What follows belongs to an exercise in optimizing a design on an open flow for small area, a short achievable clock period and few clock cycles per item; a production flow would make more cautious choices.
Where RTL was checked, it was by simulation tests only, not by an equivalence proof against the original.
Not every run is shown, and edits may drop behaviour that the tests do not exercise.
For runs 5 to 7, only the layout was checked, not whether the RTL still works.
Treat power and IR drop as tool artefacts here; the default activity estimate runs too high for this design.

==> config.mk <==
export PLATFORM = sky130hd
export DESIGN_NAME = minha_fpu
export DESIGN_NICKNAME = minha_fpu
export VERILOG_FILES = /design/flow/design.v
export SDC_FILE = /design/flow/constraint.sdc
export NUM_CORES = 4
export LEC_CHECK = 0
export CAP_MARGIN = 20
export CORE_MARGIN = 2
export CORE_UTILIZATION = 40
export SLEW_MARGIN = 20
==> constraint.sdc <==
create_clock -name core_clock -period 11.0 [get_ports {clock_100KHz}]
set_input_delay 2.2000 -clock core_clock [delete_from_list [all_inputs] [get_ports {clock_100KHz}]]
set_output_delay 2.2000 -clock core_clock [all_outputs]
set_load 0.01 [all_outputs]
==> design.v <==
module minha_fpu
(
    input logic clock_100KHz,
    input logic reset,
    input logic start,
    input logic [31:0] op_A_in,
    input logic [31:0] op_B_in,
    output logic [3:0] status_out,
    output logic [31:0] data_out,
    output logic done
);
    logic        sA, sB;
    logic [9:0]  eA, eB;
    logic [20:0] fA, fB;
    assign sA = op_A_in[31];
    assign sB = op_B_in[31];
    assign eA = op_A_in[30:21];
    assign eB = op_B_in[30:21];
    assign fA = op_A_in[20:0];
    assign fB = op_B_in[20:0];
    logic zA, zB, mA, mB, nan_res;
    assign zA = (op_A_in == 32'h0);
    assign zB = (op_B_in == 32'h0);
    assign mA = &eA;
    assign mB = &eB;
    assign nan_res = (mA && fA != 21'h0) || (mB && fB != 21'h0) || (mA && mB && (sA != sB));
    logic        swap;
    logic        sX;
    logic [9:0]  eX, eY, d;
    logic [20:0] fX, fY;
    assign swap = (op_A_in[30:0] < op_B_in[30:0]);
    assign sX = swap ? sB : sA;
    assign eX = swap ? eB : eA;
    assign eY = swap ? eA : eB;
    assign fX = swap ? fB : fA;
    assign fY = swap ? fA : fB;
    assign d  = eX - eY;
    logic        big;
    logic [21:0] mY;
    logic [22:0] m;
    assign big = (d > 10'd22);
    assign mY  = {1'b1, fY} >> d[4:0];
    assign m   = (sA != sB) ? ({2'b01, fX} - {1'b0, mY}) : ({2'b01, fX} + {1'b0, mY});
    logic [4:0]  lz;
    logic [21:0] mL;
    logic [19:0] mn;      
    logic [9:0]  en;
    always_comb begin
        lz = 5'd0;
        for (int i = 0; i <= 21; i++)
            if (m[i]) lz = 5'(21 - i);
    end
    assign mL = m[21:0] << lz;
    assign mn = m[22] ? m[21:2] : mL[20:1];
    assign en = m[22] ? (eX + 10'd1) : (eX - {5'd0, lz});
    logic [31:0] res;
    logic [1:0]  st;      
    always_comb begin
        if (zA) begin
            res = op_B_in; st = 2'd0;
        end else if (zB) begin
            res = op_A_in; st = 2'd0;
        end else if (mA || mB) begin
            if (nan_res) begin
                res = {1'b0, 10'h3FF, 21'h1}; st = 2'd3;
            end else begin
                res = {(mA ? sA : sB), 10'h3FF, 21'h0}; st = 2'd1;
            end
        end else if (big) begin
            res = {sX, eX, fX}; st = 2'd2;
        end else if (m == 23'h0 || en == 10'h0) begin
            res = 32'h0; st = 2'd2;
        end else begin
            res = {sX, en, 2'b01, mn[19:1]}; st = mn[0] ? 2'd3 : 2'd0;
        end
    end
    logic [1:0] st_q;
    always_ff @(posedge clock_100KHz) begin
        if (start) begin
            data_out <= res;
            st_q     <= st;
        end
    end
    always_ff @(posedge clock_100KHz or negedge reset) begin
        if (!reset) done <= 1'b0;
        else if (start) done <= 1'b1;
    end
    assign status_out = {st_q == 2'd3, st_q == 2'd2, st_q == 2'd1, st_q == 2'd0};
endmodule
==> run.sh <==
#!/bin/bash
# synth_recipe.tcl (not shown) runs the flow's synth.tcl, then flattens the netlist and writes it again
# the make line also repeats each setting of config.mk as NAME=value (left out here)
make -C /OpenROAD-flow-scripts/flow DESIGN_CONFIG=/design/flow/config.mk WORK_HOME=/design/flow/orfs CLKGATE_MAP_FILE= SYNTH_SCRIPT=/design/flow/synth_recipe.tcl finish
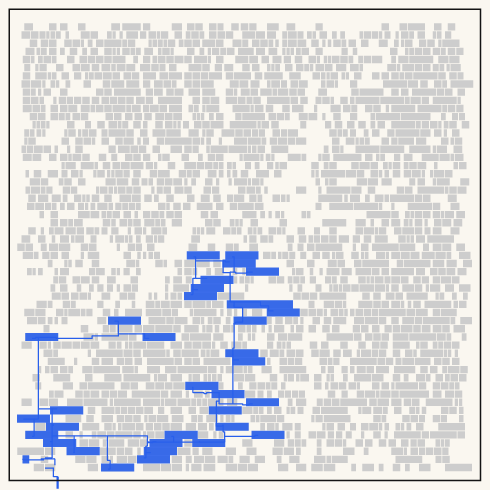
Figure 1: run 1, I/O nets highlighted.
Drawn at 3 px/um.
Key: start = blue [direction input, edge bottom, end cells 35, buffers 2, wire 405 um]

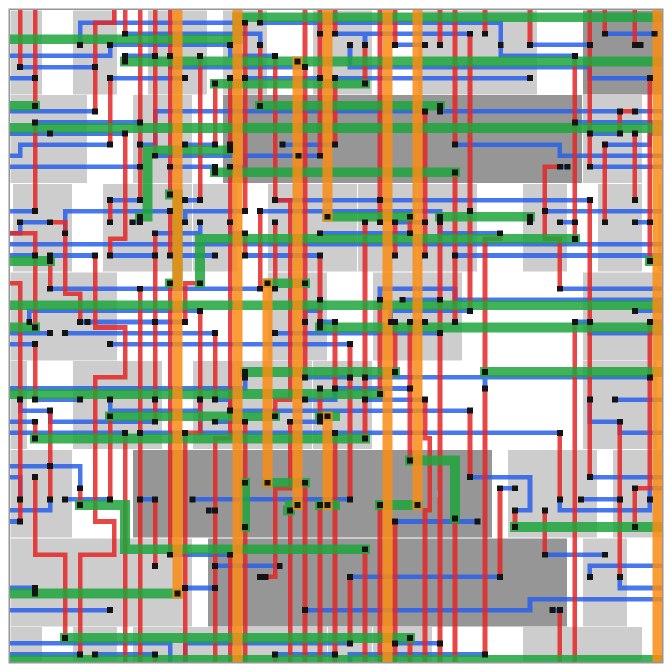
Figure 2: run 1, close-up of the layout.
Window x 68 to 88, y 37 to 57 um. Cells in gray, sequential cells in the stronger gray; small squares are vias.
Key: metal 2 = red; metal 3 = green; metal 4 = orange; metal 1 = blue
Sequential cells in the window: 3. Most frequent: nor2_1 (4), a21oi_1 (4). 32 logic cells have their middle in the window. Netlist names of flops here include data_out (3).

==> results_dict.tcl, run 1 <==
set metrics [dict create \
    crit_top_cell "ha_4" \
    root_buffer "clkbuf_16" \
    rr_worst_depth 1 \
    antenna_found_initial 0 \
    place_hpwl_um 40000 \
    numCtsBuffers 5 \
    start_util_pct 40.9 \
    n_antenna_cell 0 \
    fin_ws_ns -1.59 \
    critical_path_arrival_ns 12.62 \
    syn2layout_area_growth_pct 71.7 \
    num_vias 13700 \
    nets 2012 \
    yosysTopAreaCell "edfxtp_1" \
    portBuffers 103 \
    netlist_area_mm2 0.00931 \
    nFillCells 1855 \
    setup_tns_ns -42.06 \
    clk_pin_slew_worst_paths_ns 0.06 \
    syn_inst 1287 \
    status "failed layout checks" \
    drive_gt1_share_pct 45.7 \
    setup.worst_path.end "data_out[31]" \
    overflow 0 \
    avgRoutedWirePerCell_um 23.1 \
    yosysWarnings 1 \
    cts_sinks 35 \
    die_h_um 157 \
    report.final.slew_viol_count 0 \
    setup_viol 32 \
    slowest_stage "or4_4" \
    period_minus_slack_ns 12.59 \
    cp_max_fo 5 \
    max_stage_delay_ns 0.51 \
    synthTopCellsByArea "edfxtp_1 (11%), ha_1 (8.7%), o21ai_0 (5.8%), a21oi_1 (5.6%), mux4_2 (5.6%)" \
    syn_nets 1421 \
    ys.flop_type "edfxtp_1" \
    r2r_slack_ns 10.23 \
    slew_headroom_pct 13.8 \
    min_from "done" \
    core.rowCount 55 \
    grt_pass1_wl_um 74700 \
    fin_skew_ns 0 \
    hold_ws_ns 0.473 \
    start_kind "primary input" \
    multi_input_area_mm2 0.00892 \
    check.faults "setup timing" \
    ant_nets 0 \
    cts_hold_buf 0 \
    clk_path_buf_depth 2 \
    dr.pass1.iters 6 \
    grt_use_total_pct 39.9 \
    routed_wl_um 50700 \
    die_area_mm2 0.0245 \
    drc_errors 0 \
    grt_setup_unrepaired "true" \
    cts_tree "yes" \
    final_common_cell "buf_4" \
    max_freq_ghz 0.0794 \
    async_flop_share_pct 2.86 \
    reg2reg_to "done" \
    synthDistinctLibCells 98 \
    coreArea_mm2 0.0228 \
    finalCritPeriodShare_pct 114 \
    seq_area_frac_synth_pct 11.2 \
    crit_type "primary input to flip-flop" \
    ys_seq_elements 35 \
    final_cell_mix "buf_4 (522), nor2_1 (115), nand2_1 (110)" \
    rr_startpoint "done" \
    grt_max_degree 40 \
    critPathCaptureType "flip-flop" \
    viasPerCell 6.23 \
    globalplace.congestion 1.05 \
    max-cap-violations 0 \
    post-synth-top-area-fraction_pct 11.0 \
    drt_iter0_markers 1712 \
    die_w_um 157 \
    fin_util_pct 70.2 \
    boundaryPins 104 \
    h-tree-depth 2 \
    hp-class "flip-flop to flip-flop" \
    hold_violations 0 \
    avgSynthCellArea_um2 7.24 \
    worstMarginPinSlew_ns 1.28 \
    synth-edff-count 34 \
    grt_pass1_vias 12900 \
    startpoint "op_B_in[16]" \
    hold_depth 1 \
    insertion_delay_ns 0.29 \
    cp.required_ns 11.03 \
]
Testbench counts for the RTL of run 1, summed over its fixed seeds: cycles 24,000, items 24,000.
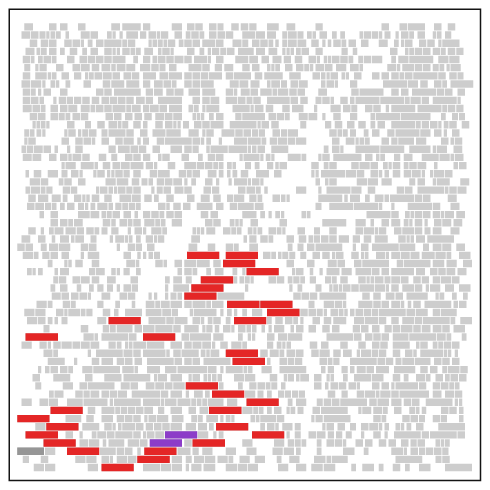
Figure 3: run 1, sequential cells grouped by signal name.
Drawn at 3 px/um.
Key: st_q = purple [sequential cells 2]; data_out = red [sequential cells 32]
Another 1 sequential cells are not colored.
sequential cell area: 0.00105 mm^2
Seq area share: 6.54%

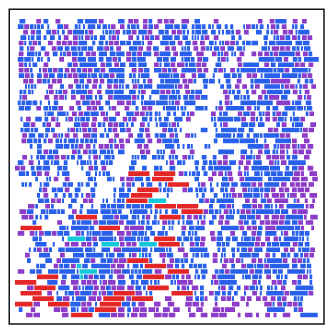
Figure 4: run 1, placed cells, one color a class.
Drawn at 2 px/um.
Key: combinational and other logic = blue [cells 1184, share of their area 59%]; clock drivers and dummy loads = cyan [cells 8, share of their area 0.91%]; sequential cells = red [cells 35, share of their area 6.7%]; remaining buffers and delay cells = purple [cells 652, share of their area 33%]

==> run 1: registers in the layout, indices dropped and copies added (netlist names) <==
| name | flops |
|---|---|
| st_q | 2 |
| done | 1 |
| data_out | 32 |
==> run 1: metal layers <==
layer	part of all wire [%]	vias up	track usage [%]
met5	0	-	0
met4	5.3	0	16.2
met3	10	186	6.62
met2	44	881	63.6
met1	40	6426	53.5
li1	-	6173	-
==> run 1: critical path: cells and delay by family <==
family	cells	cell delay, ns
fa+ha+maj	6	1.31
xor+xnor	3	0.47
simple gates	10	2.09
buf+inv	12	1.41
compound gates	24	5.11
==> run 1: worst min-delay path by stage <==
stage / slack [ns] / to
final: 0.47 / done
after global routing: 0.50 / done
after CTS: 0.48 / done
after detailed placement: 0.46 / done
after global placement: 0.45 / done
after floorplan: 0.51 / done
==> run 1: Yosys cell counts, drive strengths merged, types with 5 or more instances <==
cell,n
nor3,45
a21oi,106
a21boi,5
o211ai,24
o22ai,19
xor2,17
clkbuf,44
nand3,41
buf,24
a21o,15
a211o,8
a2111oi,5
a2bb2oi,6
o31ai,15
edfxtp,34
xnor2,31
or4,5
a221oi,10
and2,16
a211oi,13
and3,12
mux4,23
a31oi,16
or3,10
o21bai,10
ha,65
nor2,124
o21a,18
a221o,6
nand4,23
a22oi,22
o221ai,13
o21ai,114
o32ai,9
or2,13
inv,67
nor4,19
mux2i,34
nor2b,10
nand2,119
==> run 1: layout make-up <==
| cell class | count | share of cell area [%] |
|---|---|---|
| Clock inverter | 2 | 0.0783 |
| Tap cell | 313 | 2.45 |
| Sequential cell | 35 | 6.54 |
| Timing Repair Buffer | 652 | 32.6 |
| Clock buffer | 6 | 0.806 |
| Multi-Input combinational cell | 1116 | 55.8 |
| Inverter | 68 | 1.72 |
==> run 1: logic make-up after synthesis <==
family          after synthesis  synth area share (%)
xor+xnor                     48                  4.51
compound gates              492                  36.0
simple gates                451                  23.7
buf+inv                     136                  6.10
flops                        35                  11.2
mux                          58                  9.34
fa+ha+maj                    67                  9.16
==> run 1: timing repair <==
item / 4_1_cts / 5_1_grt
hold endpoints to repair: 0 / 0
gates resized for setup: 352 / 94
pin swaps: 116 / 98
setup endpoints to repair: 33 / 33
gates cloned: 1 / 0
setup buffers: 48 / 32
==> run 1: through the flow <==
stage,cells,worst slack (ns),cell area [um^2]
after global placement,2109,-2.35,14300
after floorplan,1287,-1.79,9610
final,2192,-1.59,16000
after CTS,2163,-1.43,15400
after detailed placement,2109,-2.48,14300
after global routing,2192,-1.89,16000
==> run 2: changes to the inputs <==
==> design.v (replaced) <==
module minha_fpu
(
    input logic clock_100KHz,
    input logic reset,
    input logic start,
    input logic [31:0] op_A_in,
    input logic [31:0] op_B_in,
    output logic [3:0] status_out,
    output logic [31:0] data_out,
    output logic done
);
    logic        sA, sB;
    logic [9:0]  eA, eB;
    logic [20:0] fA, fB;
    assign sA = op_A_in[31];
    assign sB = op_B_in[31];
    assign eA = op_A_in[30:21];
    assign eB = op_B_in[30:21];
    assign fA = op_A_in[20:0];
    assign fB = op_B_in[20:0];
    logic zA, zB, mA, mB, nan_res;
    assign zA = (op_A_in == 32'h0);
    assign zB = (op_B_in == 32'h0);
    assign mA = &eA;
    assign mB = &eB;
    assign nan_res = (mA && fA != 21'h0) || (mB && fB != 21'h0) || (mA && mB && (sA != sB));
    logic        swap;
    logic        sX;
    logic [9:0]  eX, eY, d;
    logic [20:0] fX, fY;
    assign swap = (op_A_in[30:0] < op_B_in[30:0]);
    assign sX = swap ? sB : sA;
    assign eX = swap ? eB : eA;
    assign eY = swap ? eA : eB;
    assign fX = swap ? fB : fA;
    assign fY = swap ? fA : fB;
    assign d  = eX - eY;
    logic        big;
    logic [21:0] mY;
    logic [22:0] m;
    assign big = (d > 10'd22);
    assign mY  = {1'b1, fY} >> d[4:0];
    assign m   = (sA != sB) ? ({2'b01, fX} - {1'b0, mY}) : ({2'b01, fX} + {1'b0, mY});
    logic        s_d, pass_d;
    logic [9:0]  e_d;
    logic [22:0] m_d;
    logic [1:0]  ps_d;
    always_comb begin
        pass_d = 1'b1;
        s_d = sX; e_d = eX; m_d = {2'b00, fX}; ps_d = 2'd2;
        if (zA) begin
            s_d = sB; e_d = eB; m_d = {2'b00, fB}; ps_d = 2'd0;
        end else if (zB) begin
            s_d = sA; e_d = eA; m_d = {2'b00, fA}; ps_d = 2'd0;
        end else if (mA || mB) begin
            e_d = 10'h3FF;
            if (nan_res) begin
                s_d = 1'b0; m_d = 23'h1; ps_d = 2'd3;
            end else begin
                s_d = mA ? sA : sB; m_d = 23'h0; ps_d = 2'd1;
            end
        end else if (!big) begin
            pass_d = 1'b0; m_d = m;
        end
    end
    logic        s_q, pass_q;
    logic [9:0]  e_q;
    logic [22:0] m_q;
    logic [1:0]  ps_q;
    always_ff @(posedge clock_100KHz) begin
        if (start) begin
            s_q    <= s_d;
            pass_q <= pass_d;
            e_q    <= e_d;
            m_q    <= m_d;
            ps_q   <= ps_d;
        end
    end
    always_ff @(posedge clock_100KHz or negedge reset) begin
        if (!reset) done <= 1'b0;
        else if (start) done <= 1'b1;
    end
    logic [4:0]  lz;
    logic [21:0] mL;
    logic [19:0] mn;      
    logic [9:0]  en;
    always_comb begin
        lz = 5'd0;
        for (int i = 0; i <= 21; i++)
            if (m_q[i]) lz = 5'(21 - i);
    end
    assign mL = m_q[21:0] << lz;
    assign mn = m_q[22] ? m_q[21:2] : mL[20:1];
    assign en = m_q[22] ? (e_q + 10'd1) : (e_q - {5'd0, lz});
    logic [1:0] st;
    always_comb begin
        if (pass_q) begin
            data_out = {s_q, e_q, m_q[20:0]}; st = ps_q;
        end else if (m_q == 23'h0 || en == 10'h0) begin
            data_out = 32'h0; st = 2'd2;
        end else begin
            data_out = {s_q, en, 2'b01, mn[19:1]}; st = mn[0] ? 2'd3 : 2'd0;
        end
    end
    assign status_out = {st == 2'd3, st == 2'd2, st == 2'd1, st == 2'd0};
endmodule
--- a/config.mk
+++ b/config.mk
@@ -8,4 +8,5 @@
 export CAP_MARGIN = 20
 export CORE_MARGIN = 2
 export CORE_UTILIZATION = 40
+export SETUP_SLACK_MARGIN = 2
 export SLEW_MARGIN = 20
==> results_dict.tcl, run 2 <==
set metrics [dict create \
    boundaryPins 104 \
    grt_pass1_wl_um 55400 \
    cp.required_ns 11.02 \
    synthDistinctLibCells 91 \
    nets 1511 \
    seq_area_frac_synth_pct 12.4 \
    min_from "done" \
    slew_headroom_pct 27.0 \
    dr.pass1.iters 7 \
    syn2layout_area_growth_pct 28.7 \
    async_flop_share_pct 2.63 \
    hold_violations 0 \
    place_hpwl_um 28400 \
    die_h_um 155 \
    routed_wl_um 36900 \
    num_vias 10500 \
    overflow 0 \
    ys.flop_type "edfxtp_1" \
    final_common_cell "nand2_1" \
    crit_type "primary input to flip-flop" \
    synth-edff-count 37 \
    dr_wl_met3_um 2560 \
    grt_setup_unrepaired "true" \
    die_area_mm2 0.0242 \
    final_cell_mix "nand2_1 (144), buf_4 (96), nor2_1 (88)" \
    core.rowCount 55 \
    max-cap-violations 0 \
    startpoint "op_B_in[29]" \
    slowest_stage "or4_4" \
    viasPerCell 6.28 \
    yosys.cell_count.top_type "nand2_1" \
    rr_startpoint "done" \
    met1_length_um 14500 \
    largest_reg_flops 23 \
    root_buffer "clkbuf_16" \
    fin_skew_ns 0 \
    numCtsBuffers 5 \
    globalplace.congestion 0.972 \
    grt_max_degree 64 \
    clk_path_buf_depth 2 \
    post-synth-top-area-fraction_pct 12.1 \
    setup_tns_ns 0 \
    grt_pass1_vias 9763 \
    syn_inst 1245 \
    top_regs "m_q x23, e_q x10, ps_q x2" \
    period_minus_slack_ns 8.80 \
    max_freq_ghz 0.114 \
    grt_use_total_pct 29.3 \
    cts_hold_buf 0 \
    coreArea_mm2 0.0226 \
    yosysWarnings 1 \
    h-tree-depth 2 \
    yosys-top-cells-count "nand2_1 (152), a21oi_1 (101), nor2_1 (94), o21ai_0 (77), inv_1 (68)" \
    critical_path_arrival_ns 8.82 \
    cts_sinks 38 \
    start_kind "primary input" \
    syn_nets 1378 \
    routed.top_layer "met5" \
    avgRoutedWirePerCell_um 22.1 \
    start_util_pct 40.6 \
    clk_pin_slew_worst_paths_ns 0.05 \
    nFillCells 2204 \
    netlist_area_mm2 0.00917 \
    wl_met2_um 17700 \
    ant_nets 0 \
    avgSynthCellArea_um2 7.37 \
    report.final.slew_viol_count 0 \
    drt_iter0_markers 865 \
    drc_errors 0 \
    critPathCaptureType "flip-flop" \
    crit_top_cell "buf_4" \
    die_w_um 155 \
    largest-register "m_q" \
    hp-class "flip-flop to flip-flop" \
    portBuffers 103 \
    synthTopCellsByArea "edfxtp_1 (12%), ha_1 (8.7%), nand2_1 (6.2%), a21oi_1 (5.5%), mux2i_1 (5.2%)" \
    finalCritPeriodShare_pct 80.0 \
    max_stage_delay_ns 0.61 \
    multi_input_area_mm2 0.00830 \
    worstMarginPinSlew_ns 1.09 \
    status "complete, no violations" \
    fin_util_pct 52.3 \
    yosysTopAreaCell "edfxtp_1" \
    insertion_delay_ns 0.28 \
    cp_max_fo 6 \
    drive_gt1_share_pct 26.5 \
    setup_viol 0 \
    cts_tree "yes" \
    antenna_found_initial 2 \
    ys_seq_elements 38 \
]
Testbench counts for the RTL of run 2, summed over its fixed seeds: cycles 24,000, items 24,000.
[run 2: metrics by stage]
stage,instance area [um^2],cells,hold slack (ns),worst slack [ns]
after floorplan,9180,1245,0.512,1.99
after global placement,10500,1593,0.460,0.601
after detailed placement,10500,1593,0.470,0.374
after CTS,11300,1639,0.482,2.00
after global routing,11800,1664,0.503,1.90
final,11800,1665,0.481,2.20
[run 2: worst paths after layout]
check | end | slack (ns) | cells past startpoint
worst max-delay path | m_q[19] | 2.20 | 36
worst min-delay path | done | 0.48 | 1
worst max register to register | done | 10.22 | 1
worst min register to register | done | 0.48 | 1
max in group asynchronous | done | 8.85 | 1
min in group asynchronous | done | 2.06 | 1
[run 2: worst max-delay path, delay by kind of cell]
kind	cells	cell delay, ns
AND/OR/NAND/NOR	8	1.75
AO/OA/AOI/OAI	14	2.13
adder cells (fa/ha/maj)	3	0.79
multiplexers	3	0.96
buffers and inverters	7	0.88
XOR/XNOR	1	0.13
[run 2: final cells by class]
cell class	instances	share of cell area, %
repair buffers	200	13.0
flip-flops and latches	38	9.62
multi-input cells	1062	70.3
well taps	285	3.02
clock inverters	3	0.583
diodes	1	0.0212
inverters	71	2.41
clock buffers	5	1.06
[run 2: repair_timing]
item / CTS / global route
buffers inserted: 36 / 25
endpoints found under the hold margin: 0 / 0
cloned: 2 / 0
pin swaps: 37 / 63
setup endpoints to repair: 22 / 46
resized for setup: 174 / 228
[run 2: cells by family (layout without fill, tap and decap cells)]
logic type	after synthesis	count (layout)	share of synthesized area [%]
AO/OA/AOI/OAI	435	435	32.5
XOR/XNOR	47	47	4.49
adder cells (fa/ha/maj)	66	66	9.17
buffers and inverters	147	279	6.48
flip-flops	38	38	12.4
multiplexers	88	88	12.3
other	0	1	0
AND/OR/NAND/NOR	424	426	22.7
[run 2: routing by layer]
metal	GRT usage (%)	vias to the layer above
li1	-	5004
met1	35.9	4852
met2	50.0	486
met3	3.12	116
met4	16.5	2
met5	0	-
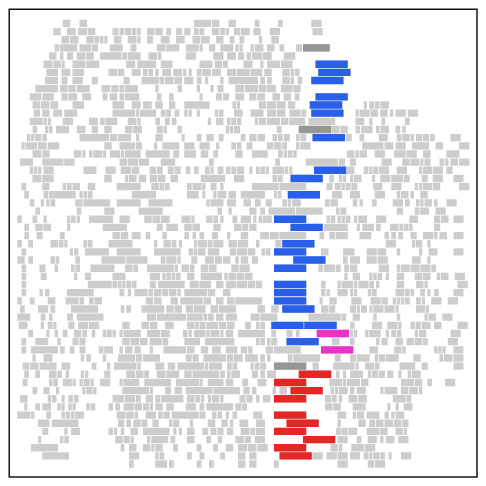
Figure 5: run 2, sequential cells grouped by signal name.
Drawn at 3 px/um.
Key: ps_q = magenta [sequential cells 2]; m_q = blue [sequential cells 23]; e_q = red [sequential cells 10, where bottom middle]
sequential cell area: 0.00114 mm^2
Seq area share: 9.62%

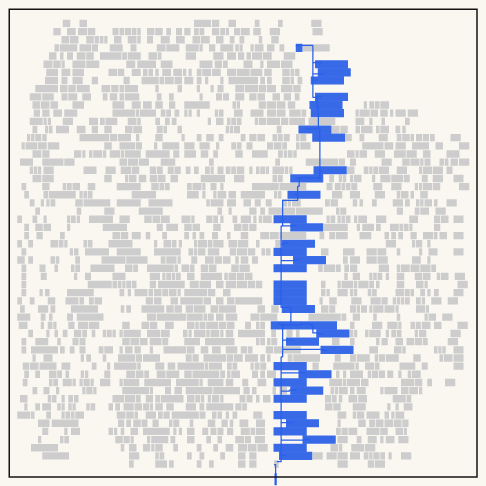
Figure 6: run 2, I/O nets highlighted.
Drawn at 3 px/um.
Key: start = blue [direction input, edge bottom, end cells 38, buffers 1, wire 271 um]

==> run 3: changes to the inputs <==
--- a/config.mk
+++ b/config.mk
@@ -8,5 +8,5 @@
 export CAP_MARGIN = 20
 export CORE_MARGIN = 2
 export CORE_UTILIZATION = 40
-export SETUP_SLACK_MARGIN = 2
+export SETUP_SLACK_MARGIN = 4
 export SLEW_MARGIN = 20
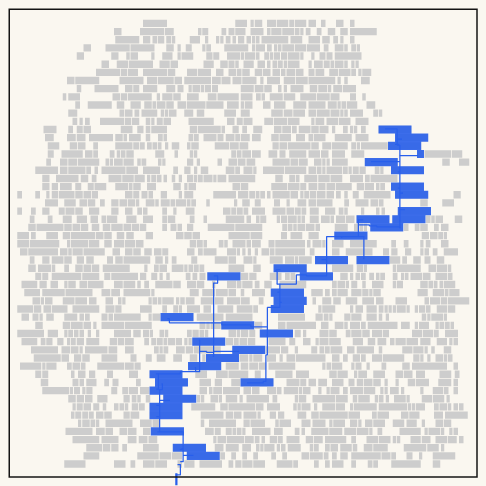
Figure 7: run 3, I/O nets highlighted.
Drawn at 3 px/um.
Key: start = blue [direction input, edge bottom, end cells 38, buffers 1, wire 357 um]
I/O Pins: 104
IO Port Bufs: 103

==> results_dict.tcl, run 3 <==
set metrics [dict create \
    grt_setup_unrepaired "true" \
    routed_wl_um 41000 \
    cp.required_ns 11.03 \
    numCtsBuffers 5 \
    slew_headroom_pct 40.8 \
    synthTopCellsByArea "edfxtp_1 (12%), ha_1 (8.7%), nand2_1 (6.2%), a21oi_1 (5.5%), mux2i_1 (5.2%)" \
    syn_nets 1378 \
    grt_use_total_pct 31.7 \
    die_area_mm2 0.0242 \
    yosys.cell_count.top_type "nand2_1" \
    slowest_stage "or4_4" \
    seq_area_frac_synth_pct 12.4 \
    drt_iter0_markers 1340 \
    hold_depth 1 \
    yosys-top-cells-count "nand2_1 (152), a21oi_1 (101), nor2_1 (94), o21ai_0 (77), inv_1 (68)" \
    synthDistinctLibCells 91 \
    finalCritPeriodShare_pct 80.1 \
    top_regs "m_q x23, e_q x10, ps_q x2" \
    rr_worst_depth 1 \
    clk_pin_slew_worst_paths_ns 0.06 \
    hold_violations 0 \
    antenna_found_initial 0 \
    final_common_cell "buf_4" \
    min_from "done" \
    netlist_area_mm2 0.00917 \
    critical_path_arrival_ns 8.84 \
    status "complete, no violations" \
    n_antenna_cell 0 \
    cts_sinks 38 \
    setup_viol 0 \
    die_w_um 155 \
    largest_reg_flops 23 \
    grt_pass1_wl_um 61000 \
    root_buffer "clkbuf_16" \
    async_flop_share_pct 2.63 \
    reg2reg_to "done" \
    fin_skew_ns 0 \
    ys_seq_elements 38 \
    syn_inst 1245 \
    cp_max_fo 5 \
    h-tree-depth 2 \
    clk_path_buf_depth 2 \
    nets 1636 \
    multi_input_area_mm2 0.00906 \
    max_freq_ghz 0.113 \
    setup_tns_ns 0 \
    viasPerCell 6.55 \
    avgSynthCellArea_um2 7.37 \
    insertion_delay_ns 0.28 \
    ys.flop_type "edfxtp_1" \
    num_vias 11700 \
    max-cap-violations 0 \
    yosysWarnings 1 \
    dr.pass1.iters 6 \
    report.final.slew_viol_count 0 \
    yosysTopAreaCell "edfxtp_1" \
]
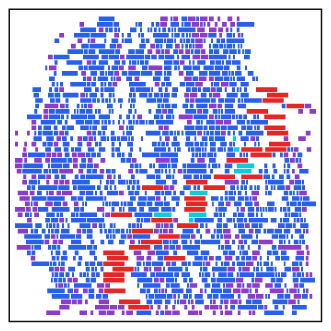
Figure 8: run 3, placed cells, one color a class.
Drawn at 2 px/um.
Key: remaining buffers and delay cells = purple [cells 324, share of their area 21%]; combinational and other logic = blue [cells 1134, share of their area 70%]; clock drivers and dummy loads = cyan [cells 8, share of their area 1.1%]; sequential cells = red [cells 38, share of their area 8.4%]
fin util: 61.3%
core area: 0.0226 mm^2
Seq area share: 8.21%
num rows: 55

run 3: cell counts after synthesis:
Identical to the previous run, type by type.
run 3: kinds of logic after synthesis:
logic type	Yosys count	share of synthesized area [%]
buffers and inverters	147	6.48
xor gates and xnor gates	47	4.49
AOI/OAI and AO/OA	435	32.5
DFF	38	12.4
adders and majority gates	66	9.17
muxes	88	12.3
and+or+nand+nor	424	22.7
run 3: worst max path at each step:
stage	start	to	depth (start not counted)
after global routing	op_B_in[29]	m_q[19]	35
after floorplan	op_B_in[29]	m_q[19]	38
final	op_A_in[0]	m_q[22]	35
after global placement	op_B_in[2]	m_q[22]	33
after detailed placement	op_B_in[2]	m_q[19]	34
after CTS	op_B_in[26]	m_q[19]	34
run 3: metal layers:
metal | up-vias | share of wire, % | global-route usage, %
met4 | 0 | 3.4 | 10.4
li1 | 5274 | - | -
met1 | 5639 | 41 | 43.1
met2 | 683 | 48 | 52.9
met3 | 123 | 8.2 | 2.92
met5 | - | 0 | 0
run 3: final cells by class:
class	instances	share of cell area, %
sequential	38	8.21
clock inverter	3	0.154
tap	285	2.58
clock buffer	5	0.904
inverter	71	2.43
timing repair buffer	324	20.2
multi-input combinational	1063	65.5
run 3: worst max-delay path, delay by kind of cell:
family	cells	cell delay, ns
multiplexers	2	0.75
AND/OR/NAND/NOR	7	1.68
AO/OA/AOI/OAI	17	2.34
buffers and inverters	7	1.28
adder cells (fa/ha/maj)	2	0.58
run 3: stage by stage:
| step | cells | hold slack (ns) | instance area [um^2] |
|---|---|---|---|
| 2_1_floorplan | 1245 | 0.512 | 9510 |
| 3_3_place_gp | 1582 | 0.454 | 10700 |
| 3_5_place_dp | 1582 | 0.466 | 10700 |
| 4_1_cts | 1742 | 0.479 | 12700 |
| 5_1_grt | 1789 | 0.498 | 13800 |
| 6_report | 1789 | 0.482 | 13800 |
run 3: what timing repair did:
| action | in CTS | in global routing |
|---|---|---|
| resized for setup | 667 | 176 |
| buffers inserted | 147 | 47 |
| pin swaps | 134 | 112 |
| gates cloned | 5 | 0 |
| setup endpoints to repair | 58 | 57 |
| hold buffers | 0 | 0 |
==> run 4: changes to the inputs <==
--- a/config.mk
+++ b/config.mk
@@ -8,5 +8,4 @@
 export CAP_MARGIN = 20
 export CORE_MARGIN = 2
 export CORE_UTILIZATION = 40
-export SETUP_SLACK_MARGIN = 4
 export SLEW_MARGIN = 20
==> results_dict.tcl, run 4 <==
set metrics [dict create \
    status "complete, no violations" \
    final_cell_mix "nand2_1 (152), clkdlybuf4s50_1 (102), a21oi_1 (99)" \
    drc_errors 0 \
    synth-edff-count 37 \
    critPathCaptureType "flip-flop" \
    hold_violations 0 \
    crit_type "primary input to flip-flop" \
    ys.flop_type "edfxtp_1" \
    core.rowCount 55 \
    grt_use_total_pct 28.0 \
    grt_pass1_vias 9383 \
    grt_max_degree 64 \
    yosysTopAreaCell "edfxtp_1" \
    num_vias 10200 \
    critical_path_arrival_ns 10.27 \
    seq_area_frac_synth_pct 12.4 \
    rr_startpoint "done" \
    reg2reg_to "done" \
    die_area_mm2 0.0242 \
    globalplace.congestion 1.02 \
    largest-register "m_q" \
    dpl_cell_area_mm2 0.0106 \
    min_from "done" \
    die_w_um 155 \
    syn2layout_area_growth_pct 18.5 \
    routed_wl_um 34500 \
    path_buf_inv 4 \
    cpLargestDelayFamily "compound AO/OA/AOI/OAI gates" \
    yosysWarnings 1 \
    clk_pin_slew_worst_paths_ns 0.05 \
    r2r_slack_ns 10.23 \
    max_freq_ghz 0.0976 \
    final_cells 1617 \
    largest_reg_flops 23 \
    dp.cells 1603 \
    worst-path-stages 35 \
    fin_ws_ns 0.750 \
    max-cap-violations 0 \
    dr.pass1.iters 6 \
    grt_setup_unrepaired "false" \
    coreArea_mm2 0.0226 \
    post-synth-top-area-fraction_pct 12.1 \
    syn_inst 1245 \
    cp.required_ns 11.02 \
    slowest_stage "clkdlybuf4s50_1" \
    boundaryPins 104 \
    top_regs "m_q x23, e_q x10, ps_q x2" \
    drive_gt1_share_pct 10.6 \
    finalCritPeriodShare_pct 93.2 \
    final_common_cell "nand2_1" \
    numCtsBuffers 5 \
    start_kind "primary input" \
    dpl_worst_slack_ns 0.474 \
    hold_depth 1 \
    die_h_um 155 \
    cts_hold_buf 0 \
    fin_skew_ns 0 \
    setup_tns_ns 0 \
    async_flop_share_pct 2.63 \
    ys_seq_elements 38 \
    ant_nets 0 \
    cp_max_fo 16 \
    start_util_pct 40.6 \
    h-tree-depth 2 \
    worstMarginPinSlew_ns 1.08 \
    hp-class "flip-flop to flip-flop" \
    syn_nets 1378 \
    place_hpwl_um 27900 \
    synthDistinctLibCells 91 \
    slew_headroom_pct 27.5 \
    portBuffers 103 \
    max_stage_delay_ns 0.58 \
    insertion_delay_ns 0.28 \
    avgRoutedWirePerCell_um 21.4 \
    nets 1463 \
    min_to "done" \
    grt_pass1_wl_um 53200 \
    avgSynthCellArea_um2 7.37 \
    rr_worst_depth 1 \
    report.final.slew_viol_count 0 \
    netlist_area_mm2 0.00917 \
    period_minus_slack_ns 10.25 \
    setup_viol 0 \
    cts_sinks 38 \
    hold_ws_ns 0.474 \
    antenna_found_initial 2 \
    cts_tree "yes" \
    yosys.cell_count.top_type "nand2_1" \
    drt_iter0_markers 820 \
    clk_path_buf_depth 2 \
    root_buffer "clkbuf_16" \
    overflow 0 \
    synthTopCellsByArea "edfxtp_1 (12%), ha_1 (8.7%), nand2_1 (6.2%), a21oi_1 (5.5%), mux2i_1 (5.2%)" \
    yosys-top-cells-count "nand2_1 (152), a21oi_1 (101), nor2_1 (94), o21ai_0 (77), inv_1 (68)" \
    viasPerCell 6.29 \
]
## run 4: cell counts after synthesis
Identical to the previous run, type by type.
## run 4: final cells by class
class,instances,area [um^2]
timing repair buffer,154,1420
clock inverter,3,68.8
inverter,71,270
tap,285,357
fill,2282,11700
sequential,38,1140
clock buffer,5,125
antenna,1,2.50
multi-input combinational,1060,7490
## run 4: kinds of logic (layout without fill, tap and decap cells)
| kind of cell | Yosys count | after routing | share of synthesized area (%) |
|---|---|---|---|
| mux | 88 | 88 | 12.3 |
| buf+inv | 147 | 233 | 6.48 |
| simple gates | 424 | 424 | 22.7 |
| compound gates | 435 | 435 | 32.5 |
| xor+xnor | 47 | 47 | 4.49 |
| flops | 38 | 38 | 12.4 |
| other cells | 0 | 1 | 0 |
| fa+ha+maj | 66 | 66 | 9.17 |
## run 4: per-layer routing
| layer | track usage, % | vias to the layer above | share of wire, % |
|---|---|---|---|
| li1 | - | 4904 | - |
| met1 | 35.9 | 4733 | 42 |
| met2 | 47.3 | 446 | 47 |
| met3 | 2.03 | 87 | 6.0 |
| met4 | 14.0 | 2 | 5.3 |
| met5 | 0 | - | 0.032 |
## run 4: worst max-delay path by stage
stage | start | to | slack (ns)
after CTS | op_B_in[23] | m_q[22] | 0.72
final | op_B_in[23] | m_q[22] | 0.75
after global routing | op_B_in[23] | m_q[22] | 0.03
after global placement | op_B_in[29] | m_q[22] | 0.48
after floorplan | op_B_in[24] | m_q[19] | 1.78
after detailed placement | op_B_in[23] | m_q[22] | 0.47
## run 4: what timing repair did
| action | CTS | global route |
|---|---|---|
| setup buffers | 0 | 5 |
| gates resized for setup | 0 | 3 |
| endpoints found under the setup margin | 0 | 2 |
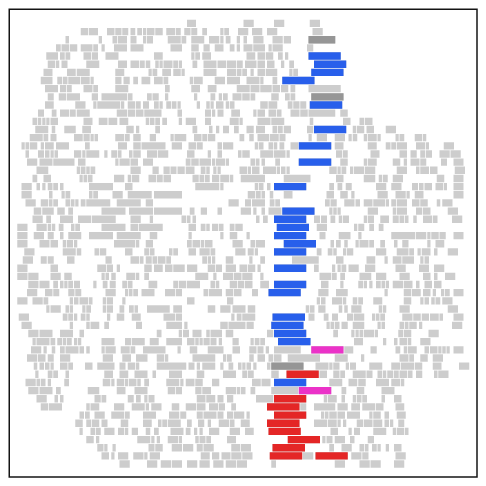
Figure 9: run 4, sequential cells grouped by signal name.
Drawn at 3 px/um.
Key: m_q = blue [sequential cells 23]; ps_q = magenta [sequential cells 2]; e_q = red [sequential cells 10, where bottom middle]
Another 3 sequential cells are not colored.
Seq area share: 10.5%
fin util: 48.1%

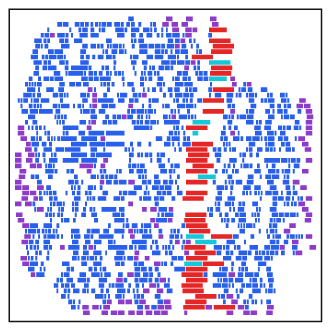
Figure 10: run 4, placed cells, one color a class.
Drawn at 2 px/um.
Key: sequential cells = red [cells 38, share of their area 11%]; combinational and other logic = blue [cells 1131, share of their area 74%]; clock drivers and dummy loads = cyan [cells 8, share of their area 1.8%]; remaining buffers and delay cells = purple [cells 154, share of their area 14%]
Design Area, Final: 0.0109 mm^2

Figure 11. IR drop map (run 4).
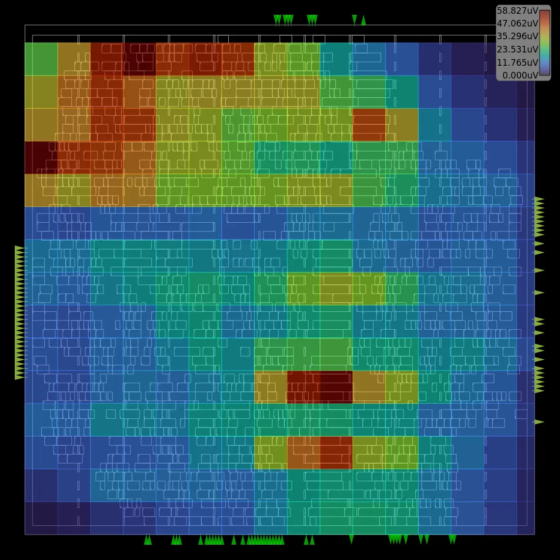

==> run 5: a larger rewrite; changed files in full <==
==> design.v <==
module minha_fpu_add #(parameter int W = 8)
(
    input  logic [W-1:0] a,
    input  logic [W-1:0] b,
    input  logic         cin,
    output logic [W-1:0] s,
    output logic         cout
);
    logic [W-1:0] p, g, gg, pp;
    always_comb begin
        p  = a ^ b;
        g  = a & b;
        gg = g;
        pp = p;
        gg[0] = g[0] | (p[0] & cin);
        for (int d = 1; d < W; d = d * 2)
            for (int i = 2 * d - 1; i < W; i += 2 * d) begin
                gg[i] = gg[i] | (pp[i] & gg[i-d]);
                pp[i] = pp[i] & pp[i-d];
            end
        for (int d = (1 << ($clog2(W) - 1)); d >= 1; d = d / 2)
            for (int i = 3 * d - 1; i < W; i += 2 * d) begin
                gg[i] = gg[i] | (pp[i] & gg[i-d]);
                pp[i] = pp[i] & pp[i-d];
            end
        s    = p ^ {gg[W-2:0], cin};
        cout = gg[W-1];
    end
endmodule
module minha_fpu
(
    input logic clock_100KHz,
    input logic reset,
    input logic start,
    input logic [31:0] op_A_in,
    input logic [31:0] op_B_in,
    output logic [3:0] status_out,
    output logic [31:0] data_out,
    output logic done
);
    logic        sA, sB;
    logic [9:0]  eA, eB;
    logic [20:0] fA, fB;
    assign sA = op_A_in[31];
    assign sB = op_B_in[31];
    assign eA = op_A_in[30:21];
    assign eB = op_B_in[30:21];
    assign fA = op_A_in[20:0];
    assign fB = op_B_in[20:0];
    logic zA, zB, mA, mB, nan_res;
    assign zA = (op_A_in == 32'h0);
    assign zB = (op_B_in == 32'h0);
    assign mA = &eA;
    assign mB = &eB;
    assign nan_res = (mA && fA != 21'h0) || (mB && fB != 21'h0) || (mA && mB && (sA != sB));
    logic [9:0] dAB, dBA, d;
    logic       geE, leE, geM, unused0;
    minha_fpu_add #(10) u_dab (.a(eA), .b(~eB), .cin(1'b1), .s(dAB), .cout(geE));
    minha_fpu_add #(10) u_dba (.a(eB), .b(~eA), .cin(1'b1), .s(dBA), .cout(leE));
    logic [30:0] cmp_s;
    minha_fpu_add #(31) u_cmp (.a(op_A_in[30:0]), .b(~op_B_in[30:0]), .cin(1'b1), .s(cmp_s), .cout(geM));
    logic        swap, sX;
    logic [9:0]  eX;
    logic [20:0] fX, fY;
    assign swap = !geM;
    assign sX = swap ? sB : sA;
    assign fX = swap ? fB : fA;
    assign fY = swap ? fA : fB;
    assign eX = geE ? eA : eB;
    assign d  = geE ? dAB : dBA;
    logic        big, sub;
    logic [21:0] mY;
    logic [22:0] m;
    logic [9:0]  eX1;
    assign big = (d[9:5] != 5'd0) || (d[4:0] > 5'd22);
    assign mY  = {1'b1, fY} >> d[4:0];
    assign sub = sA ^ sB;
    minha_fpu_add #(23) u_add (.a({2'b01, fX}), .b({1'b0, mY} ^ {23{sub}}), .cin(sub), .s(m), .cout(unused0));
    assign eX1 = eX + 10'd1;
    logic        s_d, pass_d;
    logic [9:0]  e_d;
    logic [20:0] f_d;
    logic [1:0]  ps_d;
    always_comb begin
        pass_d = 1'b1;
        s_d = sX; e_d = eX; f_d = fX; ps_d = 2'd2;
        if (zA) begin
            s_d = sB; e_d = eB; f_d = fB; ps_d = 2'd0;
        end else if (zB) begin
            s_d = sA; e_d = eA; f_d = fA; ps_d = 2'd0;
        end else if (mA || mB) begin
            e_d = 10'h3FF;
            if (nan_res) begin
                s_d = 1'b0; f_d = 21'h1; ps_d = 2'd3;
            end else begin
                s_d = mA ? sA : sB; f_d = 21'h0; ps_d = 2'd1;
            end
        end else if (!big) begin
            pass_d = 1'b0; e_d = eX1;
        end
    end
    logic        s_q, pass_q;
    logic [9:0]  e_q;
    logic [22:0] m_q;
    logic [1:0]  ps_q;
    always_ff @(posedge clock_100KHz) begin
        if (start) begin
            s_q    <= s_d;
            pass_q <= pass_d;
            e_q    <= e_d;
            m_q    <= pass_d ? {1'b0, f_d[18:0], 1'b0, f_d[20:19]} : m;
            ps_q   <= ps_d;
        end
    end
    always_ff @(posedge clock_100KHz or negedge reset) begin
        if (!reset) done <= 1'b0;
        else if (start) done <= 1'b1;
    end
    logic [22:0] n0, n1, n2, n3, n4, n5;
    logic [4:0]  z;
    always_comb begin
        n0   = m_q;
        z[4] = !pass_q && (n0[22:7] == 16'h0);
        n1   = z[4] ? {n0[6:0], 16'h0} : n0;
        z[3] = !pass_q && (n1[22:15] == 8'h0);
        n2   = z[3] ? {n1[14:0], 8'h0} : n1;
        z[2] = !pass_q && (n2[22:19] == 4'h0);
        n3   = z[2] ? {n2[18:0], 4'h0} : n2;
        z[1] = !pass_q && (n3[22:21] == 2'h0);
        n4   = z[1] ? {n3[20:0], 2'h0} : n3;
        z[0] = !pass_q && !n4[22];
        n5   = z[0] ? {n4[21:0], 1'b0} : n4;
    end
    logic [9:0] en;
    logic       uf, unused1;
    minha_fpu_add #(10) u_en (.a(e_q), .b(~{5'd0, z}), .cin(1'b1), .s(en), .cout(unused1));
    assign uf = !pass_q && (m_q == 23'h0 || (e_q[9:5] == 5'd0 && e_q[4:0] == z));
    assign data_out = uf ? 32'h0 : {s_q, en, (pass_q ? m_q[1:0] : 2'b01), n5[21:3]};
    always_comb begin
        if (pass_q)  status_out = 4'b0001 << ps_q;
        else if (uf) status_out = 4'b0100;
        else         status_out = n5[2] ? 4'b1000 : 4'b0001;
    end
endmodule
==> config.mk <==
export PLATFORM = sky130hd
export DESIGN_NAME = minha_fpu
export DESIGN_NICKNAME = minha_fpu
export VERILOG_FILES = /design/flow/design.v
export SDC_FILE = /design/flow/constraint.sdc
export NUM_CORES = 4
export LEC_CHECK = 0
export CAP_MARGIN = 20
export CORE_MARGIN = 2
export CORE_UTILIZATION = 40
export SETUP_SLACK_MARGIN = 2
export SLEW_MARGIN = 20
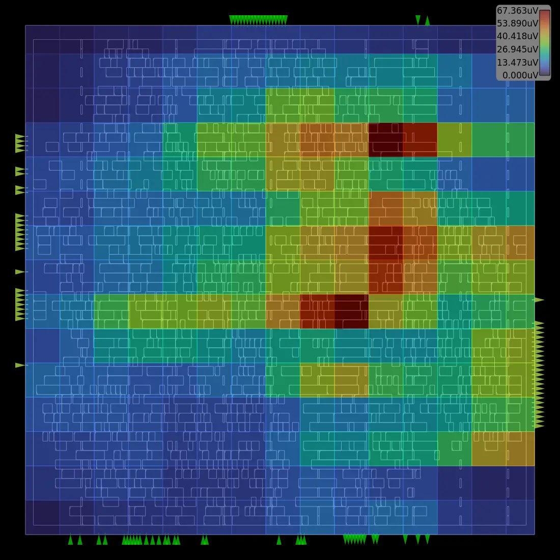
Figure 12: run 5, IR drop map.

==> results_dict.tcl, run 5 <==
set metrics [dict create \
    status "complete, no violations" \
    grt_pass1_wl_um 44200 \
    cpLargestDelayFamily "compound AO/OA/AOI/OAI gates" \
    post-synth-top-area-fraction_pct 13.3 \
    clk_path_buf_depth 2 \
    dr.pass1.iters 6 \
    grt_use_total_pct 25.3 \
    synth-edff-count 37 \
    yosysWarnings 4 \
    setup_tns_ns 0 \
    cp.required_ns 11.01 \
    final_common_cell "nand2_1" \
    clk_pin_slew_worst_paths_ns 0.05 \
    boundaryPins 104 \
    setup_viol 0 \
    coreArea_mm2 0.0203 \
    largest_reg_flops 23 \
    ys_seq_elements 38 \
    hold_depth 1 \
    nFillCells 2030 \
    seq_area_frac_synth_pct 13.6 \
    largest-register "m_q" \
    avgSynthCellArea_um2 8.08 \
    hold_violations 0 \
    n_antenna_cell 0 \
    top_regs "m_q x23, e_q x10, ps_q x2" \
    crit_type "primary input to flip-flop" \
    drc_errors 0 \
    rr_worst_depth 1 \
    ys.flop_type "edfxtp_1" \
    critical_path_arrival_ns 8.71 \
    yosysTopAreaCell "edfxtp_1" \
    worstMarginPinSlew_ns 0.939 \
    avgRoutedWirePerCell_um 20.5 \
    dpl_cell_area_mm2 0.00957 \
    yosys-top-cells-count "nand2_1 (101), nor2_1 (91), a21oi_1 (81), ha_1 (67), inv_1 (65)" \
    period_minus_slack_ns 8.71 \
    cts_hold_buf 0 \
    place_hpwl_um 22500 \
    numCtsBuffers 5 \
    slowest_stage "clkdlybuf4s50_1" \
    nets 1265 \
    h-tree-depth 2 \
    insertion_delay_ns 0.28 \
    grt_setup_unrepaired "true" \
    cts_sinks 38 \
    globalplace.congestion 0.986 \
    cts_tree "yes" \
    dp.cells 1361 \
    path_buf_inv 3 \
    critPathCaptureType "flip-flop" \
    report.final.slew_viol_count 0 \
    yosys.cell_count.top_type "nand2_1" \
    portBuffers 103 \
    die_area_mm2 0.0220 \
    max-cap-violations 0 \
    design_area_mm2 0.0100 \
    die_h_um 148 \
    grt_pass1_vias 7982 \
    fin_skew_ns 0 \
    max_stage_delay_ns 0.67 \
    final_cells 1378 \
    core.rowCount 52 \
    grt_max_degree 44 \
    final_cell_mix "nand2_1 (101), nor2_1 (89), clkdlybuf4s50_1 (88)" \
    async_flop_share_pct 2.63 \
    finalCritPeriodShare_pct 79.1 \
    routed_wl_um 28200 \
    slew_headroom_pct 37.4 \
    hp-class "flip-flop to flip-flop" \
    max_freq_ghz 0.115 \
    synthTopCellsByArea "edfxtp_1 (13%), ha_1 (10%), mux2i_1 (6.4%), fa_1 (5.8%), mux4_2 (5.1%)" \
    synthDistinctLibCells 85 \
    syn_nets 1188 \
    start_kind "primary input" \
    syn2layout_area_growth_pct 20.5 \
    cp_max_fo 21 \
    worst-path-stages 27 \
    viasPerCell 6.12 \
    start_util_pct 41.0 \
    drive_gt1_share_pct 11.8 \
    syn_inst 1030 \
    hold_ws_ns 0.470 \
    netlist_area_mm2 0.00832 \
    num_vias 8429 \
    overflow 0 \
    crit_top_cell "a21o_1" \
    root_buffer "clkbuf_16" \
    die_w_um 148 \
    drt_iter0_markers 806 \
    antenna_found_initial 0 \
    ant_nets 0 \
]
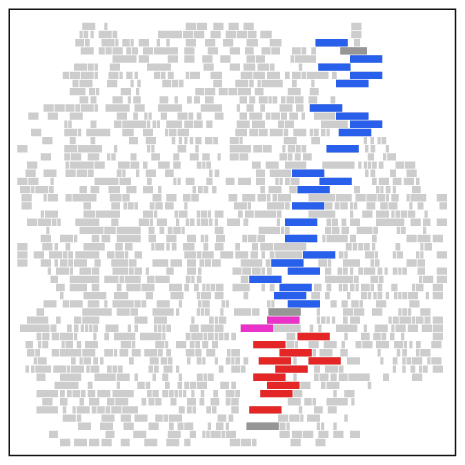
Figure 13: run 5, sequential cells grouped by signal name.
Drawn at 3 px/um.
Key: m_q = blue [sequential cells 23]; ps_q = magenta [sequential cells 2]; e_q = red [sequential cells 10, where bottom middle]
Another 3 sequential cells are not colored.

## run 5: cell types whose count changed after synthesis, sizes merged, moves of 15 or more
cell and delta:
xnor2 +17, nand2 -52, fa +22, nand3 +15, a22oi -21, clkbuf -23
o21ai -40, a21oi -17
## run 5: path summary, 6_finish.rpt
path / from / slack, ns / end
max: op_A_in[28] / 2.29 / m_q[21]
min: done / 0.47 / done
max reg2reg: done / 10.23 / done
min reg2reg: done / 0.47 / done
max in group asynchronous: reset / 8.84 / done
min in group asynchronous: reset / 2.06 / done
## run 5: kinds of logic after synthesis
family,synth area share [%]
XOR/XNOR,5.58
AO/OA/AOI/OAI,23.8
AND/OR/NAND/NOR,18.9
buffers and inverters,6.72
flip-flops,13.6
multiplexers,15.5
adder cells (fa/ha/maj),15.8
## run 5: repair_timing
action | 4_1_cts | 5_1_grt
endpoints found under the setup margin | 6 | 5
cloned | 1 | 0
gates resized for setup | 17 | 30
buffers inserted | 7 | 1
pin swaps | 3 | 2
## run 5: layer usage
| layer | up-vias | GRT usage (%) | part of all wire [%] |
|---|---|---|---|
| met3 | 58 | 2.82 | 6.7 |
| li1 | 4014 | - | - |
| met1 | 3988 | 35.9 | 45 |
| met4 | 0 | 8.86 | 3.3 |
| met5 | - | 0 | 0 |
| met2 | 369 | 40.0 | 45 |
## run 5: per-stage QoR
stage / utilization [%] / setup WS, ns
after floorplan: - / 2.83
after global placement: 47.1 / 1.09
after detailed placement: 47.1 / 1.03
after CTS: 48.8 / 2.05
after global routing: 49.4 / 1.99
final: 49.4 / 2.29
## run 5: area by class of cell
cell class / instances / area, um^2 / share of cell area [%]
well taps: 270 / 338 / 3.37
inverters: 70 / 272 / 2.71
multi-input cells: 864 / 6830 / 68.1
clock inverters: 3 / 68.8 / 0.686
clock buffers: 5 / 125 / 1.25
repair buffers: 128 / 1260 / 12.6
flip-flops and latches: 38 / 1140 / 11.3
==> run 6: changes to the inputs <==
--- a/config.mk
+++ b/config.mk
@@ -8,5 +8,5 @@
 export CAP_MARGIN = 20
 export CORE_MARGIN = 2
 export CORE_UTILIZATION = 40
-export SETUP_SLACK_MARGIN = 2
+export SETUP_SLACK_MARGIN = 1
 export SLEW_MARGIN = 20
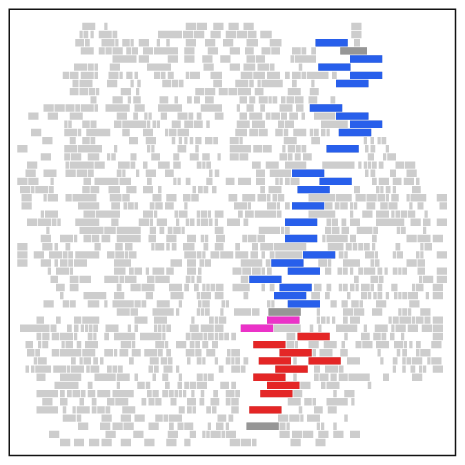
Figure 14: run 6, sequential cells grouped by signal name.
Drawn at 3 px/um.
Key: e_q = red [sequential cells 10, where bottom middle]; m_q = blue [sequential cells 23]; ps_q = magenta [sequential cells 2]
fin util: 48.5%
Seq area share: 11.5%

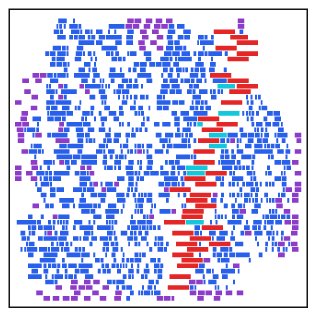
Figure 15: run 6, placed cells, one color a class.
Drawn at 2 px/um.
Key: clock drivers and dummy loads = cyan [cells 8, share of their area 2.0%]; combinational and other logic = blue [cells 934, share of their area 73%]; remaining buffers and delay cells = purple [cells 126, share of their area 13%]; sequential cells = red [cells 38, share of their area 12%]

==> results_dict.tcl, run 6 <==
set metrics [dict create \
    status "complete, no violations" \
    drt_iter0_markers 868 \
    report.final.slew_viol_count 0 \
    critPathCaptureType "flip-flop" \
    final_cells 1376 \
    syn2layout_area_growth_pct 18.2 \
    netlist_area_mm2 0.00832 \
    syn_nets 1188 \
    viasPerCell 6.11 \
    drc_errors 0 \
    synth-edff-count 37 \
    yosys-top-cells-count "nand2_1 (101), nor2_1 (91), a21oi_1 (81), ha_1 (67), inv_1 (65)" \
    yosysWarnings 4 \
    ys.flop_type "edfxtp_1" \
    die_area_mm2 0.0220 \
    grt_use_total_pct 25.2 \
    portBuffers 103 \
    setup_tns_ns 0 \
    top_regs "m_q x23, e_q x10, ps_q x2" \
    yosys.cell_count.top_type "nand2_1" \
    async_flop_share_pct 2.63 \
    ant_nets 0 \
    seq_area_frac_synth_pct 13.6 \
    root_buffer "clkbuf_16" \
    crit_type "primary input to flip-flop" \
    numCtsBuffers 5 \
    routed_wl_um 28000 \
    hold_violations 0 \
    cp_max_fo 21 \
    max-cap-violations 0 \
    nets 1263 \
    insertion_delay_ns 0.28 \
    cts_sinks 38 \
    clk_path_buf_depth 2 \
    n_antenna_cell 0 \
    worstMarginPinSlew_ns 0.936 \
    max_freq_ghz 0.106 \
    die_h_um 148 \
    place_hpwl_um 22500 \
    final_common_cell "clkdlybuf4s50_1" \
    start_util_pct 41.0 \
    clk_pin_slew_worst_paths_ns 0.05 \
    coreArea_mm2 0.0203 \
    dr.pass1.iters 5 \
    post-synth-top-area-fraction_pct 13.3 \
    dp.cells 1361 \
    largest_reg_flops 23 \
    slew_headroom_pct 37.6 \
    boundaryPins 104 \
    num_vias 8408 \
    fin_ws_ns 1.54 \
    period_minus_slack_ns 9.46 \
    syn_inst 1030 \
    yosysTopAreaCell "edfxtp_1" \
    fin_skew_ns 0 \
    avgRoutedWirePerCell_um 20.4 \
    grt_pass1_vias 7927 \
    drive_gt1_share_pct 10.2 \
    grt_pass1_wl_um 44000 \
    ys_seq_elements 38 \
    synthTopCellsByArea "edfxtp_1 (13%), ha_1 (10%), mux2i_1 (6.4%), fa_1 (5.8%), mux4_2 (5.1%)" \
    h-tree-depth 2 \
    dpl_worst_slack_ns 1.03 \
    start_kind "primary input" \
    synthDistinctLibCells 85 \
    cts_hold_buf 0 \
    grt_setup_unrepaired "false" \
    hp-class "flip-flop to flip-flop" \
    nFillCells 2043 \
    cp.required_ns 11.01 \
    largest-register "m_q" \
    finalCritPeriodShare_pct 86.0 \
    critical_path_arrival_ns 9.47 \
    globalplace.congestion 0.986 \
    die_w_um 148 \
    antenna_found_initial 0 \
    core.rowCount 52 \
    grt_max_degree 44 \
    overflow 0 \
    setup_viol 0 \
    final_cell_mix "clkdlybuf4s50_1 (102), nand2_1 (101), nor2_1 (91)" \
    avgSynthCellArea_um2 8.08 \
    cts_tree "yes" \
]
==> run 6: kinds of logic after synthesis <==
family	count (synthesis)	synth area share [%]
AO/OA/AOI/OAI	282	23.8
multiplexers	101	15.5
adder cells (fa/ha/maj)	91	15.8
flip-flops	38	13.6
AND/OR/NAND/NOR	336	18.9
buffers and inverters	129	6.72
XOR/XNOR	53	5.58
==> run 6: final cells by class <==
class | instances | area, um^2 | share of cell area (%)
inverter | 70 | 270 | 2.75
timing repair buffer | 126 | 1210 | 12.3
clock buffer | 5 | 125 | 1.27
sequential | 38 | 1140 | 11.5
multi-input combinational | 864 | 6690 | 68.0
clock inverter | 3 | 68.8 | 0.699
tap | 270 | 338 | 3.43
==> run 6: worst paths after layout <==
kind                        startpoint      end  slack, ns  depth (start not counted)
setup / recovery           op_A_in[27]  m_q[21]       1.54                         25
hold / removal                    done     done       0.47                          1
setup reg to reg                  done     done      10.23                          1
hold reg to reg                   done     done       0.47                          1
max in group asynchronous        reset     done       8.84                          1
min in group asynchronous        reset     done       2.06                          1
==> run 6: timing repair <==
action                                  4_1_cts  5_1_grt
resized for setup                             0        2
endpoints found under the setup margin        0        4
setup buffers                                 0        6
==> run 6: worst max-delay path: stages <==
cell             delay, ns
clkdlybuf4s50_1       0.69
inv_1                 0.20
ha_1                  0.38
a21oi_1               0.23
nand2_1               0.19
o32ai_4               0.57
mux2_2                0.61
mux2i_1               0.18
mux4_2                0.50
a21oi_1               0.31
nand2_1               0.10
a21oi_1               0.40
xnor2_1               0.14
ha_1                  0.21
or3_1                 0.37
a211oi_1              0.28
o31ai_1               0.16
nor4_1                0.27
o41ai_1               0.20
a21o_1                0.22
a21o_1                0.19
fa_1                  0.43
xnor2_1               0.19
xnor2_1               0.14
a21oi_1               0.08
==> run 6: per-layer routing <==
layer	part of all wire (%)	track usage (%)
met1	45	35.9
met2	45	39.6
met5	0	0
met3	7.1	2.79
met4	3.2	8.90
==> run 6: metrics by stage <==
step / utilization, % / cell area (um^2) / hold slack, ns
6_report: 48.5 / 9840 / 0.470
5_1_grt: 48.5 / 9840 / 0.494
4_1_cts: 48.1 / 9760 / 0.475
3_5_place_dp: 47.1 / 9570 / 0.461
3_3_place_gp: 47.1 / 9570 / 0.454
2_1_floorplan: - / 8320 / 0.512
==> run 7: changes to the inputs <==
--- a/config.mk
+++ b/config.mk
@@ -8,5 +8,5 @@
 export CAP_MARGIN = 20
 export CORE_MARGIN = 2
 export CORE_UTILIZATION = 40
-export SETUP_SLACK_MARGIN = 1
+export SETUP_SLACK_MARGIN = 3
 export SLEW_MARGIN = 20
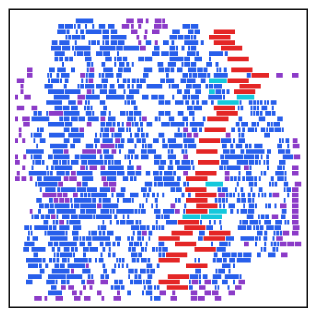
Figure 16: run 7, placed cells, one color a class.
Drawn at 2 px/um.
Key: remaining buffers and delay cells = purple [cells 159, share of their area 13%]; combinational and other logic = blue [cells 936, share of their area 74%]; clock drivers and dummy loads = cyan [cells 8, share of their area 1.9%]; sequential cells = red [cells 38, share of their area 11%]

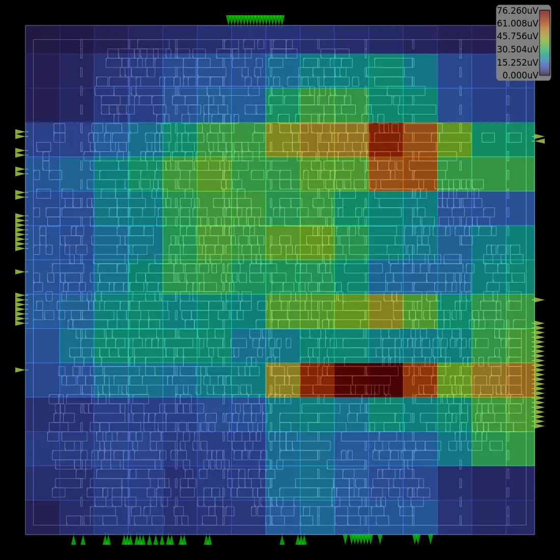
Figure 17: run 7, IR drop map.

==> results_dict.tcl, run 7 <==
set metrics [dict create \
    routed_wl_um 29500 \
    crit_top_cell "a21o_1" \
    worstMarginPinSlew_ns 0.963 \
    drt_iter0_markers 738 \
    syn_inst 1030 \
    antenna_found_initial 0 \
    largest_reg_flops 23 \
    portBuffers 103 \
    start_util_pct 41.0 \
    die_area_mm2 0.0220 \
    root_buffer "clkbuf_16" \
    synthTopCellsByArea "edfxtp_1 (13%), ha_1 (10%), mux2i_1 (6.4%), fa_1 (5.8%), mux4_2 (5.1%)" \
    dr.pass1.iters 5 \
    syn2layout_area_growth_pct 27.1 \
    fin_util_pct 52.1 \
    start_kind "primary input" \
    setup_tns_ns 0 \
    viasPerCell 6.10 \
    grt_setup_unrepaired "true" \
    syn_nets 1188 \
    grt_max_degree 44 \
    cts_tree "yes" \
    finalCritPeriodShare_pct 71.9 \
    grt_pass1_wl_um 46100 \
    cts_sinks 38 \
    clk_path_buf_depth 2 \
    final_common_cell "nand2_1" \
    largest-register "m_q" \
    cts_hold_buf 0 \
    critPathCaptureType "flip-flop" \
    insertion_delay_ns 0.28 \
    seq_area_frac_synth_pct 13.6 \
    top_regs "m_q x23, e_q x10, ps_q x2" \
    synth-edff-count 37 \
    hp-class "flip-flop to flip-flop" \
    max-cap-violations 0 \
    drc_errors 0 \
    final_cell_mix "nand2_1 (97), nor2_1 (87), a21oi_1 (66)" \
    avgRoutedWirePerCell_um 20.9 \
    yosys.cell_count.top_type "nand2_1" \
    nets 1298 \
    num_vias 8603 \
    numCtsBuffers 5 \
    crit_type "primary input to flip-flop" \
    ys.flop_type "edfxtp_1" \
    post-synth-top-area-fraction_pct 13.3 \
    fin_skew_ns 0 \
    h-tree-depth 2 \
    slowest_stage "mux4_2" \
    boundaryPins 104 \
    report.final.slew_viol_count 0 \
    die_h_um 148 \
    async_flop_share_pct 2.63 \
    drive_gt1_share_pct 25.0 \
    grt_use_total_pct 26.3 \
    period_minus_slack_ns 7.91 \
    place_hpwl_um 22600 \
    critical_path_arrival_ns 7.93 \
    clk_pin_slew_worst_paths_ns 0.06 \
    status "complete, no violations" \
    ys_seq_elements 38 \
    setup_viol 0 \
    cp_max_fo 6 \
    max_freq_ghz 0.126 \
    n_antenna_cell 0 \
    grt_pass1_vias 8216 \
    ant_nets 0 \
    yosysWarnings 4 \
    hold_violations 0 \
    die_w_um 148 \
    overflow 0 \
    cp.required_ns 11.01 \
    max_stage_delay_ns 0.50 \
    coreArea_mm2 0.0203 \
    core.rowCount 52 \
    globalplace.congestion 1.01 \
    synthDistinctLibCells 85 \
    netlist_area_mm2 0.00832 \
    slew_headroom_pct 35.8 \
    yosys-top-cells-count "nand2_1 (101), nor2_1 (91), a21oi_1 (81), ha_1 (67), inv_1 (65)" \
    yosysTopAreaCell "edfxtp_1" \
    avgSynthCellArea_um2 8.08 \
]
run 7: cell types whose count changed in the layout (fill, tap and decap cells not counted), moves of 14 or more:
cell	before	now
ha_4	0	16
buf_4	22	50
a21oi_1	80	66
clkbuf_2	0	17
clkdlybuf4s50_1	102	40
ha_1	67	48
buf_2	1	15
run 7: final timing paths:
check	endpoint	start	cells after the start	slack [ns]
max in group asynchronous	done	reset	1	8.82
worst min register to register	done	done	1	0.48
min in group asynchronous	done	reset	1	2.07
worst max-delay path	m_q[21]	op_B_in[21]	29	3.09
worst max register to register	done	done	1	10.22
worst min-delay path	done	done	1	0.48
run 7: kinds of logic (layout without fill, tap and decap cells):
kind of cell	Yosys count	after routing	synth area share [%]
compound gates	282	282	23.8
xor+xnor	53	53	5.58
fa+ha+maj	91	91	15.8
buf+inv	129	237	6.72
flops	38	38	13.6
mux	101	104	15.5
simple gates	336	336	18.9
run 7: layout make-up:
type,instances,area [um^2]
clock buffers,5,125
clock inverters,3,68.8
fillers,1942,9720
inverters,70,282
multi-input cells,866,7280
flip-flops and latches,38,1140
well taps,270,338
repair buffers,159,1350
run 7: repair_timing:
action | 4_1_cts | 5_1_grt
endpoints found under the setup margin | 42 | 30
pin swaps | 15 | 36
resized for setup | 209 | 125
buffers inserted | 20 | 18
cloned | 3 | 0
run 7: metal layers:
| metal | global-route usage (%) | vias up | wire (um) |
|---|---|---|---|
| met5 | 0 | - | 0 |
| met4 | 8.43 | 0 | 971 |
| met2 | 43.1 | 368 | 13500 |
| met1 | 36.0 | 4062 | 13000 |
| li1 | - | 4093 | - |
| met3 | 3.53 | 80 | 1960 |
run 7: metrics by stage:
step	hold slack, ns	instances	cell area (um^2)	setup slack, ns
global route	0.496	1411	10600	2.80
global placement	0.472	1362	9600	1.40
detailed placement	0.463	1362	9600	1.24
floorplan	0.512	1030	8360	3.00
finish	0.477	1411	10600	3.09
CTS	0.476	1393	10300	2.99
run 7: worst max-delay path, delay by kind of cell:
family / cells / cell delay [ns]
compound gates: 16 / 2.76
buf+inv: 3 / 0.54
mux: 1 / 0.50
fa+ha+maj: 3 / 0.96
simple gates: 3 / 0.51
xor+xnor: 3 / 0.44
==> run 8: changes to the inputs <==
--- a/design.v
+++ b/design.v
@@ -6,6 +6,7 @@
     output logic [W-1:0] s,
     output logic         cout
 );
+    localparam int TOP = (W > 16) ? 16 : (W > 8) ? 8 : (W > 4) ? 4 : (W > 2) ? 2 : 1;
     logic [W-1:0] p, g, gg, pp;
     always_comb begin
         p  = a ^ b;
@@ -18,7 +19,7 @@
                 gg[i] = gg[i] | (pp[i] & gg[i-d]);
                 pp[i] = pp[i] & pp[i-d];
             end
-        for (int d = (1 << ($clog2(W) - 1)); d >= 1; d = d / 2)
+        for (int d = TOP; d >= 1; d = d / 2)
             for (int i = 3 * d - 1; i < W; i += 2 * d) begin
                 gg[i] = gg[i] | (pp[i] & gg[i-d]);
                 pp[i] = pp[i] & pp[i-d];
--- a/config.mk
+++ b/config.mk
@@ -5,6 +5,7 @@
 export SDC_FILE = /design/flow/constraint.sdc
 export NUM_CORES = 4
 export LEC_CHECK = 0
+export ABC_AREA = 1
 export CAP_MARGIN = 20
 export CORE_MARGIN = 2
 export CORE_UTILIZATION = 40
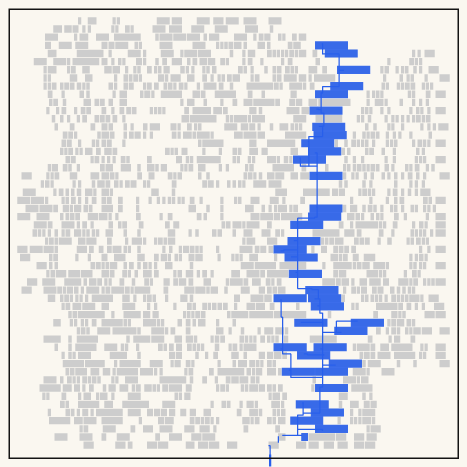
Figure 18: run 8, I/O nets highlighted.
Drawn at 3 px/um.
Key: start = blue [direction input, edge bottom, end cells 38, buffers 2, wire 306 um]

==> results_dict.tcl, run 8 <==
set metrics [dict create \
    avgSynthCellArea_um2 6.01 \
    rr_worst_depth 1 \
    avgRoutedWirePerCell_um 16.8 \
    report.final.slew_viol_count 0 \
    grt_max_degree 59 \
    max-cap-violations 0 \
    multi_input_area_mm2 0.00676 \
    rr_startpoint "done" \
    r2r_slack_ns 10.22 \
    yosysWarnings 4 \
    dr.pass1.iters 5 \
    yosysTopAreaCell "nand2_1" \
    final_cells 1772 \
    largest_reg_flops 23 \
    synthMuxAreaShare_pct 0 \
    clk_path_buf_depth 2 \
    hold_ws_ns 0.474 \
    drc_errors 0 \
    status "complete, no violations" \
    post-synth-top-area-fraction_pct 20.5 \
    coreArea_mm2 0.0208 \
    reg2reg_to "done" \
    dpl_worst_slack_ns 1.47 \
    slew_headroom_pct 42.3 \
    hold_depth 1 \
    dpl_cell_area_mm2 0.00954 \
    grt_pass1_wl_um 46300 \
    synth_fa_ha_area_share_pct 15.7 \
    crit_type "primary input to flip-flop" \
    hp-class "flip-flop to flip-flop" \
    min_from "done" \
    clk_pin_slew_worst_paths_ns 0.06 \
    syn2layout_area_growth_pct 24.8 \
    numCtsBuffers 5 \
    min_to "done" \
    synth-compound-area-share_pct 14.8 \
    place_hpwl_um 23300 \
    nets 1654 \
    antenna_found_initial 0 \
    async_flop_share_pct 2.63 \
    synth-edff-count 37 \
    synth_simple_gate_area_share_pct 41.0 \
    start_kind "primary input" \
    die_h_um 149 \
    critPathCaptureType "flip-flop" \
    fin_ws_ns 3.22 \
    boundaryPins 104 \
    viasPerCell 5.45 \
    root_buffer "clkbuf_16" \
    portBuffers 103 \
    fin_skew_ns 0 \
    h-tree-depth 2 \
    yosys-top-cells-count "nand2_1 (460), nand3_1 (159), inv_1 (143), nor2_1 (102), o21ai_0 (89)" \
    setup_viol 0 \
    fin_util_pct 50.5 \
    worstMarginPinSlew_ns 0.863 \
    final_cell_mix "nand2_1 (447), nand3_1 (151), inv_1 (125)" \
    synthTopCellsByArea "nand2_1 (20%), edfxtp_1 (13%), ha_1 (9.9%), nand3_1 (9.4%), inv_1 (6.4%)" \
    yosys.cell_count.top_type "nand2_1" \
    ff_latch_area_mm2 0.00114 \
    synth_xor_area_share_pct 3.94 \
    die_w_um 149 \
    top_regs "m_q x23, e_q x10, ps_q x2" \
    globalplace.congestion 0.958 \
    syn_nets 1561 \
    cp_max_fo 13 \
    netlist_area_mm2 0.00843 \
    period_minus_slack_ns 7.78 \
    finalCritPeriodShare_pct 70.7 \
]
Testbench counts for the RTL of run 8, summed over its fixed seeds: cycles 24,000, items 24,000.
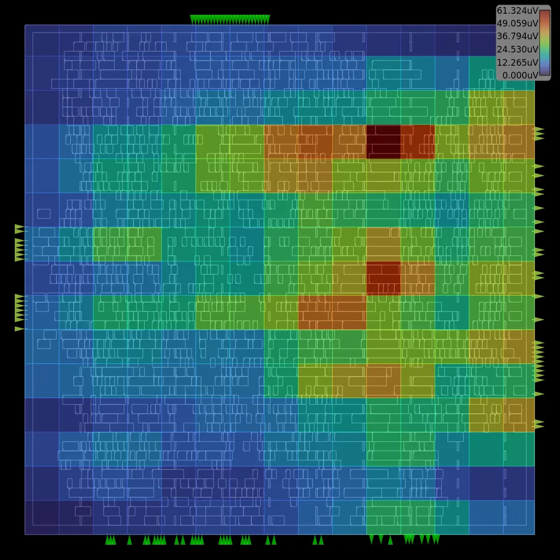
Figure 19: run 8, IR drop map.

## run 8: routing by layer
layer  routed length, um  up-vias  global-route usage [%]
met4                 745        0                    7.29
met3                1790       40                    1.68
met1               13600     4465                    37.2
met2               13700      314                    42.9
met5                   0        -                       0
li1                    -     4840                       -
## run 8: worst max-delay path: cells and delay by family
family,cells,cell delay [ns]
fa+ha+maj,3,1.00
compound gates,6,1.24
simple gates,14,1.36
xor+xnor,2,0.34
buf+inv,6,1.58
## run 8: area by class of cell
type                       count  area share, %
sequential                    38           10.8
clock buffer                   5           1.19
clock inverter                 3          0.654
inverter                     158           5.80
timing repair inverter         4          0.262
timing repair buffer         142           13.8
multi-input combinational   1147           64.2
tap                          275           3.27
## run 8: timing repair
item / 4_1_cts / 5_1_grt
gates cloned: 6 / 4
setup buffers: 13 / 13
pin swaps: 7 / 26
resized for setup: 44 / 123
endpoints found under the setup margin: 45 / 39
## run 8: kinds of logic (layout without fill, tap and decap cells)
group	count (synthesis)	after routing
buf+inv	221	312
xor+xnor	37	37
compound gates	211	211
fa+ha+maj	91	91
simple gates	805	808
flops	38	38
## run 8: worst max-delay path by stage
stage          cells past startpoint   startpoint  slack [ns]       to
2_1_floorplan                     34  op_A_in[21]        3.51  m_q[21]
3_3_place_gp                      44  op_A_in[21]        1.61  m_q[21]
3_5_place_dp                      44  op_A_in[21]        1.47  m_q[21]
4_1_cts                           39   op_B_in[7]        2.96  m_q[21]
5_1_grt                           35  op_B_in[28]        2.91  m_q[21]
6_report                          31  op_B_in[29]        3.22  m_q[21]
==> run 9: changes to the inputs <==
--- a/config.mk
+++ b/config.mk
@@ -5,9 +5,8 @@
 export SDC_FILE = /design/flow/constraint.sdc
 export NUM_CORES = 4
 export LEC_CHECK = 0
-export ABC_AREA = 1
 export CAP_MARGIN = 20
 export CORE_MARGIN = 2
 export CORE_UTILIZATION = 40
-export SETUP_SLACK_MARGIN = 3
+export SETUP_SLACK_MARGIN = 2
 export SLEW_MARGIN = 20
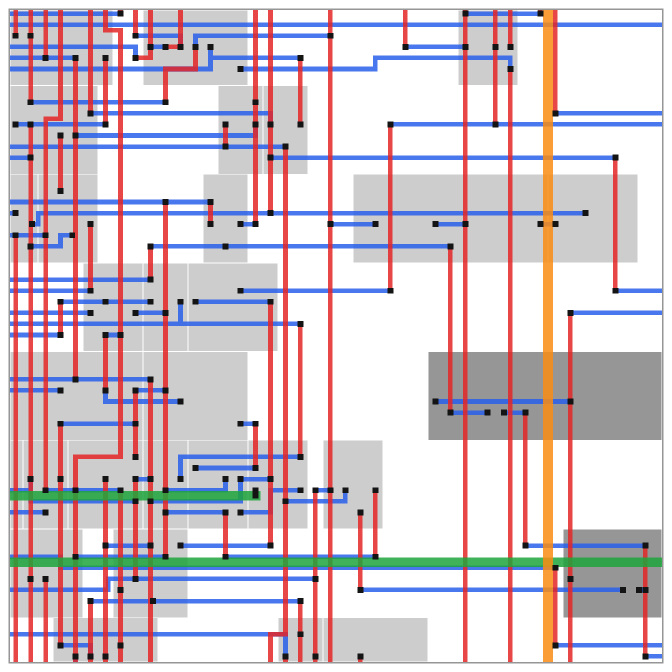
Figure 20: run 9, close-up of the layout.
Window x 64 to 84, y 34 to 54 um. Cells in gray, sequential cells in the stronger gray; small squares are vias.
Key: metal 4 = orange; metal 1 = blue; metal 3 = green; metal 2 = red
Netlist names of flops here include ps_q (1). Sequential cells in the window: 1. Most frequent: nand2_1 (5), o21ai_0 (3), nor2_1 (3). 28 logic cells have their middle in the window.

==> results_dict.tcl, run 9 <==
set metrics [dict create \
    worstMarginPinSlew_ns 0.939 \
    max_freq_ghz 0.115 \
    gr-usage-met1_pct 35.9 \
    clk_path_buf_depth 2 \
    place_hpwl_um 22500 \
    routed_wl_um 28200 \
    grt_use_total_pct 25.3 \
    critPathCaptureType "flip-flop" \
    h-tree-depth 2 \
    ff_latch_area_mm2 0.00114 \
    yosysTopAreaCell "edfxtp_1" \
    antenna_found_initial 0 \
    largest_reg_flops 23 \
    setup_viol 0 \
    synthTopCellsByArea "edfxtp_1 (13%), ha_1 (10%), mux2i_1 (6.4%), fa_1 (5.8%), mux4_2 (5.1%)" \
    root_buffer "clkbuf_16" \
    period_minus_slack_ns 8.71 \
    finalCritPeriodShare_pct 79.1 \
    die_area_mm2 0.0220 \
    fin_ws_ns 2.29 \
    dp.cells 1361 \
    numCtsBuffers 5 \
    drc_errors 0 \
    largest-register "m_q" \
    met3_usage_pct 2.82 \
    slowest_stage "clkdlybuf4s50_1" \
    overflow 0 \
    crit_top_cell "a21o_1" \
    ys_seq_elements 38 \
    setup_tns_ns 0 \
    seq_area_frac_synth_pct 13.6 \
    final_cell_mix "nand2_1 (101), nor2_1 (89), clkdlybuf4s50_1 (88)" \
    multi_input_area_mm2 0.00683 \
    hold_depth 1 \
    grt_pass1_vias 7982 \
    syn_inst 1030 \
    dr.pass1.iters 6 \
    ys.flop_type "edfxtp_1" \
    cts_sinks 38 \
    design_area_mm2 0.0100 \
    syn2layout_area_growth_pct 20.5 \
    start_util_pct 41.0 \
    grt_setup_unrepaired "true" \
    r2r_slack_ns 10.23 \
    min_from "done" \
    netlist_area_mm2 0.00832 \
    final_common_cell "nand2_1" \
    grt_pass1_wl_um 44200 \
    top_usage_layer "met2" \
    final_cells 1378 \
    insertion_delay_ns 0.28 \
    crit_type "primary input to flip-flop" \
    dpl_worst_slack_ns 1.03 \
    ant_nets 0 \
    start_kind "primary input" \
    yosys-top-cells-count "nand2_1 (101), nor2_1 (91), a21oi_1 (81), ha_1 (67), inv_1 (65)" \
    num_vias 8429 \
    portBuffers 103 \
    report.final.slew_viol_count 0 \
    reg2reg_to "done" \
    max_stage_delay_ns 0.67 \
    globalplace.congestion 0.986 \
    hold_violations 0 \
    drt_iter0_markers 806 \
    dpl_cell_area_mm2 0.00957 \
    nFillCells 2030 \
    rr_startpoint "done" \
    min_to "done" \
    status "complete, no violations" \
    die_w_um 148 \
    viasPerCell 6.12 \
    rr_worst_depth 1 \
    post-synth-top-area-fraction_pct 13.3 \
    drive_gt1_share_pct 11.8 \
    max-cap-violations 0 \
    cp.required_ns 11.01 \
    yosysWarnings 4 \
    critical_path_arrival_ns 8.71 \
    synth-edff-count 37 \
    top_regs "m_q x23, e_q x10, ps_q x2" \
    n_antenna_cell 0 \
    async_flop_share_pct 2.63 \
    synthDistinctLibCells 85 \
    use_met2_pct 40.0 \
    cp_max_fo 21 \
    fin_skew_ns 0 \
    clk_pin_slew_worst_paths_ns 0.05 \
    cts_tree "yes" \
    boundaryPins 104 \
    syn_nets 1188 \
    die_h_um 148 \
    avgSynthCellArea_um2 8.08 \
    grt_max_degree 44 \
    nets 1265 \
    hp-class "flip-flop to flip-flop" \
    slew_headroom_pct 37.4 \
    avgRoutedWirePerCell_um 20.5 \
    yosys.cell_count.top_type "nand2_1" \
]
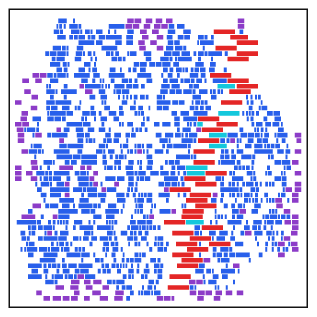
Figure 21: run 9, placed cells, one color a class.
Drawn at 2 px/um.
Key: combinational and other logic = blue [cells 934, share of their area 73%]; sequential cells = red [cells 38, share of their area 12%]; remaining buffers and delay cells = purple [cells 128, share of their area 13%]; clock drivers and dummy loads = cyan [cells 8, share of their area 2.0%]
num rows: 52
core area: 0.0203 mm^2
Seq area share: 11.3%
fin util: 49.4%

[run 9: changes by cell type in the layout (fill, tap and decap cells not counted), moves of 21 or more]
cell / before / now
a221oi_1: 2 / 23
o21ai_0: 79 / 44
o211ai_1: 31 / 6
mux2i_1: 0 / 51
clkdlybuf4s50_1: 60 / 88
o21ai_1: 27 / 6
inv_1: 125 / 65
inv_2: 27 / 2
dlymetal6s2s_1: 34 / 10
mux2_2: 0 / 23
a21oi_1: 26 / 77
nand3_1: 151 / 35
xnor2_1: 11 / 42
nand2_1: 447 / 101
[run 9: cell type report]
type / instances / share of cell area [%]
well taps: 270 / 3.37
inverters: 70 / 2.71
clock inverters: 3 / 0.686
repair buffers: 128 / 12.6
multi-input cells: 864 / 68.1
clock buffers: 5 / 1.25
flip-flops and latches: 38 / 11.3
[run 9: worst max path at each step]
stage,startpoint,end,slack [ns],depth (start not counted)
6_report,op_A_in[28],m_q[21],2.29,27
5_1_grt,op_B_in[22],m_q[21],1.99,29
4_1_cts,op_A_in[26],m_q[21],2.05,27
3_5_place_dp,op_A_in[29],m_q[21],1.03,29
3_3_place_gp,op_A_in[29],m_q[21],1.09,29
2_1_floorplan,op_A_in[21],m_q[21],2.83,28
[run 9: what timing repair did]
action | CTS | global route
cloned | 1 | 0
pin swaps | 3 | 2
setup buffers | 7 | 1
setup endpoints to repair | 6 | 5
resized for setup | 17 | 30
hold buffers | 0 | 0
[run 9: metrics by stage]
stage / utilization, % / hold WS, ns
2_1_floorplan: - / 0.512
3_3_place_gp: 47.1 / 0.454
3_5_place_dp: 47.1 / 0.461
4_1_cts: 48.8 / 0.475
5_1_grt: 49.4 / 0.494
6_report: 49.4 / 0.470
[run 9: metal layers]
layer / vias up / wire [um]
met5: - / 0
li1: 4014 / -
met3: 58 / 1890
met4: 0 / 937
met1: 3988 / 12700
met2: 369 / 12600
[run 9: critical path, delay by kind of cell]
family	cells	cell delay, ns
AO/OA/AOI/OAI	13	2.33
multiplexers	4	1.26
adder cells (fa/ha/maj)	3	1.24
buffers and inverters	3	0.94
XOR/XNOR	2	0.33
AND/OR/NAND/NOR	2	0.41
[run 9: cells by family after synthesis]
family,Yosys count,synth area share [%]
AO/OA/AOI/OAI,282,23.8
flip-flops,38,13.6
AND/OR/NAND/NOR,336,18.9
buffers and inverters,129,6.72
adder cells (fa/ha/maj),91,15.8
multiplexers,101,15.5
XOR/XNOR,53,5.58
==> run 10: changes to the inputs <==
==> flow/run.sh (new file) <==
#!/bin/bash
# Standard ORFS layout (standard.sh), except that the port buffers use
# sky130_fd_sc_hd__buf_1 instead of the cell buffer_ports picks by default.
set -euo pipefail
export BUFFER_PORTS_ARGS="-buffer_cell sky130_fd_sc_hd__buf_1"
bash standard.sh > standard.log 2>&1
==> standard.sh (new file) <==
#!/bin/bash
# synth_recipe.tcl (not shown) runs the flow's synth.tcl, then flattens the netlist and writes it again
# the make line also repeats each setting of config.mk as NAME=value (left out here)
make -C /OpenROAD-flow-scripts/flow DESIGN_CONFIG=/design/flow/config.mk WORK_HOME=/design/flow/orfs CLKGATE_MAP_FILE= SYNTH_SCRIPT=/design/flow/synth_recipe.tcl "${@:-finish}"
removed: run.sh
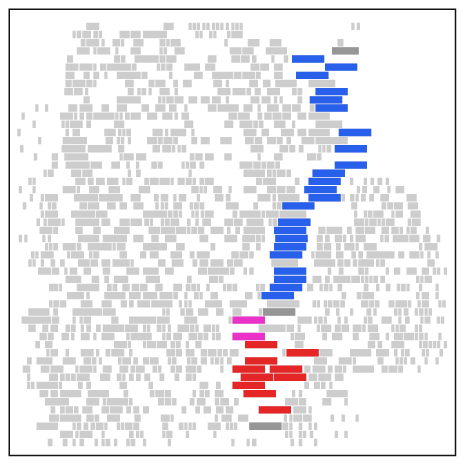
Figure 22: run 10, sequential cells grouped by signal name.
Drawn at 3 px/um.
Key: e_q = red [sequential cells 10, where bottom middle]; ps_q = magenta [sequential cells 2]; m_q = blue [sequential cells 23]
Another 3 sequential cells are not colored.

==> results_dict.tcl, run 10 <==
set metrics [dict create \
    status "complete, no violations" \
    coreArea_mm2 0.0203 \
    place_hpwl_um 22300 \
    report.final.slew_viol_count 0 \
    hold_violations 0 \
    core.rowCount 52 \
    grt_pass1_vias 8003 \
    hp-class "flip-flop to flip-flop" \
    n_antenna_cell 0 \
    yosysTopAreaCell "edfxtp_1" \
    die_h_um 148 \
    setup_tns_ns 0 \
    cts_sinks 38 \
    grt_setup_unrepaired "false" \
    final_cell_mix "nand2_1 (101), buf_1 (97), nor2_1 (90)" \
    ys_seq_elements 38 \
    boundaryPins 104 \
    nets 1263 \
    netlist_area_mm2 0.00832 \
    slowest_stage "mux4_2" \
    antenna_found_initial 0 \
    dr.pass1.iters 7 \
    portBuffers 103 \
    avgSynthCellArea_um2 8.08 \
    setup_viol 0 \
    top_regs "m_q x23, e_q x10, ps_q x2" \
    ant_nets 0 \
    root_buffer "clkbuf_16" \
    critical_path_arrival_ns 8.68 \
    max_stage_delay_ns 0.51 \
    yosysWarnings 4 \
    max_freq_ghz 0.115 \
    synthTopCellsByArea "edfxtp_1 (13%), ha_1 (10%), mux2i_1 (6.4%), fa_1 (5.8%), mux4_2 (5.1%)" \
    syn2layout_area_growth_pct 12.1 \
    drive_gt1_share_pct 11.8 \
    routed_wl_um 28200 \
    yosys-top-cells-count "nand2_1 (101), nor2_1 (91), a21oi_1 (81), ha_1 (67), inv_1 (65)" \
    crit_top_cell "a21oi_1" \
    globalplace.congestion 1.00 \
    die_area_mm2 0.0220 \
    crit_type "primary input to flip-flop" \
    post-synth-top-area-fraction_pct 13.3 \
    start_util_pct 41.0 \
    slew_headroom_pct 35.5 \
    largest_reg_flops 23 \
    clk_pin_slew_worst_paths_ns 0.05 \
    largest-register "m_q" \
    syn_nets 1188 \
    ys.flop_type "edfxtp_1" \
    finalCritPeriodShare_pct 79.0 \
    cts_tree "yes" \
    cp.required_ns 10.99 \
    start_kind "primary input" \
    avgRoutedWirePerCell_um 20.5 \
    final_common_cell "nand2_1" \
    cp_max_fo 18 \
    seq_area_frac_synth_pct 13.6 \
    fin_skew_ns 0 \
    fin_util_pct 46.0 \
    dpl_cell_area_mm2 0.00891 \
    grt_use_total_pct 25.3 \
    period_minus_slack_ns 8.69 \
    num_vias 8498 \
    synthDistinctLibCells 85 \
    viasPerCell 6.18 \
    nFillCells 2109 \
    drt_iter0_markers 832 \
    h-tree-depth 2 \
    yosys.cell_count.top_type "nand2_1" \
    grt_pass1_wl_um 44700 \
    critPathCaptureType "flip-flop" \
    synth-edff-count 37 \
    grt_max_degree 44 \
    numCtsBuffers 5 \
    die_w_um 148 \
    cts_hold_buf 0 \
    max-cap-violations 0 \
    overflow 0 \
    syn_inst 1030 \
    drc_errors 0 \
    async_flop_share_pct 2.63 \
    clk_path_buf_depth 2 \
    design_area_mm2 0.00933 \
    insertion_delay_ns 0.28 \
    worstMarginPinSlew_ns 0.967 \
]
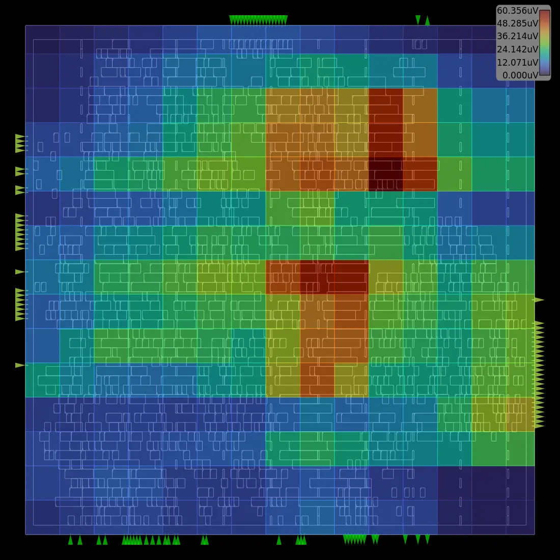
Figure 23: run 10, IR drop map.

==> run 10: cell types whose count changed in the layout (fill, tap and decap cells not counted), sizes merged <==
cell / previous run / this run
clkbuf: 5 / 11
clkdlybuf4s50: 88 / 0
clkdlybuf4s15: 1 / 0
inv: 69 / 70
dlymetal6s2s: 10 / 0
dlygate4sd2: 3 / 0
buf: 26 / 120
clkinv: 2 / 1
==> run 10: cell type report <==
cell class,count,area [um^2],area share (%)
clock buffer,5,125,1.34
inverter,70,270,2.90
multi-input combinational,864,6790,72.8
sequential,38,1140,12.2
clock inverter,3,68.8,0.738
timing repair buffer,126,604,6.48
tap,270,338,3.62
==> run 10: cell families after synthesis <==
| group | after synthesis | share of synthesized area, % |
|---|---|---|
| AO/OA/AOI/OAI | 282 | 23.8 |
| XOR/XNOR | 53 | 5.58 |
| adder cells (fa/ha/maj) | 91 | 15.8 |
| buffers and inverters | 129 | 6.72 |
| flip-flops | 38 | 13.6 |
| multiplexers | 101 | 15.5 |
| AND/OR/NAND/NOR | 336 | 18.9 |
==> run 10: timing repair <==
item,CTS,global route
cloned,1,0
gates resized for setup,4,23
setup buffers,7,2
endpoints found under the setup margin,2,4
pin swaps,2,1
==> run 10: path summary, 6_finish.rpt <==
kind / from / slack (ns) / depth (start not counted) / end
setup / recovery: op_A_in[24] / 2.31 / 27 / m_q[21]
hold / removal: done / 0.47 / 1 / done
setup reg to reg: done / 10.23 / 1 / done
hold reg to reg: done / 0.47 / 1 / done
max in group asynchronous: reset / 9.23 / 1 / done
min in group asynchronous: reset / 1.67 / 1 / done
==> run 10: critical path, delay by kind of cell <==
family                   cells  cell delay [ns]
AO/OA/AOI/OAI               11             2.48
adder cells (fa/ha/maj)      3             1.08
buffers and inverters        4             0.89
multiplexers                 3             0.80
AND/OR/NAND/NOR              3             0.74
XOR/XNOR                     3             0.45
==> run 10: per-stage QoR <==
step	hold WS (ns)	instances	worst slack [ns]
global route	0.504	1376	1.94
CTS	0.478	1374	2.06
floorplan	0.512	1030	2.83
global placement	0.452	1358	1.54
detailed placement	0.464	1358	1.35
finish	0.467	1376	2.31
==> run 10: routing by layer <==
layer  track usage, %  vias up  wire [um]
met5                0        -          0
met4             7.81        0        722
met3             2.61       54       1920
met2             39.8      409      12800
met1             36.5     4029      12800
li1                 -     4006          -
Figure 24. Close-up of the layout (run 10).
Window x 64 to 84, y 34 to 54 um. Cells in gray, sequential cells in the stronger gray; small squares are vias.
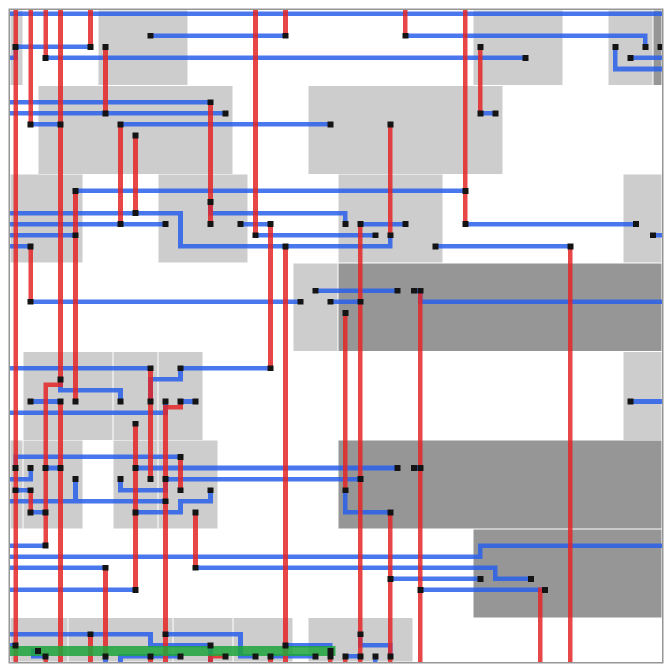

==> run 11: changes to the inputs <==
--- a/config.mk
+++ b/config.mk
@@ -8,5 +8,5 @@
 export CAP_MARGIN = 20
 export CORE_MARGIN = 2
 export CORE_UTILIZATION = 40
-export SETUP_SLACK_MARGIN = 2
+export SETUP_SLACK_MARGIN = 3
 export SLEW_MARGIN = 20
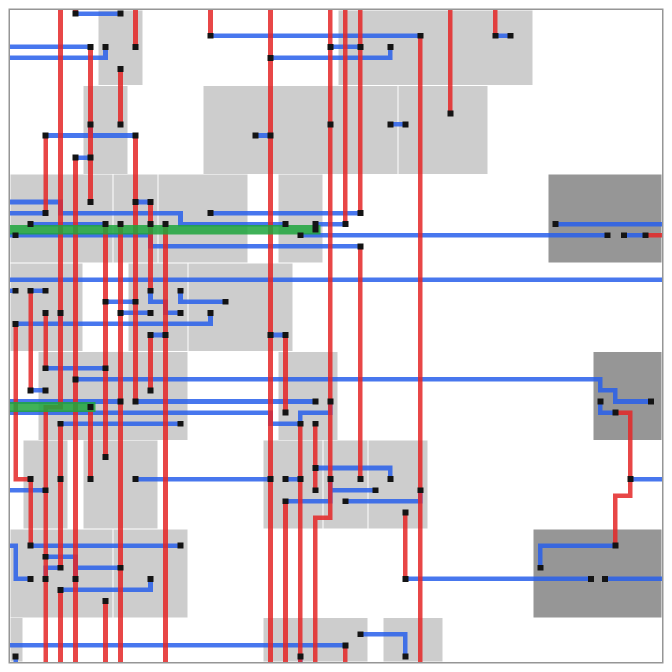
Figure 25: run 11, close-up of the layout.
Window x 64 to 84, y 34 to 54 um. Cells in gray, sequential cells in the stronger gray; small squares are vias.
Key: metal 2 = red; metal 3 = green; metal 1 = blue
22 logic cells have their middle in the window. Most frequent: nand2_1 (4), o21ai_0 (4). Sequential cells in the window: 0.

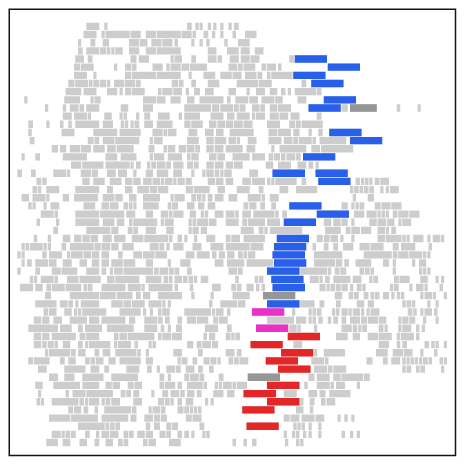
Figure 26: run 11, sequential cells grouped by signal name.
Drawn at 3 px/um.
Key: e_q = red [sequential cells 10, where bottom middle]; m_q = blue [sequential cells 23]; ps_q = magenta [sequential cells 2]
Another 3 sequential cells are not colored.
Seq area share: 11.0%
fin util: 50.8%

==> results_dict.tcl, run 11 <==
set metrics [dict create \
    status "complete, no violations" \
    syn2layout_area_growth_pct 23.8 \
    yosysTopAreaCell "edfxtp_1" \
    fin_ws_ns 3.08 \
    hold_ws_ns 0.488 \
    max-cap-violations 0 \
    slowest_stage "mux4_2" \
    synth-edff-count 37 \
    r2r_slack_ns 10.21 \
    critical_path_arrival_ns 7.94 \
    syn_nets 1188 \
    cts_hold_buf 0 \
    start_kind "primary input" \
    setup.worst_path.end "m_q[3]" \
    crit_top_cell "buf_4" \
    ys.flop_type "edfxtp_1" \
    top_regs "m_q x23, e_q x10, ps_q x2" \
    met1_length_um 12500 \
    drt_iter0_markers 1067 \
    yosys.cell_count.top_type "nand2_1" \
    dp.cells 1360 \
    reg2reg_to "done" \
    path_buf_inv 23 \
    worst-path-stages 40 \
    worstMarginPinSlew_ns 1.01 \
    max_stage_delay_ns 0.54 \
    rr_startpoint "done" \
    dr.pass1.iters 6 \
    cts_tree "yes" \
    post-synth-top-area-fraction_pct 13.3 \
    final_cells 1429 \
    overflow 0 \
    nFillCells 1987 \
    finalCritPeriodShare_pct 72.0 \
    setup_tns_ns 0 \
    numCtsBuffers 5 \
    crit_type "primary input to flip-flop" \
    ant_nets 0 \
    routed_wl_um 29900 \
    slew_headroom_pct 32.2 \
    dpl_worst_slack_ns 1.34 \
    critPathCaptureType "flip-flop" \
    portBuffers 103 \
    hp-class "flip-flop to flip-flop" \
    die_h_um 148 \
    die_w_um 148 \
    cpLargestDelayFamily "buffers and inverters" \
    wl_met2_um 13400 \
    h-tree-depth 2 \
    yosysWarnings 4 \
    seq_area_frac_synth_pct 13.6 \
    setup_viol 0 \
    avgSynthCellArea_um2 8.08 \
    dr_wl_met3_um 2820 \
    grt_pass1_wl_um 46000 \
    antenna_found_initial 0 \
    cp.required_ns 11.02 \
    design_area_mm2 0.0103 \
    hold_violations 0 \
    core.rowCount 52 \
    synthTopCellsByArea "edfxtp_1 (13%), ha_1 (10%), mux2i_1 (6.4%), fa_1 (5.8%), mux4_2 (5.1%)" \
    netlist_area_mm2 0.00832 \
    report.final.slew_viol_count 0 \
    avgRoutedWirePerCell_um 20.9 \
    start_util_pct 41.0 \
    rr_worst_depth 1 \
    boundaryPins 104 \
    place_hpwl_um 22200 \
    nets 1316 \
    n_antenna_cell 0 \
    max_freq_ghz 0.126 \
    drc_errors 0 \
    period_minus_slack_ns 7.92 \
    drive_gt1_share_pct 23.7 \
    coreArea_mm2 0.0203 \
]
[run 11: cell counts after synthesis]
No cell type changed its count.
[run 11: layer usage]
| metal | GRT usage [%] | vias to the layer above |
|---|---|---|
| met1 | 36.6 | 4188 |
| met2 | 40.7 | 502 |
| met4 | 10.1 | 0 |
| met5 | 0 | - |
| li1 | - | 4124 |
| met3 | 3.96 | 90 |
[run 11: timing repair]
| action | CTS | global route |
|---|---|---|
| setup buffers | 35 | 21 |
| hold endpoints to repair | 0 | 0 |
| gates cloned | 4 | 1 |
| resized for setup | 78 | 97 |
| setup endpoints to repair | 21 | 11 |
| pin swaps | 14 | 30 |
[run 11: logic make-up after synthesis]
logic type | synth area share [%]
adder cells (fa/ha/maj) | 15.8
XOR/XNOR | 5.58
AO/OA/AOI/OAI | 23.8
AND/OR/NAND/NOR | 18.9
multiplexers | 15.5
buffers and inverters | 6.72
flip-flops | 13.6
[run 11: final cells by class]
class,instances,area (um^2),share of cell area [%]
sequential,38,1140,11.0
clock buffer,5,125,1.21
tap,270,338,3.28
multi-input combinational,867,7260,70.4
timing repair buffer,176,1100,10.7
inverter,70,280,2.72
clock inverter,3,68.8,0.668
[run 11: worst min path at each step]
stage / endpoint / slack (ns)
CTS: done / 0.49
detailed placement: done / 0.48
global route: done / 0.51
global placement: done / 0.49
finish: done / 0.49
floorplan: done / 0.51
==> run 12: changes to the inputs <==
--- a/design.v
+++ b/design.v
@@ -117,20 +117,27 @@
         if (!reset) done <= 1'b0;
         else if (start) done <= 1'b1;
     end
-    logic [22:0] n0, n1, n2, n3, n4, n5;
     logic [4:0]  z;
+    logic [22:0] n5;
     always_comb begin
-        n0   = m_q;
-        z[4] = !pass_q && (n0[22:7] == 16'h0);
-        n1   = z[4] ? {n0[6:0], 16'h0} : n0;
-        z[3] = !pass_q && (n1[22:15] == 8'h0);
-        n2   = z[3] ? {n1[14:0], 8'h0} : n1;
-        z[2] = !pass_q && (n2[22:19] == 4'h0);
-        n3   = z[2] ? {n2[18:0], 4'h0} : n2;
-        z[1] = !pass_q && (n3[22:21] == 2'h0);
-        n4   = z[1] ? {n3[20:0], 2'h0} : n3;
-        z[0] = !pass_q && !n4[22];
-        n5   = z[0] ? {n4[21:0], 1'b0} : n4;
+        logic [31:0] v;
+        logic [4:0]  zz [32];
+        logic [31:0] nv;
+        logic [4:0]  nz [32];
+        v = {m_q, 9'h1FF};
+        for (int i = 0; i < 32; i++) zz[i] = 5'd0;
+        for (int w = 1; w < 32; w = w * 2) begin
+            nv = '0;
+            for (int i = 0; i < 32; i++) nz[i] = 5'd0;
+            for (int j = 0; j < 32 / (2 * w); j++) begin
+                nv[j] = v[2*j+1] | v[2*j];
+                nz[j] = v[2*j+1] ? zz[2*j+1] : (zz[2*j] | 5'(w));
+            end
+            v = nv;
+            for (int i = 0; i < 32; i++) zz[i] = nz[i];
+        end
+        z = pass_q ? 5'd0 : zz[0];
+        n5 = m_q << z;
     end
     logic [9:0] en;
     logic       uf, unused1;
==> flow/run.sh (replaced) <==
#!/bin/bash
# Standard ORFS layout (standard.sh) with two changes:
# - the port buffers use sky130_fd_sc_hd__buf_1 instead of the cell buffer_ports
#   picks by default;
# - synthesis does not extract full/half adder cells (ADDER_MAP_FILE empty), so
#   ABC maps the prefix adders of the RTL itself.
set -euo pipefail
export BUFFER_PORTS_ARGS="-buffer_cell sky130_fd_sc_hd__buf_1"
export ADDER_MAP_FILE=
bash standard.sh > standard.log 2>&1
--- a/config.mk
+++ b/config.mk
@@ -5,6 +5,7 @@
 export SDC_FILE = /design/flow/constraint.sdc
 export NUM_CORES = 4
 export LEC_CHECK = 0
+export ABC_AREA = 1
 export CAP_MARGIN = 20
 export CORE_MARGIN = 2
 export CORE_UTILIZATION = 40
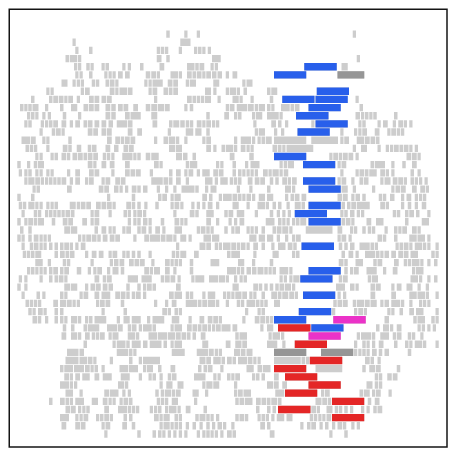
Figure 27: run 12, sequential cells grouped by signal name.
Drawn at 3 px/um.
Key: ps_q = magenta [sequential cells 2]; e_q = red [sequential cells 10]; m_q = blue [sequential cells 23]

==> results_dict.tcl, run 12 <==
set metrics [dict create \
    cts_sinks 38 \
    period_minus_slack_ns 6.96 \
    hp-class "flip-flop to flip-flop" \
    die_h_um 145 \
    report.final.slew_viol_count 0 \
    syn_nets 1549 \
    start_kind "flip-flop" \
    grt_use_total_pct 24.3 \
    max-cap-violations 0 \
    cts_tree "yes" \
    critPathCaptureType "output pin" \
    routed_wl_um 26600 \
    crit_type "flip-flop to output pin" \
    cp.required_ns 8.80 \
    root_buffer "clkbuf_16" \
    dpl_worst_slack_ns 3.77 \
    avgRoutedWirePerCell_um 14.7 \
    ant_nets 0 \
    globalplace.congestion 0.983 \
    path_buf_inv 6 \
    drc_errors 0 \
    max_stage_delay_ns 0.66 \
    drt_iter0_markers 673 \
    cp_max_fo 26 \
    cts_hold_buf 0 \
    cpLargestDelayFamily "simple AND/OR/NAND/NOR gates" \
    grt_setup_unrepaired "false" \
    seq_area_frac_synth_pct 14.2 \
    async_flop_share_pct 2.63 \
    setup_tns_ns 0 \
    grt_max_degree 67 \
    core.rowCount 51 \
    die_w_um 145 \
    yosys-top-cells-count "nand2_1 (474), nand3_1 (173), inv_1 (168), o21ai_0 (132), nor2_1 (115)" \
    boundaryPins 104 \
    grt_pass1_wl_um 43000 \
    avgSynthCellArea_um2 5.40 \
    top_regs "m_q x23, e_q x10, ps_q x2" \
    viasPerCell 5.35 \
    synthDistinctLibCells 54 \
    slew_headroom_pct 39.8 \
    syn_inst 1482 \
    clk_path_buf_depth 2 \
    final_cells 1807 \
    post-synth-top-area-fraction_pct 22.2 \
    insertion_delay_ns 0.28 \
    nets 1608 \
    fin_skew_ns 0 \
    die_area_mm2 0.0211 \
    start_util_pct 41.0 \
    hold_violations 0 \
    yosys.cell_count.top_type "nand2_1" \
    netlist_area_mm2 0.00800 \
    synth-edff-count 37 \
    postCtsSetupRepairBufs 0 \
    drive_gt1_share_pct 6.61 \
    numCtsBuffers 5 \
    final_common_cell "nand2_1" \
    portBuffers 103 \
    fin_ws_ns 4.04 \
    slowest_stage "a31oi_2" \
    ys.flop_type "edfxtp_1" \
    max_freq_ghz 0.144 \
    overflow 0 \
    dpl_cell_area_mm2 0.00847 \
    n_antenna_cell 0 \
    ys_seq_elements 38 \
    cts_resized 0 \
    synthTopCellsByArea "nand2_1 (22%), edfxtp_1 (14%), nand3_1 (11%), o21ai_0 (8.3%), inv_1 (7.9%)" \
    setup_viol 0 \
    clk_pin_slew_worst_paths_ns 0.05 \
    nFillCells 2228 \
    antenna_found_initial 0 \
    design_area_mm2 0.00864 \
    syn2layout_area_growth_pct 7.98 \
    finalCritPeriodShare_pct 63.3 \
    largest-register "m_q" \
    h-tree-depth 2 \
    status "complete, no violations" \
    fin_util_pct 44.2 \
    worstMarginPinSlew_ns 0.903 \
    yosysWarnings 6 \
    yosysTopAreaCell "nand2_1" \
    critical_path_arrival_ns 4.76 \
    largest_reg_flops 23 \
    num_vias 9668 \
    dr.pass1.iters 5 \
    grt_pass1_vias 8494 \
    coreArea_mm2 0.0195 \
    place_hpwl_um 22000 \
    dp.cells 1799 \
    final_cell_mix "nand2_1 (474), nand3_1 (173), inv_1 (168)" \
]
Testbench counts for the RTL of run 12, summed over its fixed seeds: cycles 24,000, items 24,000.
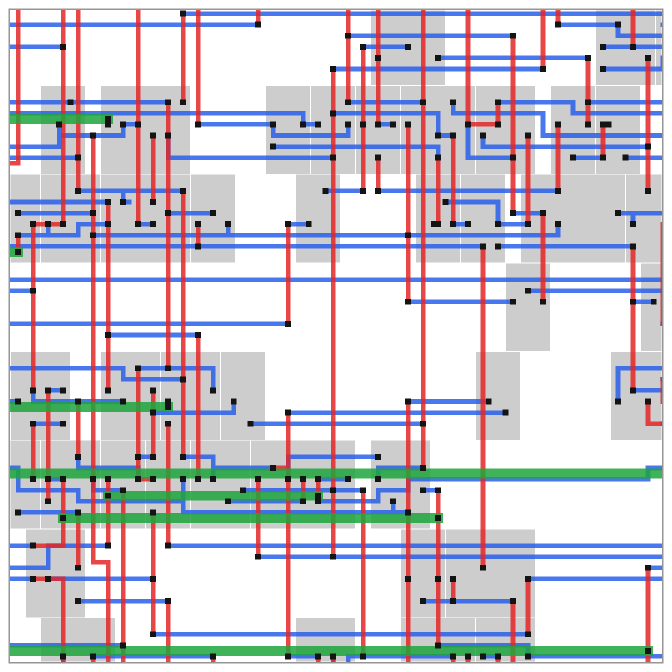
Figure 28: run 12, close-up of the layout.
Window x 63 to 83, y 34 to 54 um. Cells in gray, sequential cells in the stronger gray; small squares are vias.
Key: metal 2 = red; metal 3 = green; metal 1 = blue
Sequential cells in the window: 0. Most frequent: nand2_1 (10), o21ai_0 (7), inv_1 (6). 41 logic cells have their middle in the window.

run 12: kinds of logic after synthesis:
kind of cell | count (synthesis) | synth area share [%]
simple gates | 887 | 49.3
compound gates | 284 | 20.6
buf+inv | 244 | 12.7
flops | 38 | 14.2
xor+xnor | 25 | 2.74
mux | 4 | 0.501
run 12: final cells by class:
type                       instances  area (um^2)  share of cell area, %
sequential                        38         1140                   13.2
clock buffer                       7          133                   1.54
timing repair buffer             110          440                   5.10
tap                              265          332                   3.84
inverter                         186          699                   8.10
multi-input combinational       1200         5870                   67.9
clock inverter                     1         30.0                  0.348
run 12: path summary, 6_finish.rpt:
kind,startpoint,to,slack [ns],cells after the start
setup reg to reg,done,done,10.23,1
max in group asynchronous,reset,done,9.22,1
hold / removal,done,done,0.47,1
min in group asynchronous,reset,done,1.68,1
setup / recovery,m_q[21],data_out[30],4.04,25
hold reg to reg,done,done,0.47,1
run 12: metal layers:
metal,routed length (um),part of all wire (%),GRT usage (%)
met1,13000,49,35.7
met2,11700,44,38.8
met3,1400,5.3,1.50
met4,552,2.1,6.32
met5,0,0,0
run 12: through the flow:
| step | hold slack [ns] |
|---|---|
| final | 0.466 |
| after floorplan | 0.512 |
| after global routing | 0.504 |
| after global placement | 0.454 |
| after detailed placement | 0.461 |
| after CTS | 0.473 |
==> run 13: changes to the inputs <==
--- a/config.mk
+++ b/config.mk
@@ -9,5 +9,5 @@
 export CAP_MARGIN = 20
 export CORE_MARGIN = 2
 export CORE_UTILIZATION = 40
-export SETUP_SLACK_MARGIN = 3
+export SETUP_SLACK_MARGIN = 4.5
 export SLEW_MARGIN = 20
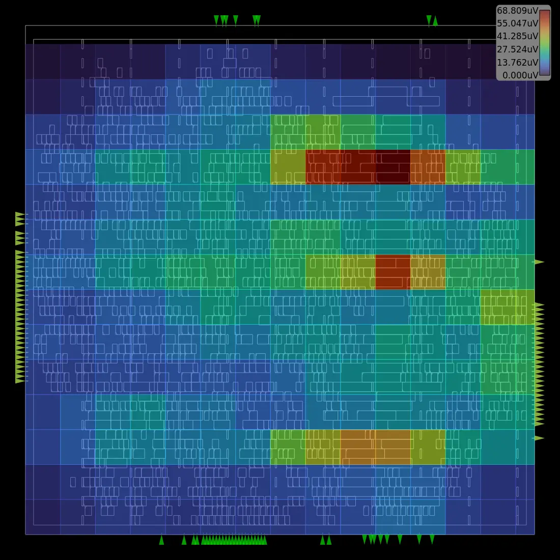
Figure 29: run 13, IR drop map.

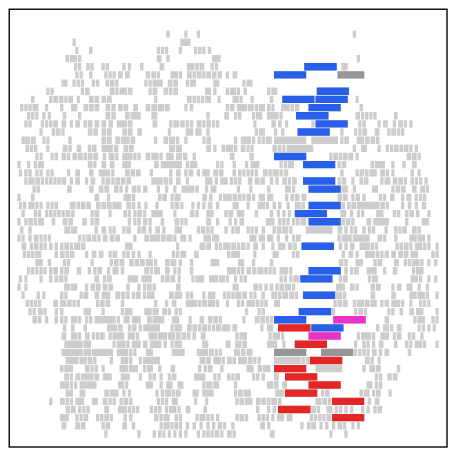
Figure 30: run 13, sequential cells grouped by signal name.
Drawn at 3 px/um.
Key: ps_q = magenta [sequential cells 2]; e_q = red [sequential cells 10]; m_q = blue [sequential cells 23]
Another 3 sequential cells are not colored.
fin util: 45.8%
Seq area share: 12.7%

==> results_dict.tcl, run 13 <==
set metrics [dict create \
    status "complete, no violations" \
    setup_tns_ns 0 \
    hold_ws_ns 0.466 \
    start_kind "primary input" \
    clk_pin_slew_worst_paths_ns 0.05 \
    boundaryPins 104 \
    start_util_pct 41.0 \
    grt_setup_unrepaired "false" \
    worstMarginPinSlew_ns 0.884 \
    die_w_um 145 \
    fin_ws_ns 4.80 \
    synthDistinctLibCells 54 \
    wl_met2_um 12300 \
    core.rowCount 51 \
    critPathCaptureType "flip-flop" \
    globalplace.congestion 0.983 \
    min_to "done" \
    ys.flop_type "edfxtp_1" \
    max-cap-violations 0 \
    cts_hold_buf 0 \
    r2r_slack_ns 10.23 \
    coreArea_mm2 0.0195 \
    max_freq_ghz 0.161 \
    slew_headroom_pct 41.0 \
    cts_sinks 38 \
    ff_latch_area_mm2 0.00114 \
    reg2reg_to "done" \
    grt_max_degree 67 \
    die_h_um 145 \
    post-synth-top-area-fraction_pct 22.2 \
    hold_depth 1 \
    grt_use_total_pct 24.5 \
    final_common_cell "nand2_1" \
    report.final.slew_viol_count 0 \
    min_from "done" \
    met1_length_um 12900 \
    finalCritPeriodShare_pct 56.4 \
    grt_pass1_wl_um 43300 \
    avgRoutedWirePerCell_um 15.3 \
    synthTopCellsByArea "nand2_1 (22%), edfxtp_1 (14%), nand3_1 (11%), o21ai_0 (8.3%), inv_1 (7.9%)" \
    dr_wl_met3_um 1860 \
    numCtsBuffers 5 \
    final_cell_mix "nand2_1 (470), nand3_1 (172), inv_1 (167)" \
    yosys-top-cells-count "nand2_1 (474), nand3_1 (173), inv_1 (168), o21ai_0 (132), nor2_1 (115)" \
    slowest_stage "o21ai_2" \
    drt_iter0_markers 796 \
    yosysTopAreaCell "nand2_1" \
    largest_reg_flops 23 \
    die_area_mm2 0.0211 \
    dr.pass1.iters 5 \
    hp-class "flip-flop to flip-flop" \
    routed.top_layer "met4" \
    yosysWarnings 6 \
    ys_seq_elements 38 \
    top_regs "m_q x23, e_q x10, ps_q x2" \
    overflow 0 \
    ant_nets 0 \
    antenna_found_initial 0 \
    viasPerCell 5.39 \
    cp.required_ns 11.03 \
    n_antenna_cell 0 \
    period_minus_slack_ns 6.20 \
    routed_wl_um 27900 \
    num_vias 9855 \
    clk_path_buf_depth 2 \
    cp_max_fo 8 \
    crit_top_cell "nand2_1" \
    grt_pass1_vias 8520 \
    place_hpwl_um 22000 \
    netlist_area_mm2 0.00800 \
    rr_worst_depth 1 \
    critical_path_arrival_ns 6.23 \
    avgSynthCellArea_um2 5.40 \
    synth-edff-count 37 \
    drive_gt1_share_pct 8.77 \
    insertion_delay_ns 0.28 \
    seq_area_frac_synth_pct 14.2 \
    multi_input_area_mm2 0.00603 \
    crit_type "primary input to flip-flop" \
    async_flop_share_pct 2.63 \
    nets 1629 \
    syn_nets 1549 \
]
## run 13: metal layers
metal	vias up	track usage (%)
met5	-	0
met4	0	6.23
met3	40	1.69
met2	323	39.5
met1	4415	35.6
li1	5077	-
## run 13: worst max path at each step
stage | start | endpoint | slack (ns) | depth (start not counted)
floorplan | m_q[21] | data_out[30] | 5.48 | 23
global placement | op_A_in[21] | m_q[22] | 3.86 | 38
detailed placement | op_A_in[21] | m_q[15] | 3.77 | 38
CTS | op_A_in[22] | m_q[15] | 4.56 | 36
global route | m_q[21] | data_out[30] | 4.50 | 25
finish | op_A_in[28] | m_q[15] | 4.80 | 34
## run 13: repair_timing
action / 4_1_cts / 5_1_grt
gates resized for setup: 4 / 29
cloned: 1 / 6
pin swaps: 2 / 5
setup endpoints to repair: 40 / 45
buffers inserted: 1 / 13
## run 13: cell families (layout without fill, tap and decap cells)
logic type | after synthesis | after routing | synth area share (%)
AO/OA/AOI/OAI | 284 | 285 | 20.6
multiplexers | 4 | 4 | 0.501
buffers and inverters | 244 | 319 | 12.7
flip-flops | 38 | 38 | 14.2
AND/OR/NAND/NOR | 887 | 892 | 49.3
XOR/XNOR | 25 | 25 | 2.74
## run 13: area by class of cell
type                            instances  share of cell area (%)
Inverter                              186                    8.00
Tap cell                              265                    3.71
Multi-Input combinational cell       1206                    67.4
Clock buffer                            7                    1.48
Clock inverter                          1                   0.336
Sequential cell                        38                    12.7
Timing Repair Buffer                  124                    6.36
Timing Repair inverter                  1                  0.0559
## run 13: critical path, delay by kind of cell
kind,cells,cell delay (ns)
and+or+nand+nor,26,2.56
buffers and inverters,6,0.85
AOI/OAI and AO/OA,2,0.62
## run 13: through the flow
stage	area [um^2]	util, %	instances
after detailed placement	8470	43.4	1799
after floorplan	8000	-	1482
final	8950	45.8	1828
after global placement	8470	43.4	1799
after global routing	8950	45.8	1828
after CTS	8670	44.4	1809
Figure 31. I/O nets highlighted (run 13).
Drawn at 3 px/um.
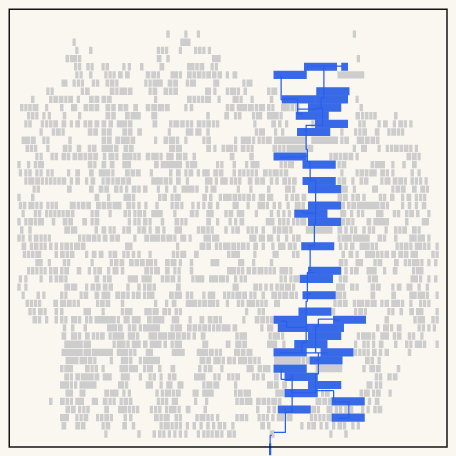

==> run 14: changes to the inputs <==
--- a/config.mk
+++ b/config.mk
@@ -9,5 +9,5 @@
 export CAP_MARGIN = 20
 export CORE_MARGIN = 2
 export CORE_UTILIZATION = 40
-export SETUP_SLACK_MARGIN = 4.5
+export SETUP_SLACK_MARGIN = 5
 export SLEW_MARGIN = 20
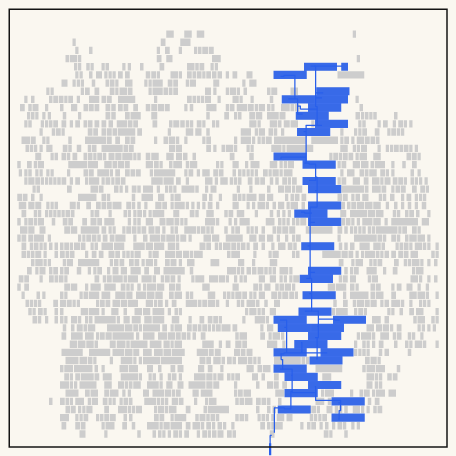
Figure 32: run 14, I/O nets highlighted.
Drawn at 3 px/um.
Key: start = blue [direction input, edge bottom, end cells 38, buffers 1, wire 297 um]

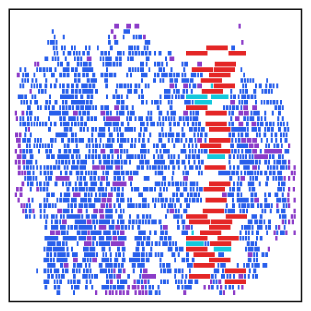
Figure 33: run 14, placed cells, one color a class.
Drawn at 2 px/um.
Key: combinational and other logic = blue [cells 1400, share of their area 75%]; remaining buffers and delay cells = purple [cells 176, share of their area 11%]; sequential cells = red [cells 38, share of their area 12%]; clock drivers and dummy loads = cyan [cells 8, share of their area 1.7%]

==> results_dict.tcl, run 14 <==
set metrics [dict create \
    yosys.cell_count.top_type "nand2_1" \
    final_common_cell "nand2_1" \
    syn_nets 1549 \
    portBuffers 103 \
    largest_reg_flops 23 \
    fin_ws_ns 5.05 \
    die_h_um 145 \
    fin_skew_ns 0 \
    antenna_found_initial 0 \
    period_minus_slack_ns 5.95 \
    max-cap-violations 0 \
    slew_headroom_pct 41.4 \
    worstMarginPinSlew_ns 0.880 \
    seq_area_frac_synth_pct 14.2 \
    overflow 0 \
    yosysWarnings 6 \
    ys.flop_type "edfxtp_1" \
    drc_errors 0 \
    root_buffer "clkbuf_16" \
    insertion_delay_ns 0.28 \
    synth_simple_gate_area_share_pct 49.3 \
    dr.pass1.iters 5 \
    grt_max_degree 41 \
    grt_pass1_wl_um 44600 \
    hold_violations 0 \
    hp-class "flip-flop to flip-flop" \
    cts_tree "yes" \
    synthDistinctLibCells 54 \
    design_area_mm2 0.0101 \
    cpLargestDelayFamily "simple AND/OR/NAND/NOR gates" \
    setup_viol 0 \
    top_regs "m_q x23, e_q x10, ps_q x2" \
    clk_pin_slew_worst_paths_ns 0.05 \
    globalplace.congestion 0.983 \
    cp.required_ns 11.04 \
    finalCritPeriodShare_pct 54.1 \
    nFillCells 2062 \
    largest-register "m_q" \
    final_cell_mix "nand2_1 (428), inv_1 (149), nand3_1 (139)" \
    cts_hold_buf 0 \
    rr_startpoint "done" \
    num_vias 10500 \
    grt_setup_unrepaired "true" \
    post-synth-top-area-fraction_pct 22.2 \
    dpl_cell_area_mm2 0.00847 \
    ant_nets 0 \
    hold_depth 1 \
    critPathCaptureType "flip-flop" \
    critical_path_arrival_ns 5.99 \
    min_from "done" \
    slowest_stage "a211oi_2" \
    die_w_um 145 \
    cts_sinks 38 \
    yosys-top-cells-count "nand2_1 (474), nand3_1 (173), inv_1 (168), o21ai_0 (132), nor2_1 (115)" \
    top_usage_layer "met2" \
    met3_usage_pct 2.57 \
    report.final.slew_viol_count 0 \
    routed_wl_um 30200 \
    avgSynthCellArea_um2 5.40 \
    crit_type "primary input to flip-flop" \
    min_to "done" \
    clk_path_buf_depth 2 \
    crit_top_cell "nand2_2" \
    start_kind "primary input" \
    reg2reg_to "done" \
    synth_top_family_by_area "simple AND/OR/NAND/NOR gates" \
    boundaryPins 104 \
    async_flop_share_pct 2.63 \
    ys_seq_elements 38 \
    place_hpwl_um 22000 \
    use_met2_pct 40.8 \
    h-tree-depth 2 \
    gr-usage-met1_pct 35.9 \
    yosysTopAreaCell "nand2_1" \
    die_area_mm2 0.0211 \
    synthMuxAreaShare_pct 0.501 \
    dpl_worst_slack_ns 3.77 \
    viasPerCell 5.56 \
    netlist_area_mm2 0.00800 \
    coreArea_mm2 0.0195 \
    synth-compound-area-share_pct 20.6 \
    numCtsBuffers 5 \
    synth_fa_ha_area_share_pct 0 \
    start_util_pct 41.0 \
    core.rowCount 51 \
    drive_gt1_share_pct 22.1 \
    synth_xor_area_share_pct 2.74 \
    status "complete, no violations" \
    synth-edff-count 37 \
    r2r_slack_ns 10.23 \
    nets 1688 \
    grt_pass1_vias 8730 \
    ff_latch_area_mm2 0.00114 \
    avgRoutedWirePerCell_um 16.0 \
    path_buf_inv 3 \
    cp_max_fo 8 \
    syn2layout_area_growth_pct 26.7 \
    drt_iter0_markers 893 \
    max_stage_delay_ns 0.68 \
    rr_worst_depth 1 \
    synthTopCellsByArea "nand2_1 (22%), edfxtp_1 (14%), nand3_1 (11%), o21ai_0 (8.3%), inv_1 (7.9%)" \
    max_freq_ghz 0.168 \
    multi_input_area_mm2 0.00661 \
]
-- run 14: cell counts after synthesis --
Identical to the previous run, type by type.
-- run 14: layout make-up --
class / count / area share (%)
flip-flops and latches: 38 / 11.2
clock buffers: 7 / 1.31
inverters: 186 / 7.45
repair inverters: 5 / 0.309
clock inverters: 1 / 0.296
repair buffers: 176 / 10.9
well taps: 265 / 3.27
multi-input cells: 1209 / 65.3
-- run 14: how the worst max path moves through the flow --
stage	from	end	cells after the start
after CTS	op_B_in[22]	m_q[15]	34
final	op_B_in[29]	m_q[22]	30
after detailed placement	op_A_in[21]	m_q[15]	38
after global routing	op_A_in[20]	m_q[22]	36
after global placement	op_A_in[21]	m_q[22]	38
after floorplan	m_q[21]	data_out[30]	23
-- run 14: stage by stage --
stage	hold WS [ns]	util, %	std cells
2_1_floorplan	0.512	-	1482
3_3_place_gp	0.454	43.4	1799
3_5_place_dp	0.461	43.4	1799
4_1_cts	0.473	45.7	1825
5_1_grt	0.504	51.9	1887
6_report	0.467	51.9	1887
-- run 14: cells by family after synthesis --
| family | Yosys count |
|---|---|
| AND/OR/NAND/NOR | 887 |
| AO/OA/AOI/OAI | 284 |
| buffers and inverters | 244 |
| flip-flops | 38 |
| XOR/XNOR | 25 |
| multiplexers | 4 |
-- run 14: what timing repair did --
item,in CTS,in global routing
hold endpoints to repair,0,0
resized for setup,25,244
setup buffers,13,52
pin swaps,8,65
cloned,5,10
setup endpoints to repair,66,50
-- run 14: metal layers --
metal / wire length, um / up-vias
li1: - / 5219
met5: 0 / -
met4: 1300 / 0
met1: 13100 / 4719
met2: 13500 / 468
met3: 2250 / 92

[separate check: timing with driven ports]
The results above use ideal ports. As a check the final layouts listed here were re-extracted and re-timed, cells and wires unchanged.
Step 1 sets driving cells, clkbuf_16 on the clock port and buf_2 on the other inputs (assumed; they add their load-dependent delay and slew).
Step 2 moves the port delays by t, midway between the first and last clock arrival at a register: inputs arrive t later, outputs are due t later. That takes back most of the time a late clock gives input paths.
Slacks: no drivers / after step 1 / after step 2; pairs: no drivers / after step 1.
run	shift t [ns]	slack for setup (ns)	worst data-port slew with drivers (ns)	cell pins on the clock port's net
run 1	0.318	-1.588 / -1.596 / -1.914	0.07	1
run 2	0.322	2.200 / 2.176 / 1.855	0.07	1
run 3	0.317	2.184 / 2.174 / 1.858	0.07	1
run 4	0.314	0.750 / 0.747 / 0.433	0.08	1
run 5	0.317	2.294 / 2.308 / 1.991	0.04	1
run 6	0.317	1.538 / 1.554 / 1.237	0.04	1
run 7	0.315	3.087 / 3.096 / 2.781	0.04	1
run 8	0.313	3.222 / 3.235 / 2.922	0.05	1
run 9	0.317	2.294 / 2.308 / 1.991	0.04	1
run 10	0.315	2.310 / 2.319 / 2.004	0.03	1
run 11	0.316	3.079 / 3.086 / 2.770	0.04	1
run 12	0.315	4.035 / 3.999 / 3.887	0.05	1
run 13	0.315	4.800 / 4.806 / 4.491	0.05	1
run 14	0.315	5.050 / 5.041 / 4.748	0.07	1
For run 2, which loses most, drivers alone change the setup slack by -0.024 ns; drivers and shift together by -0.345 ns.
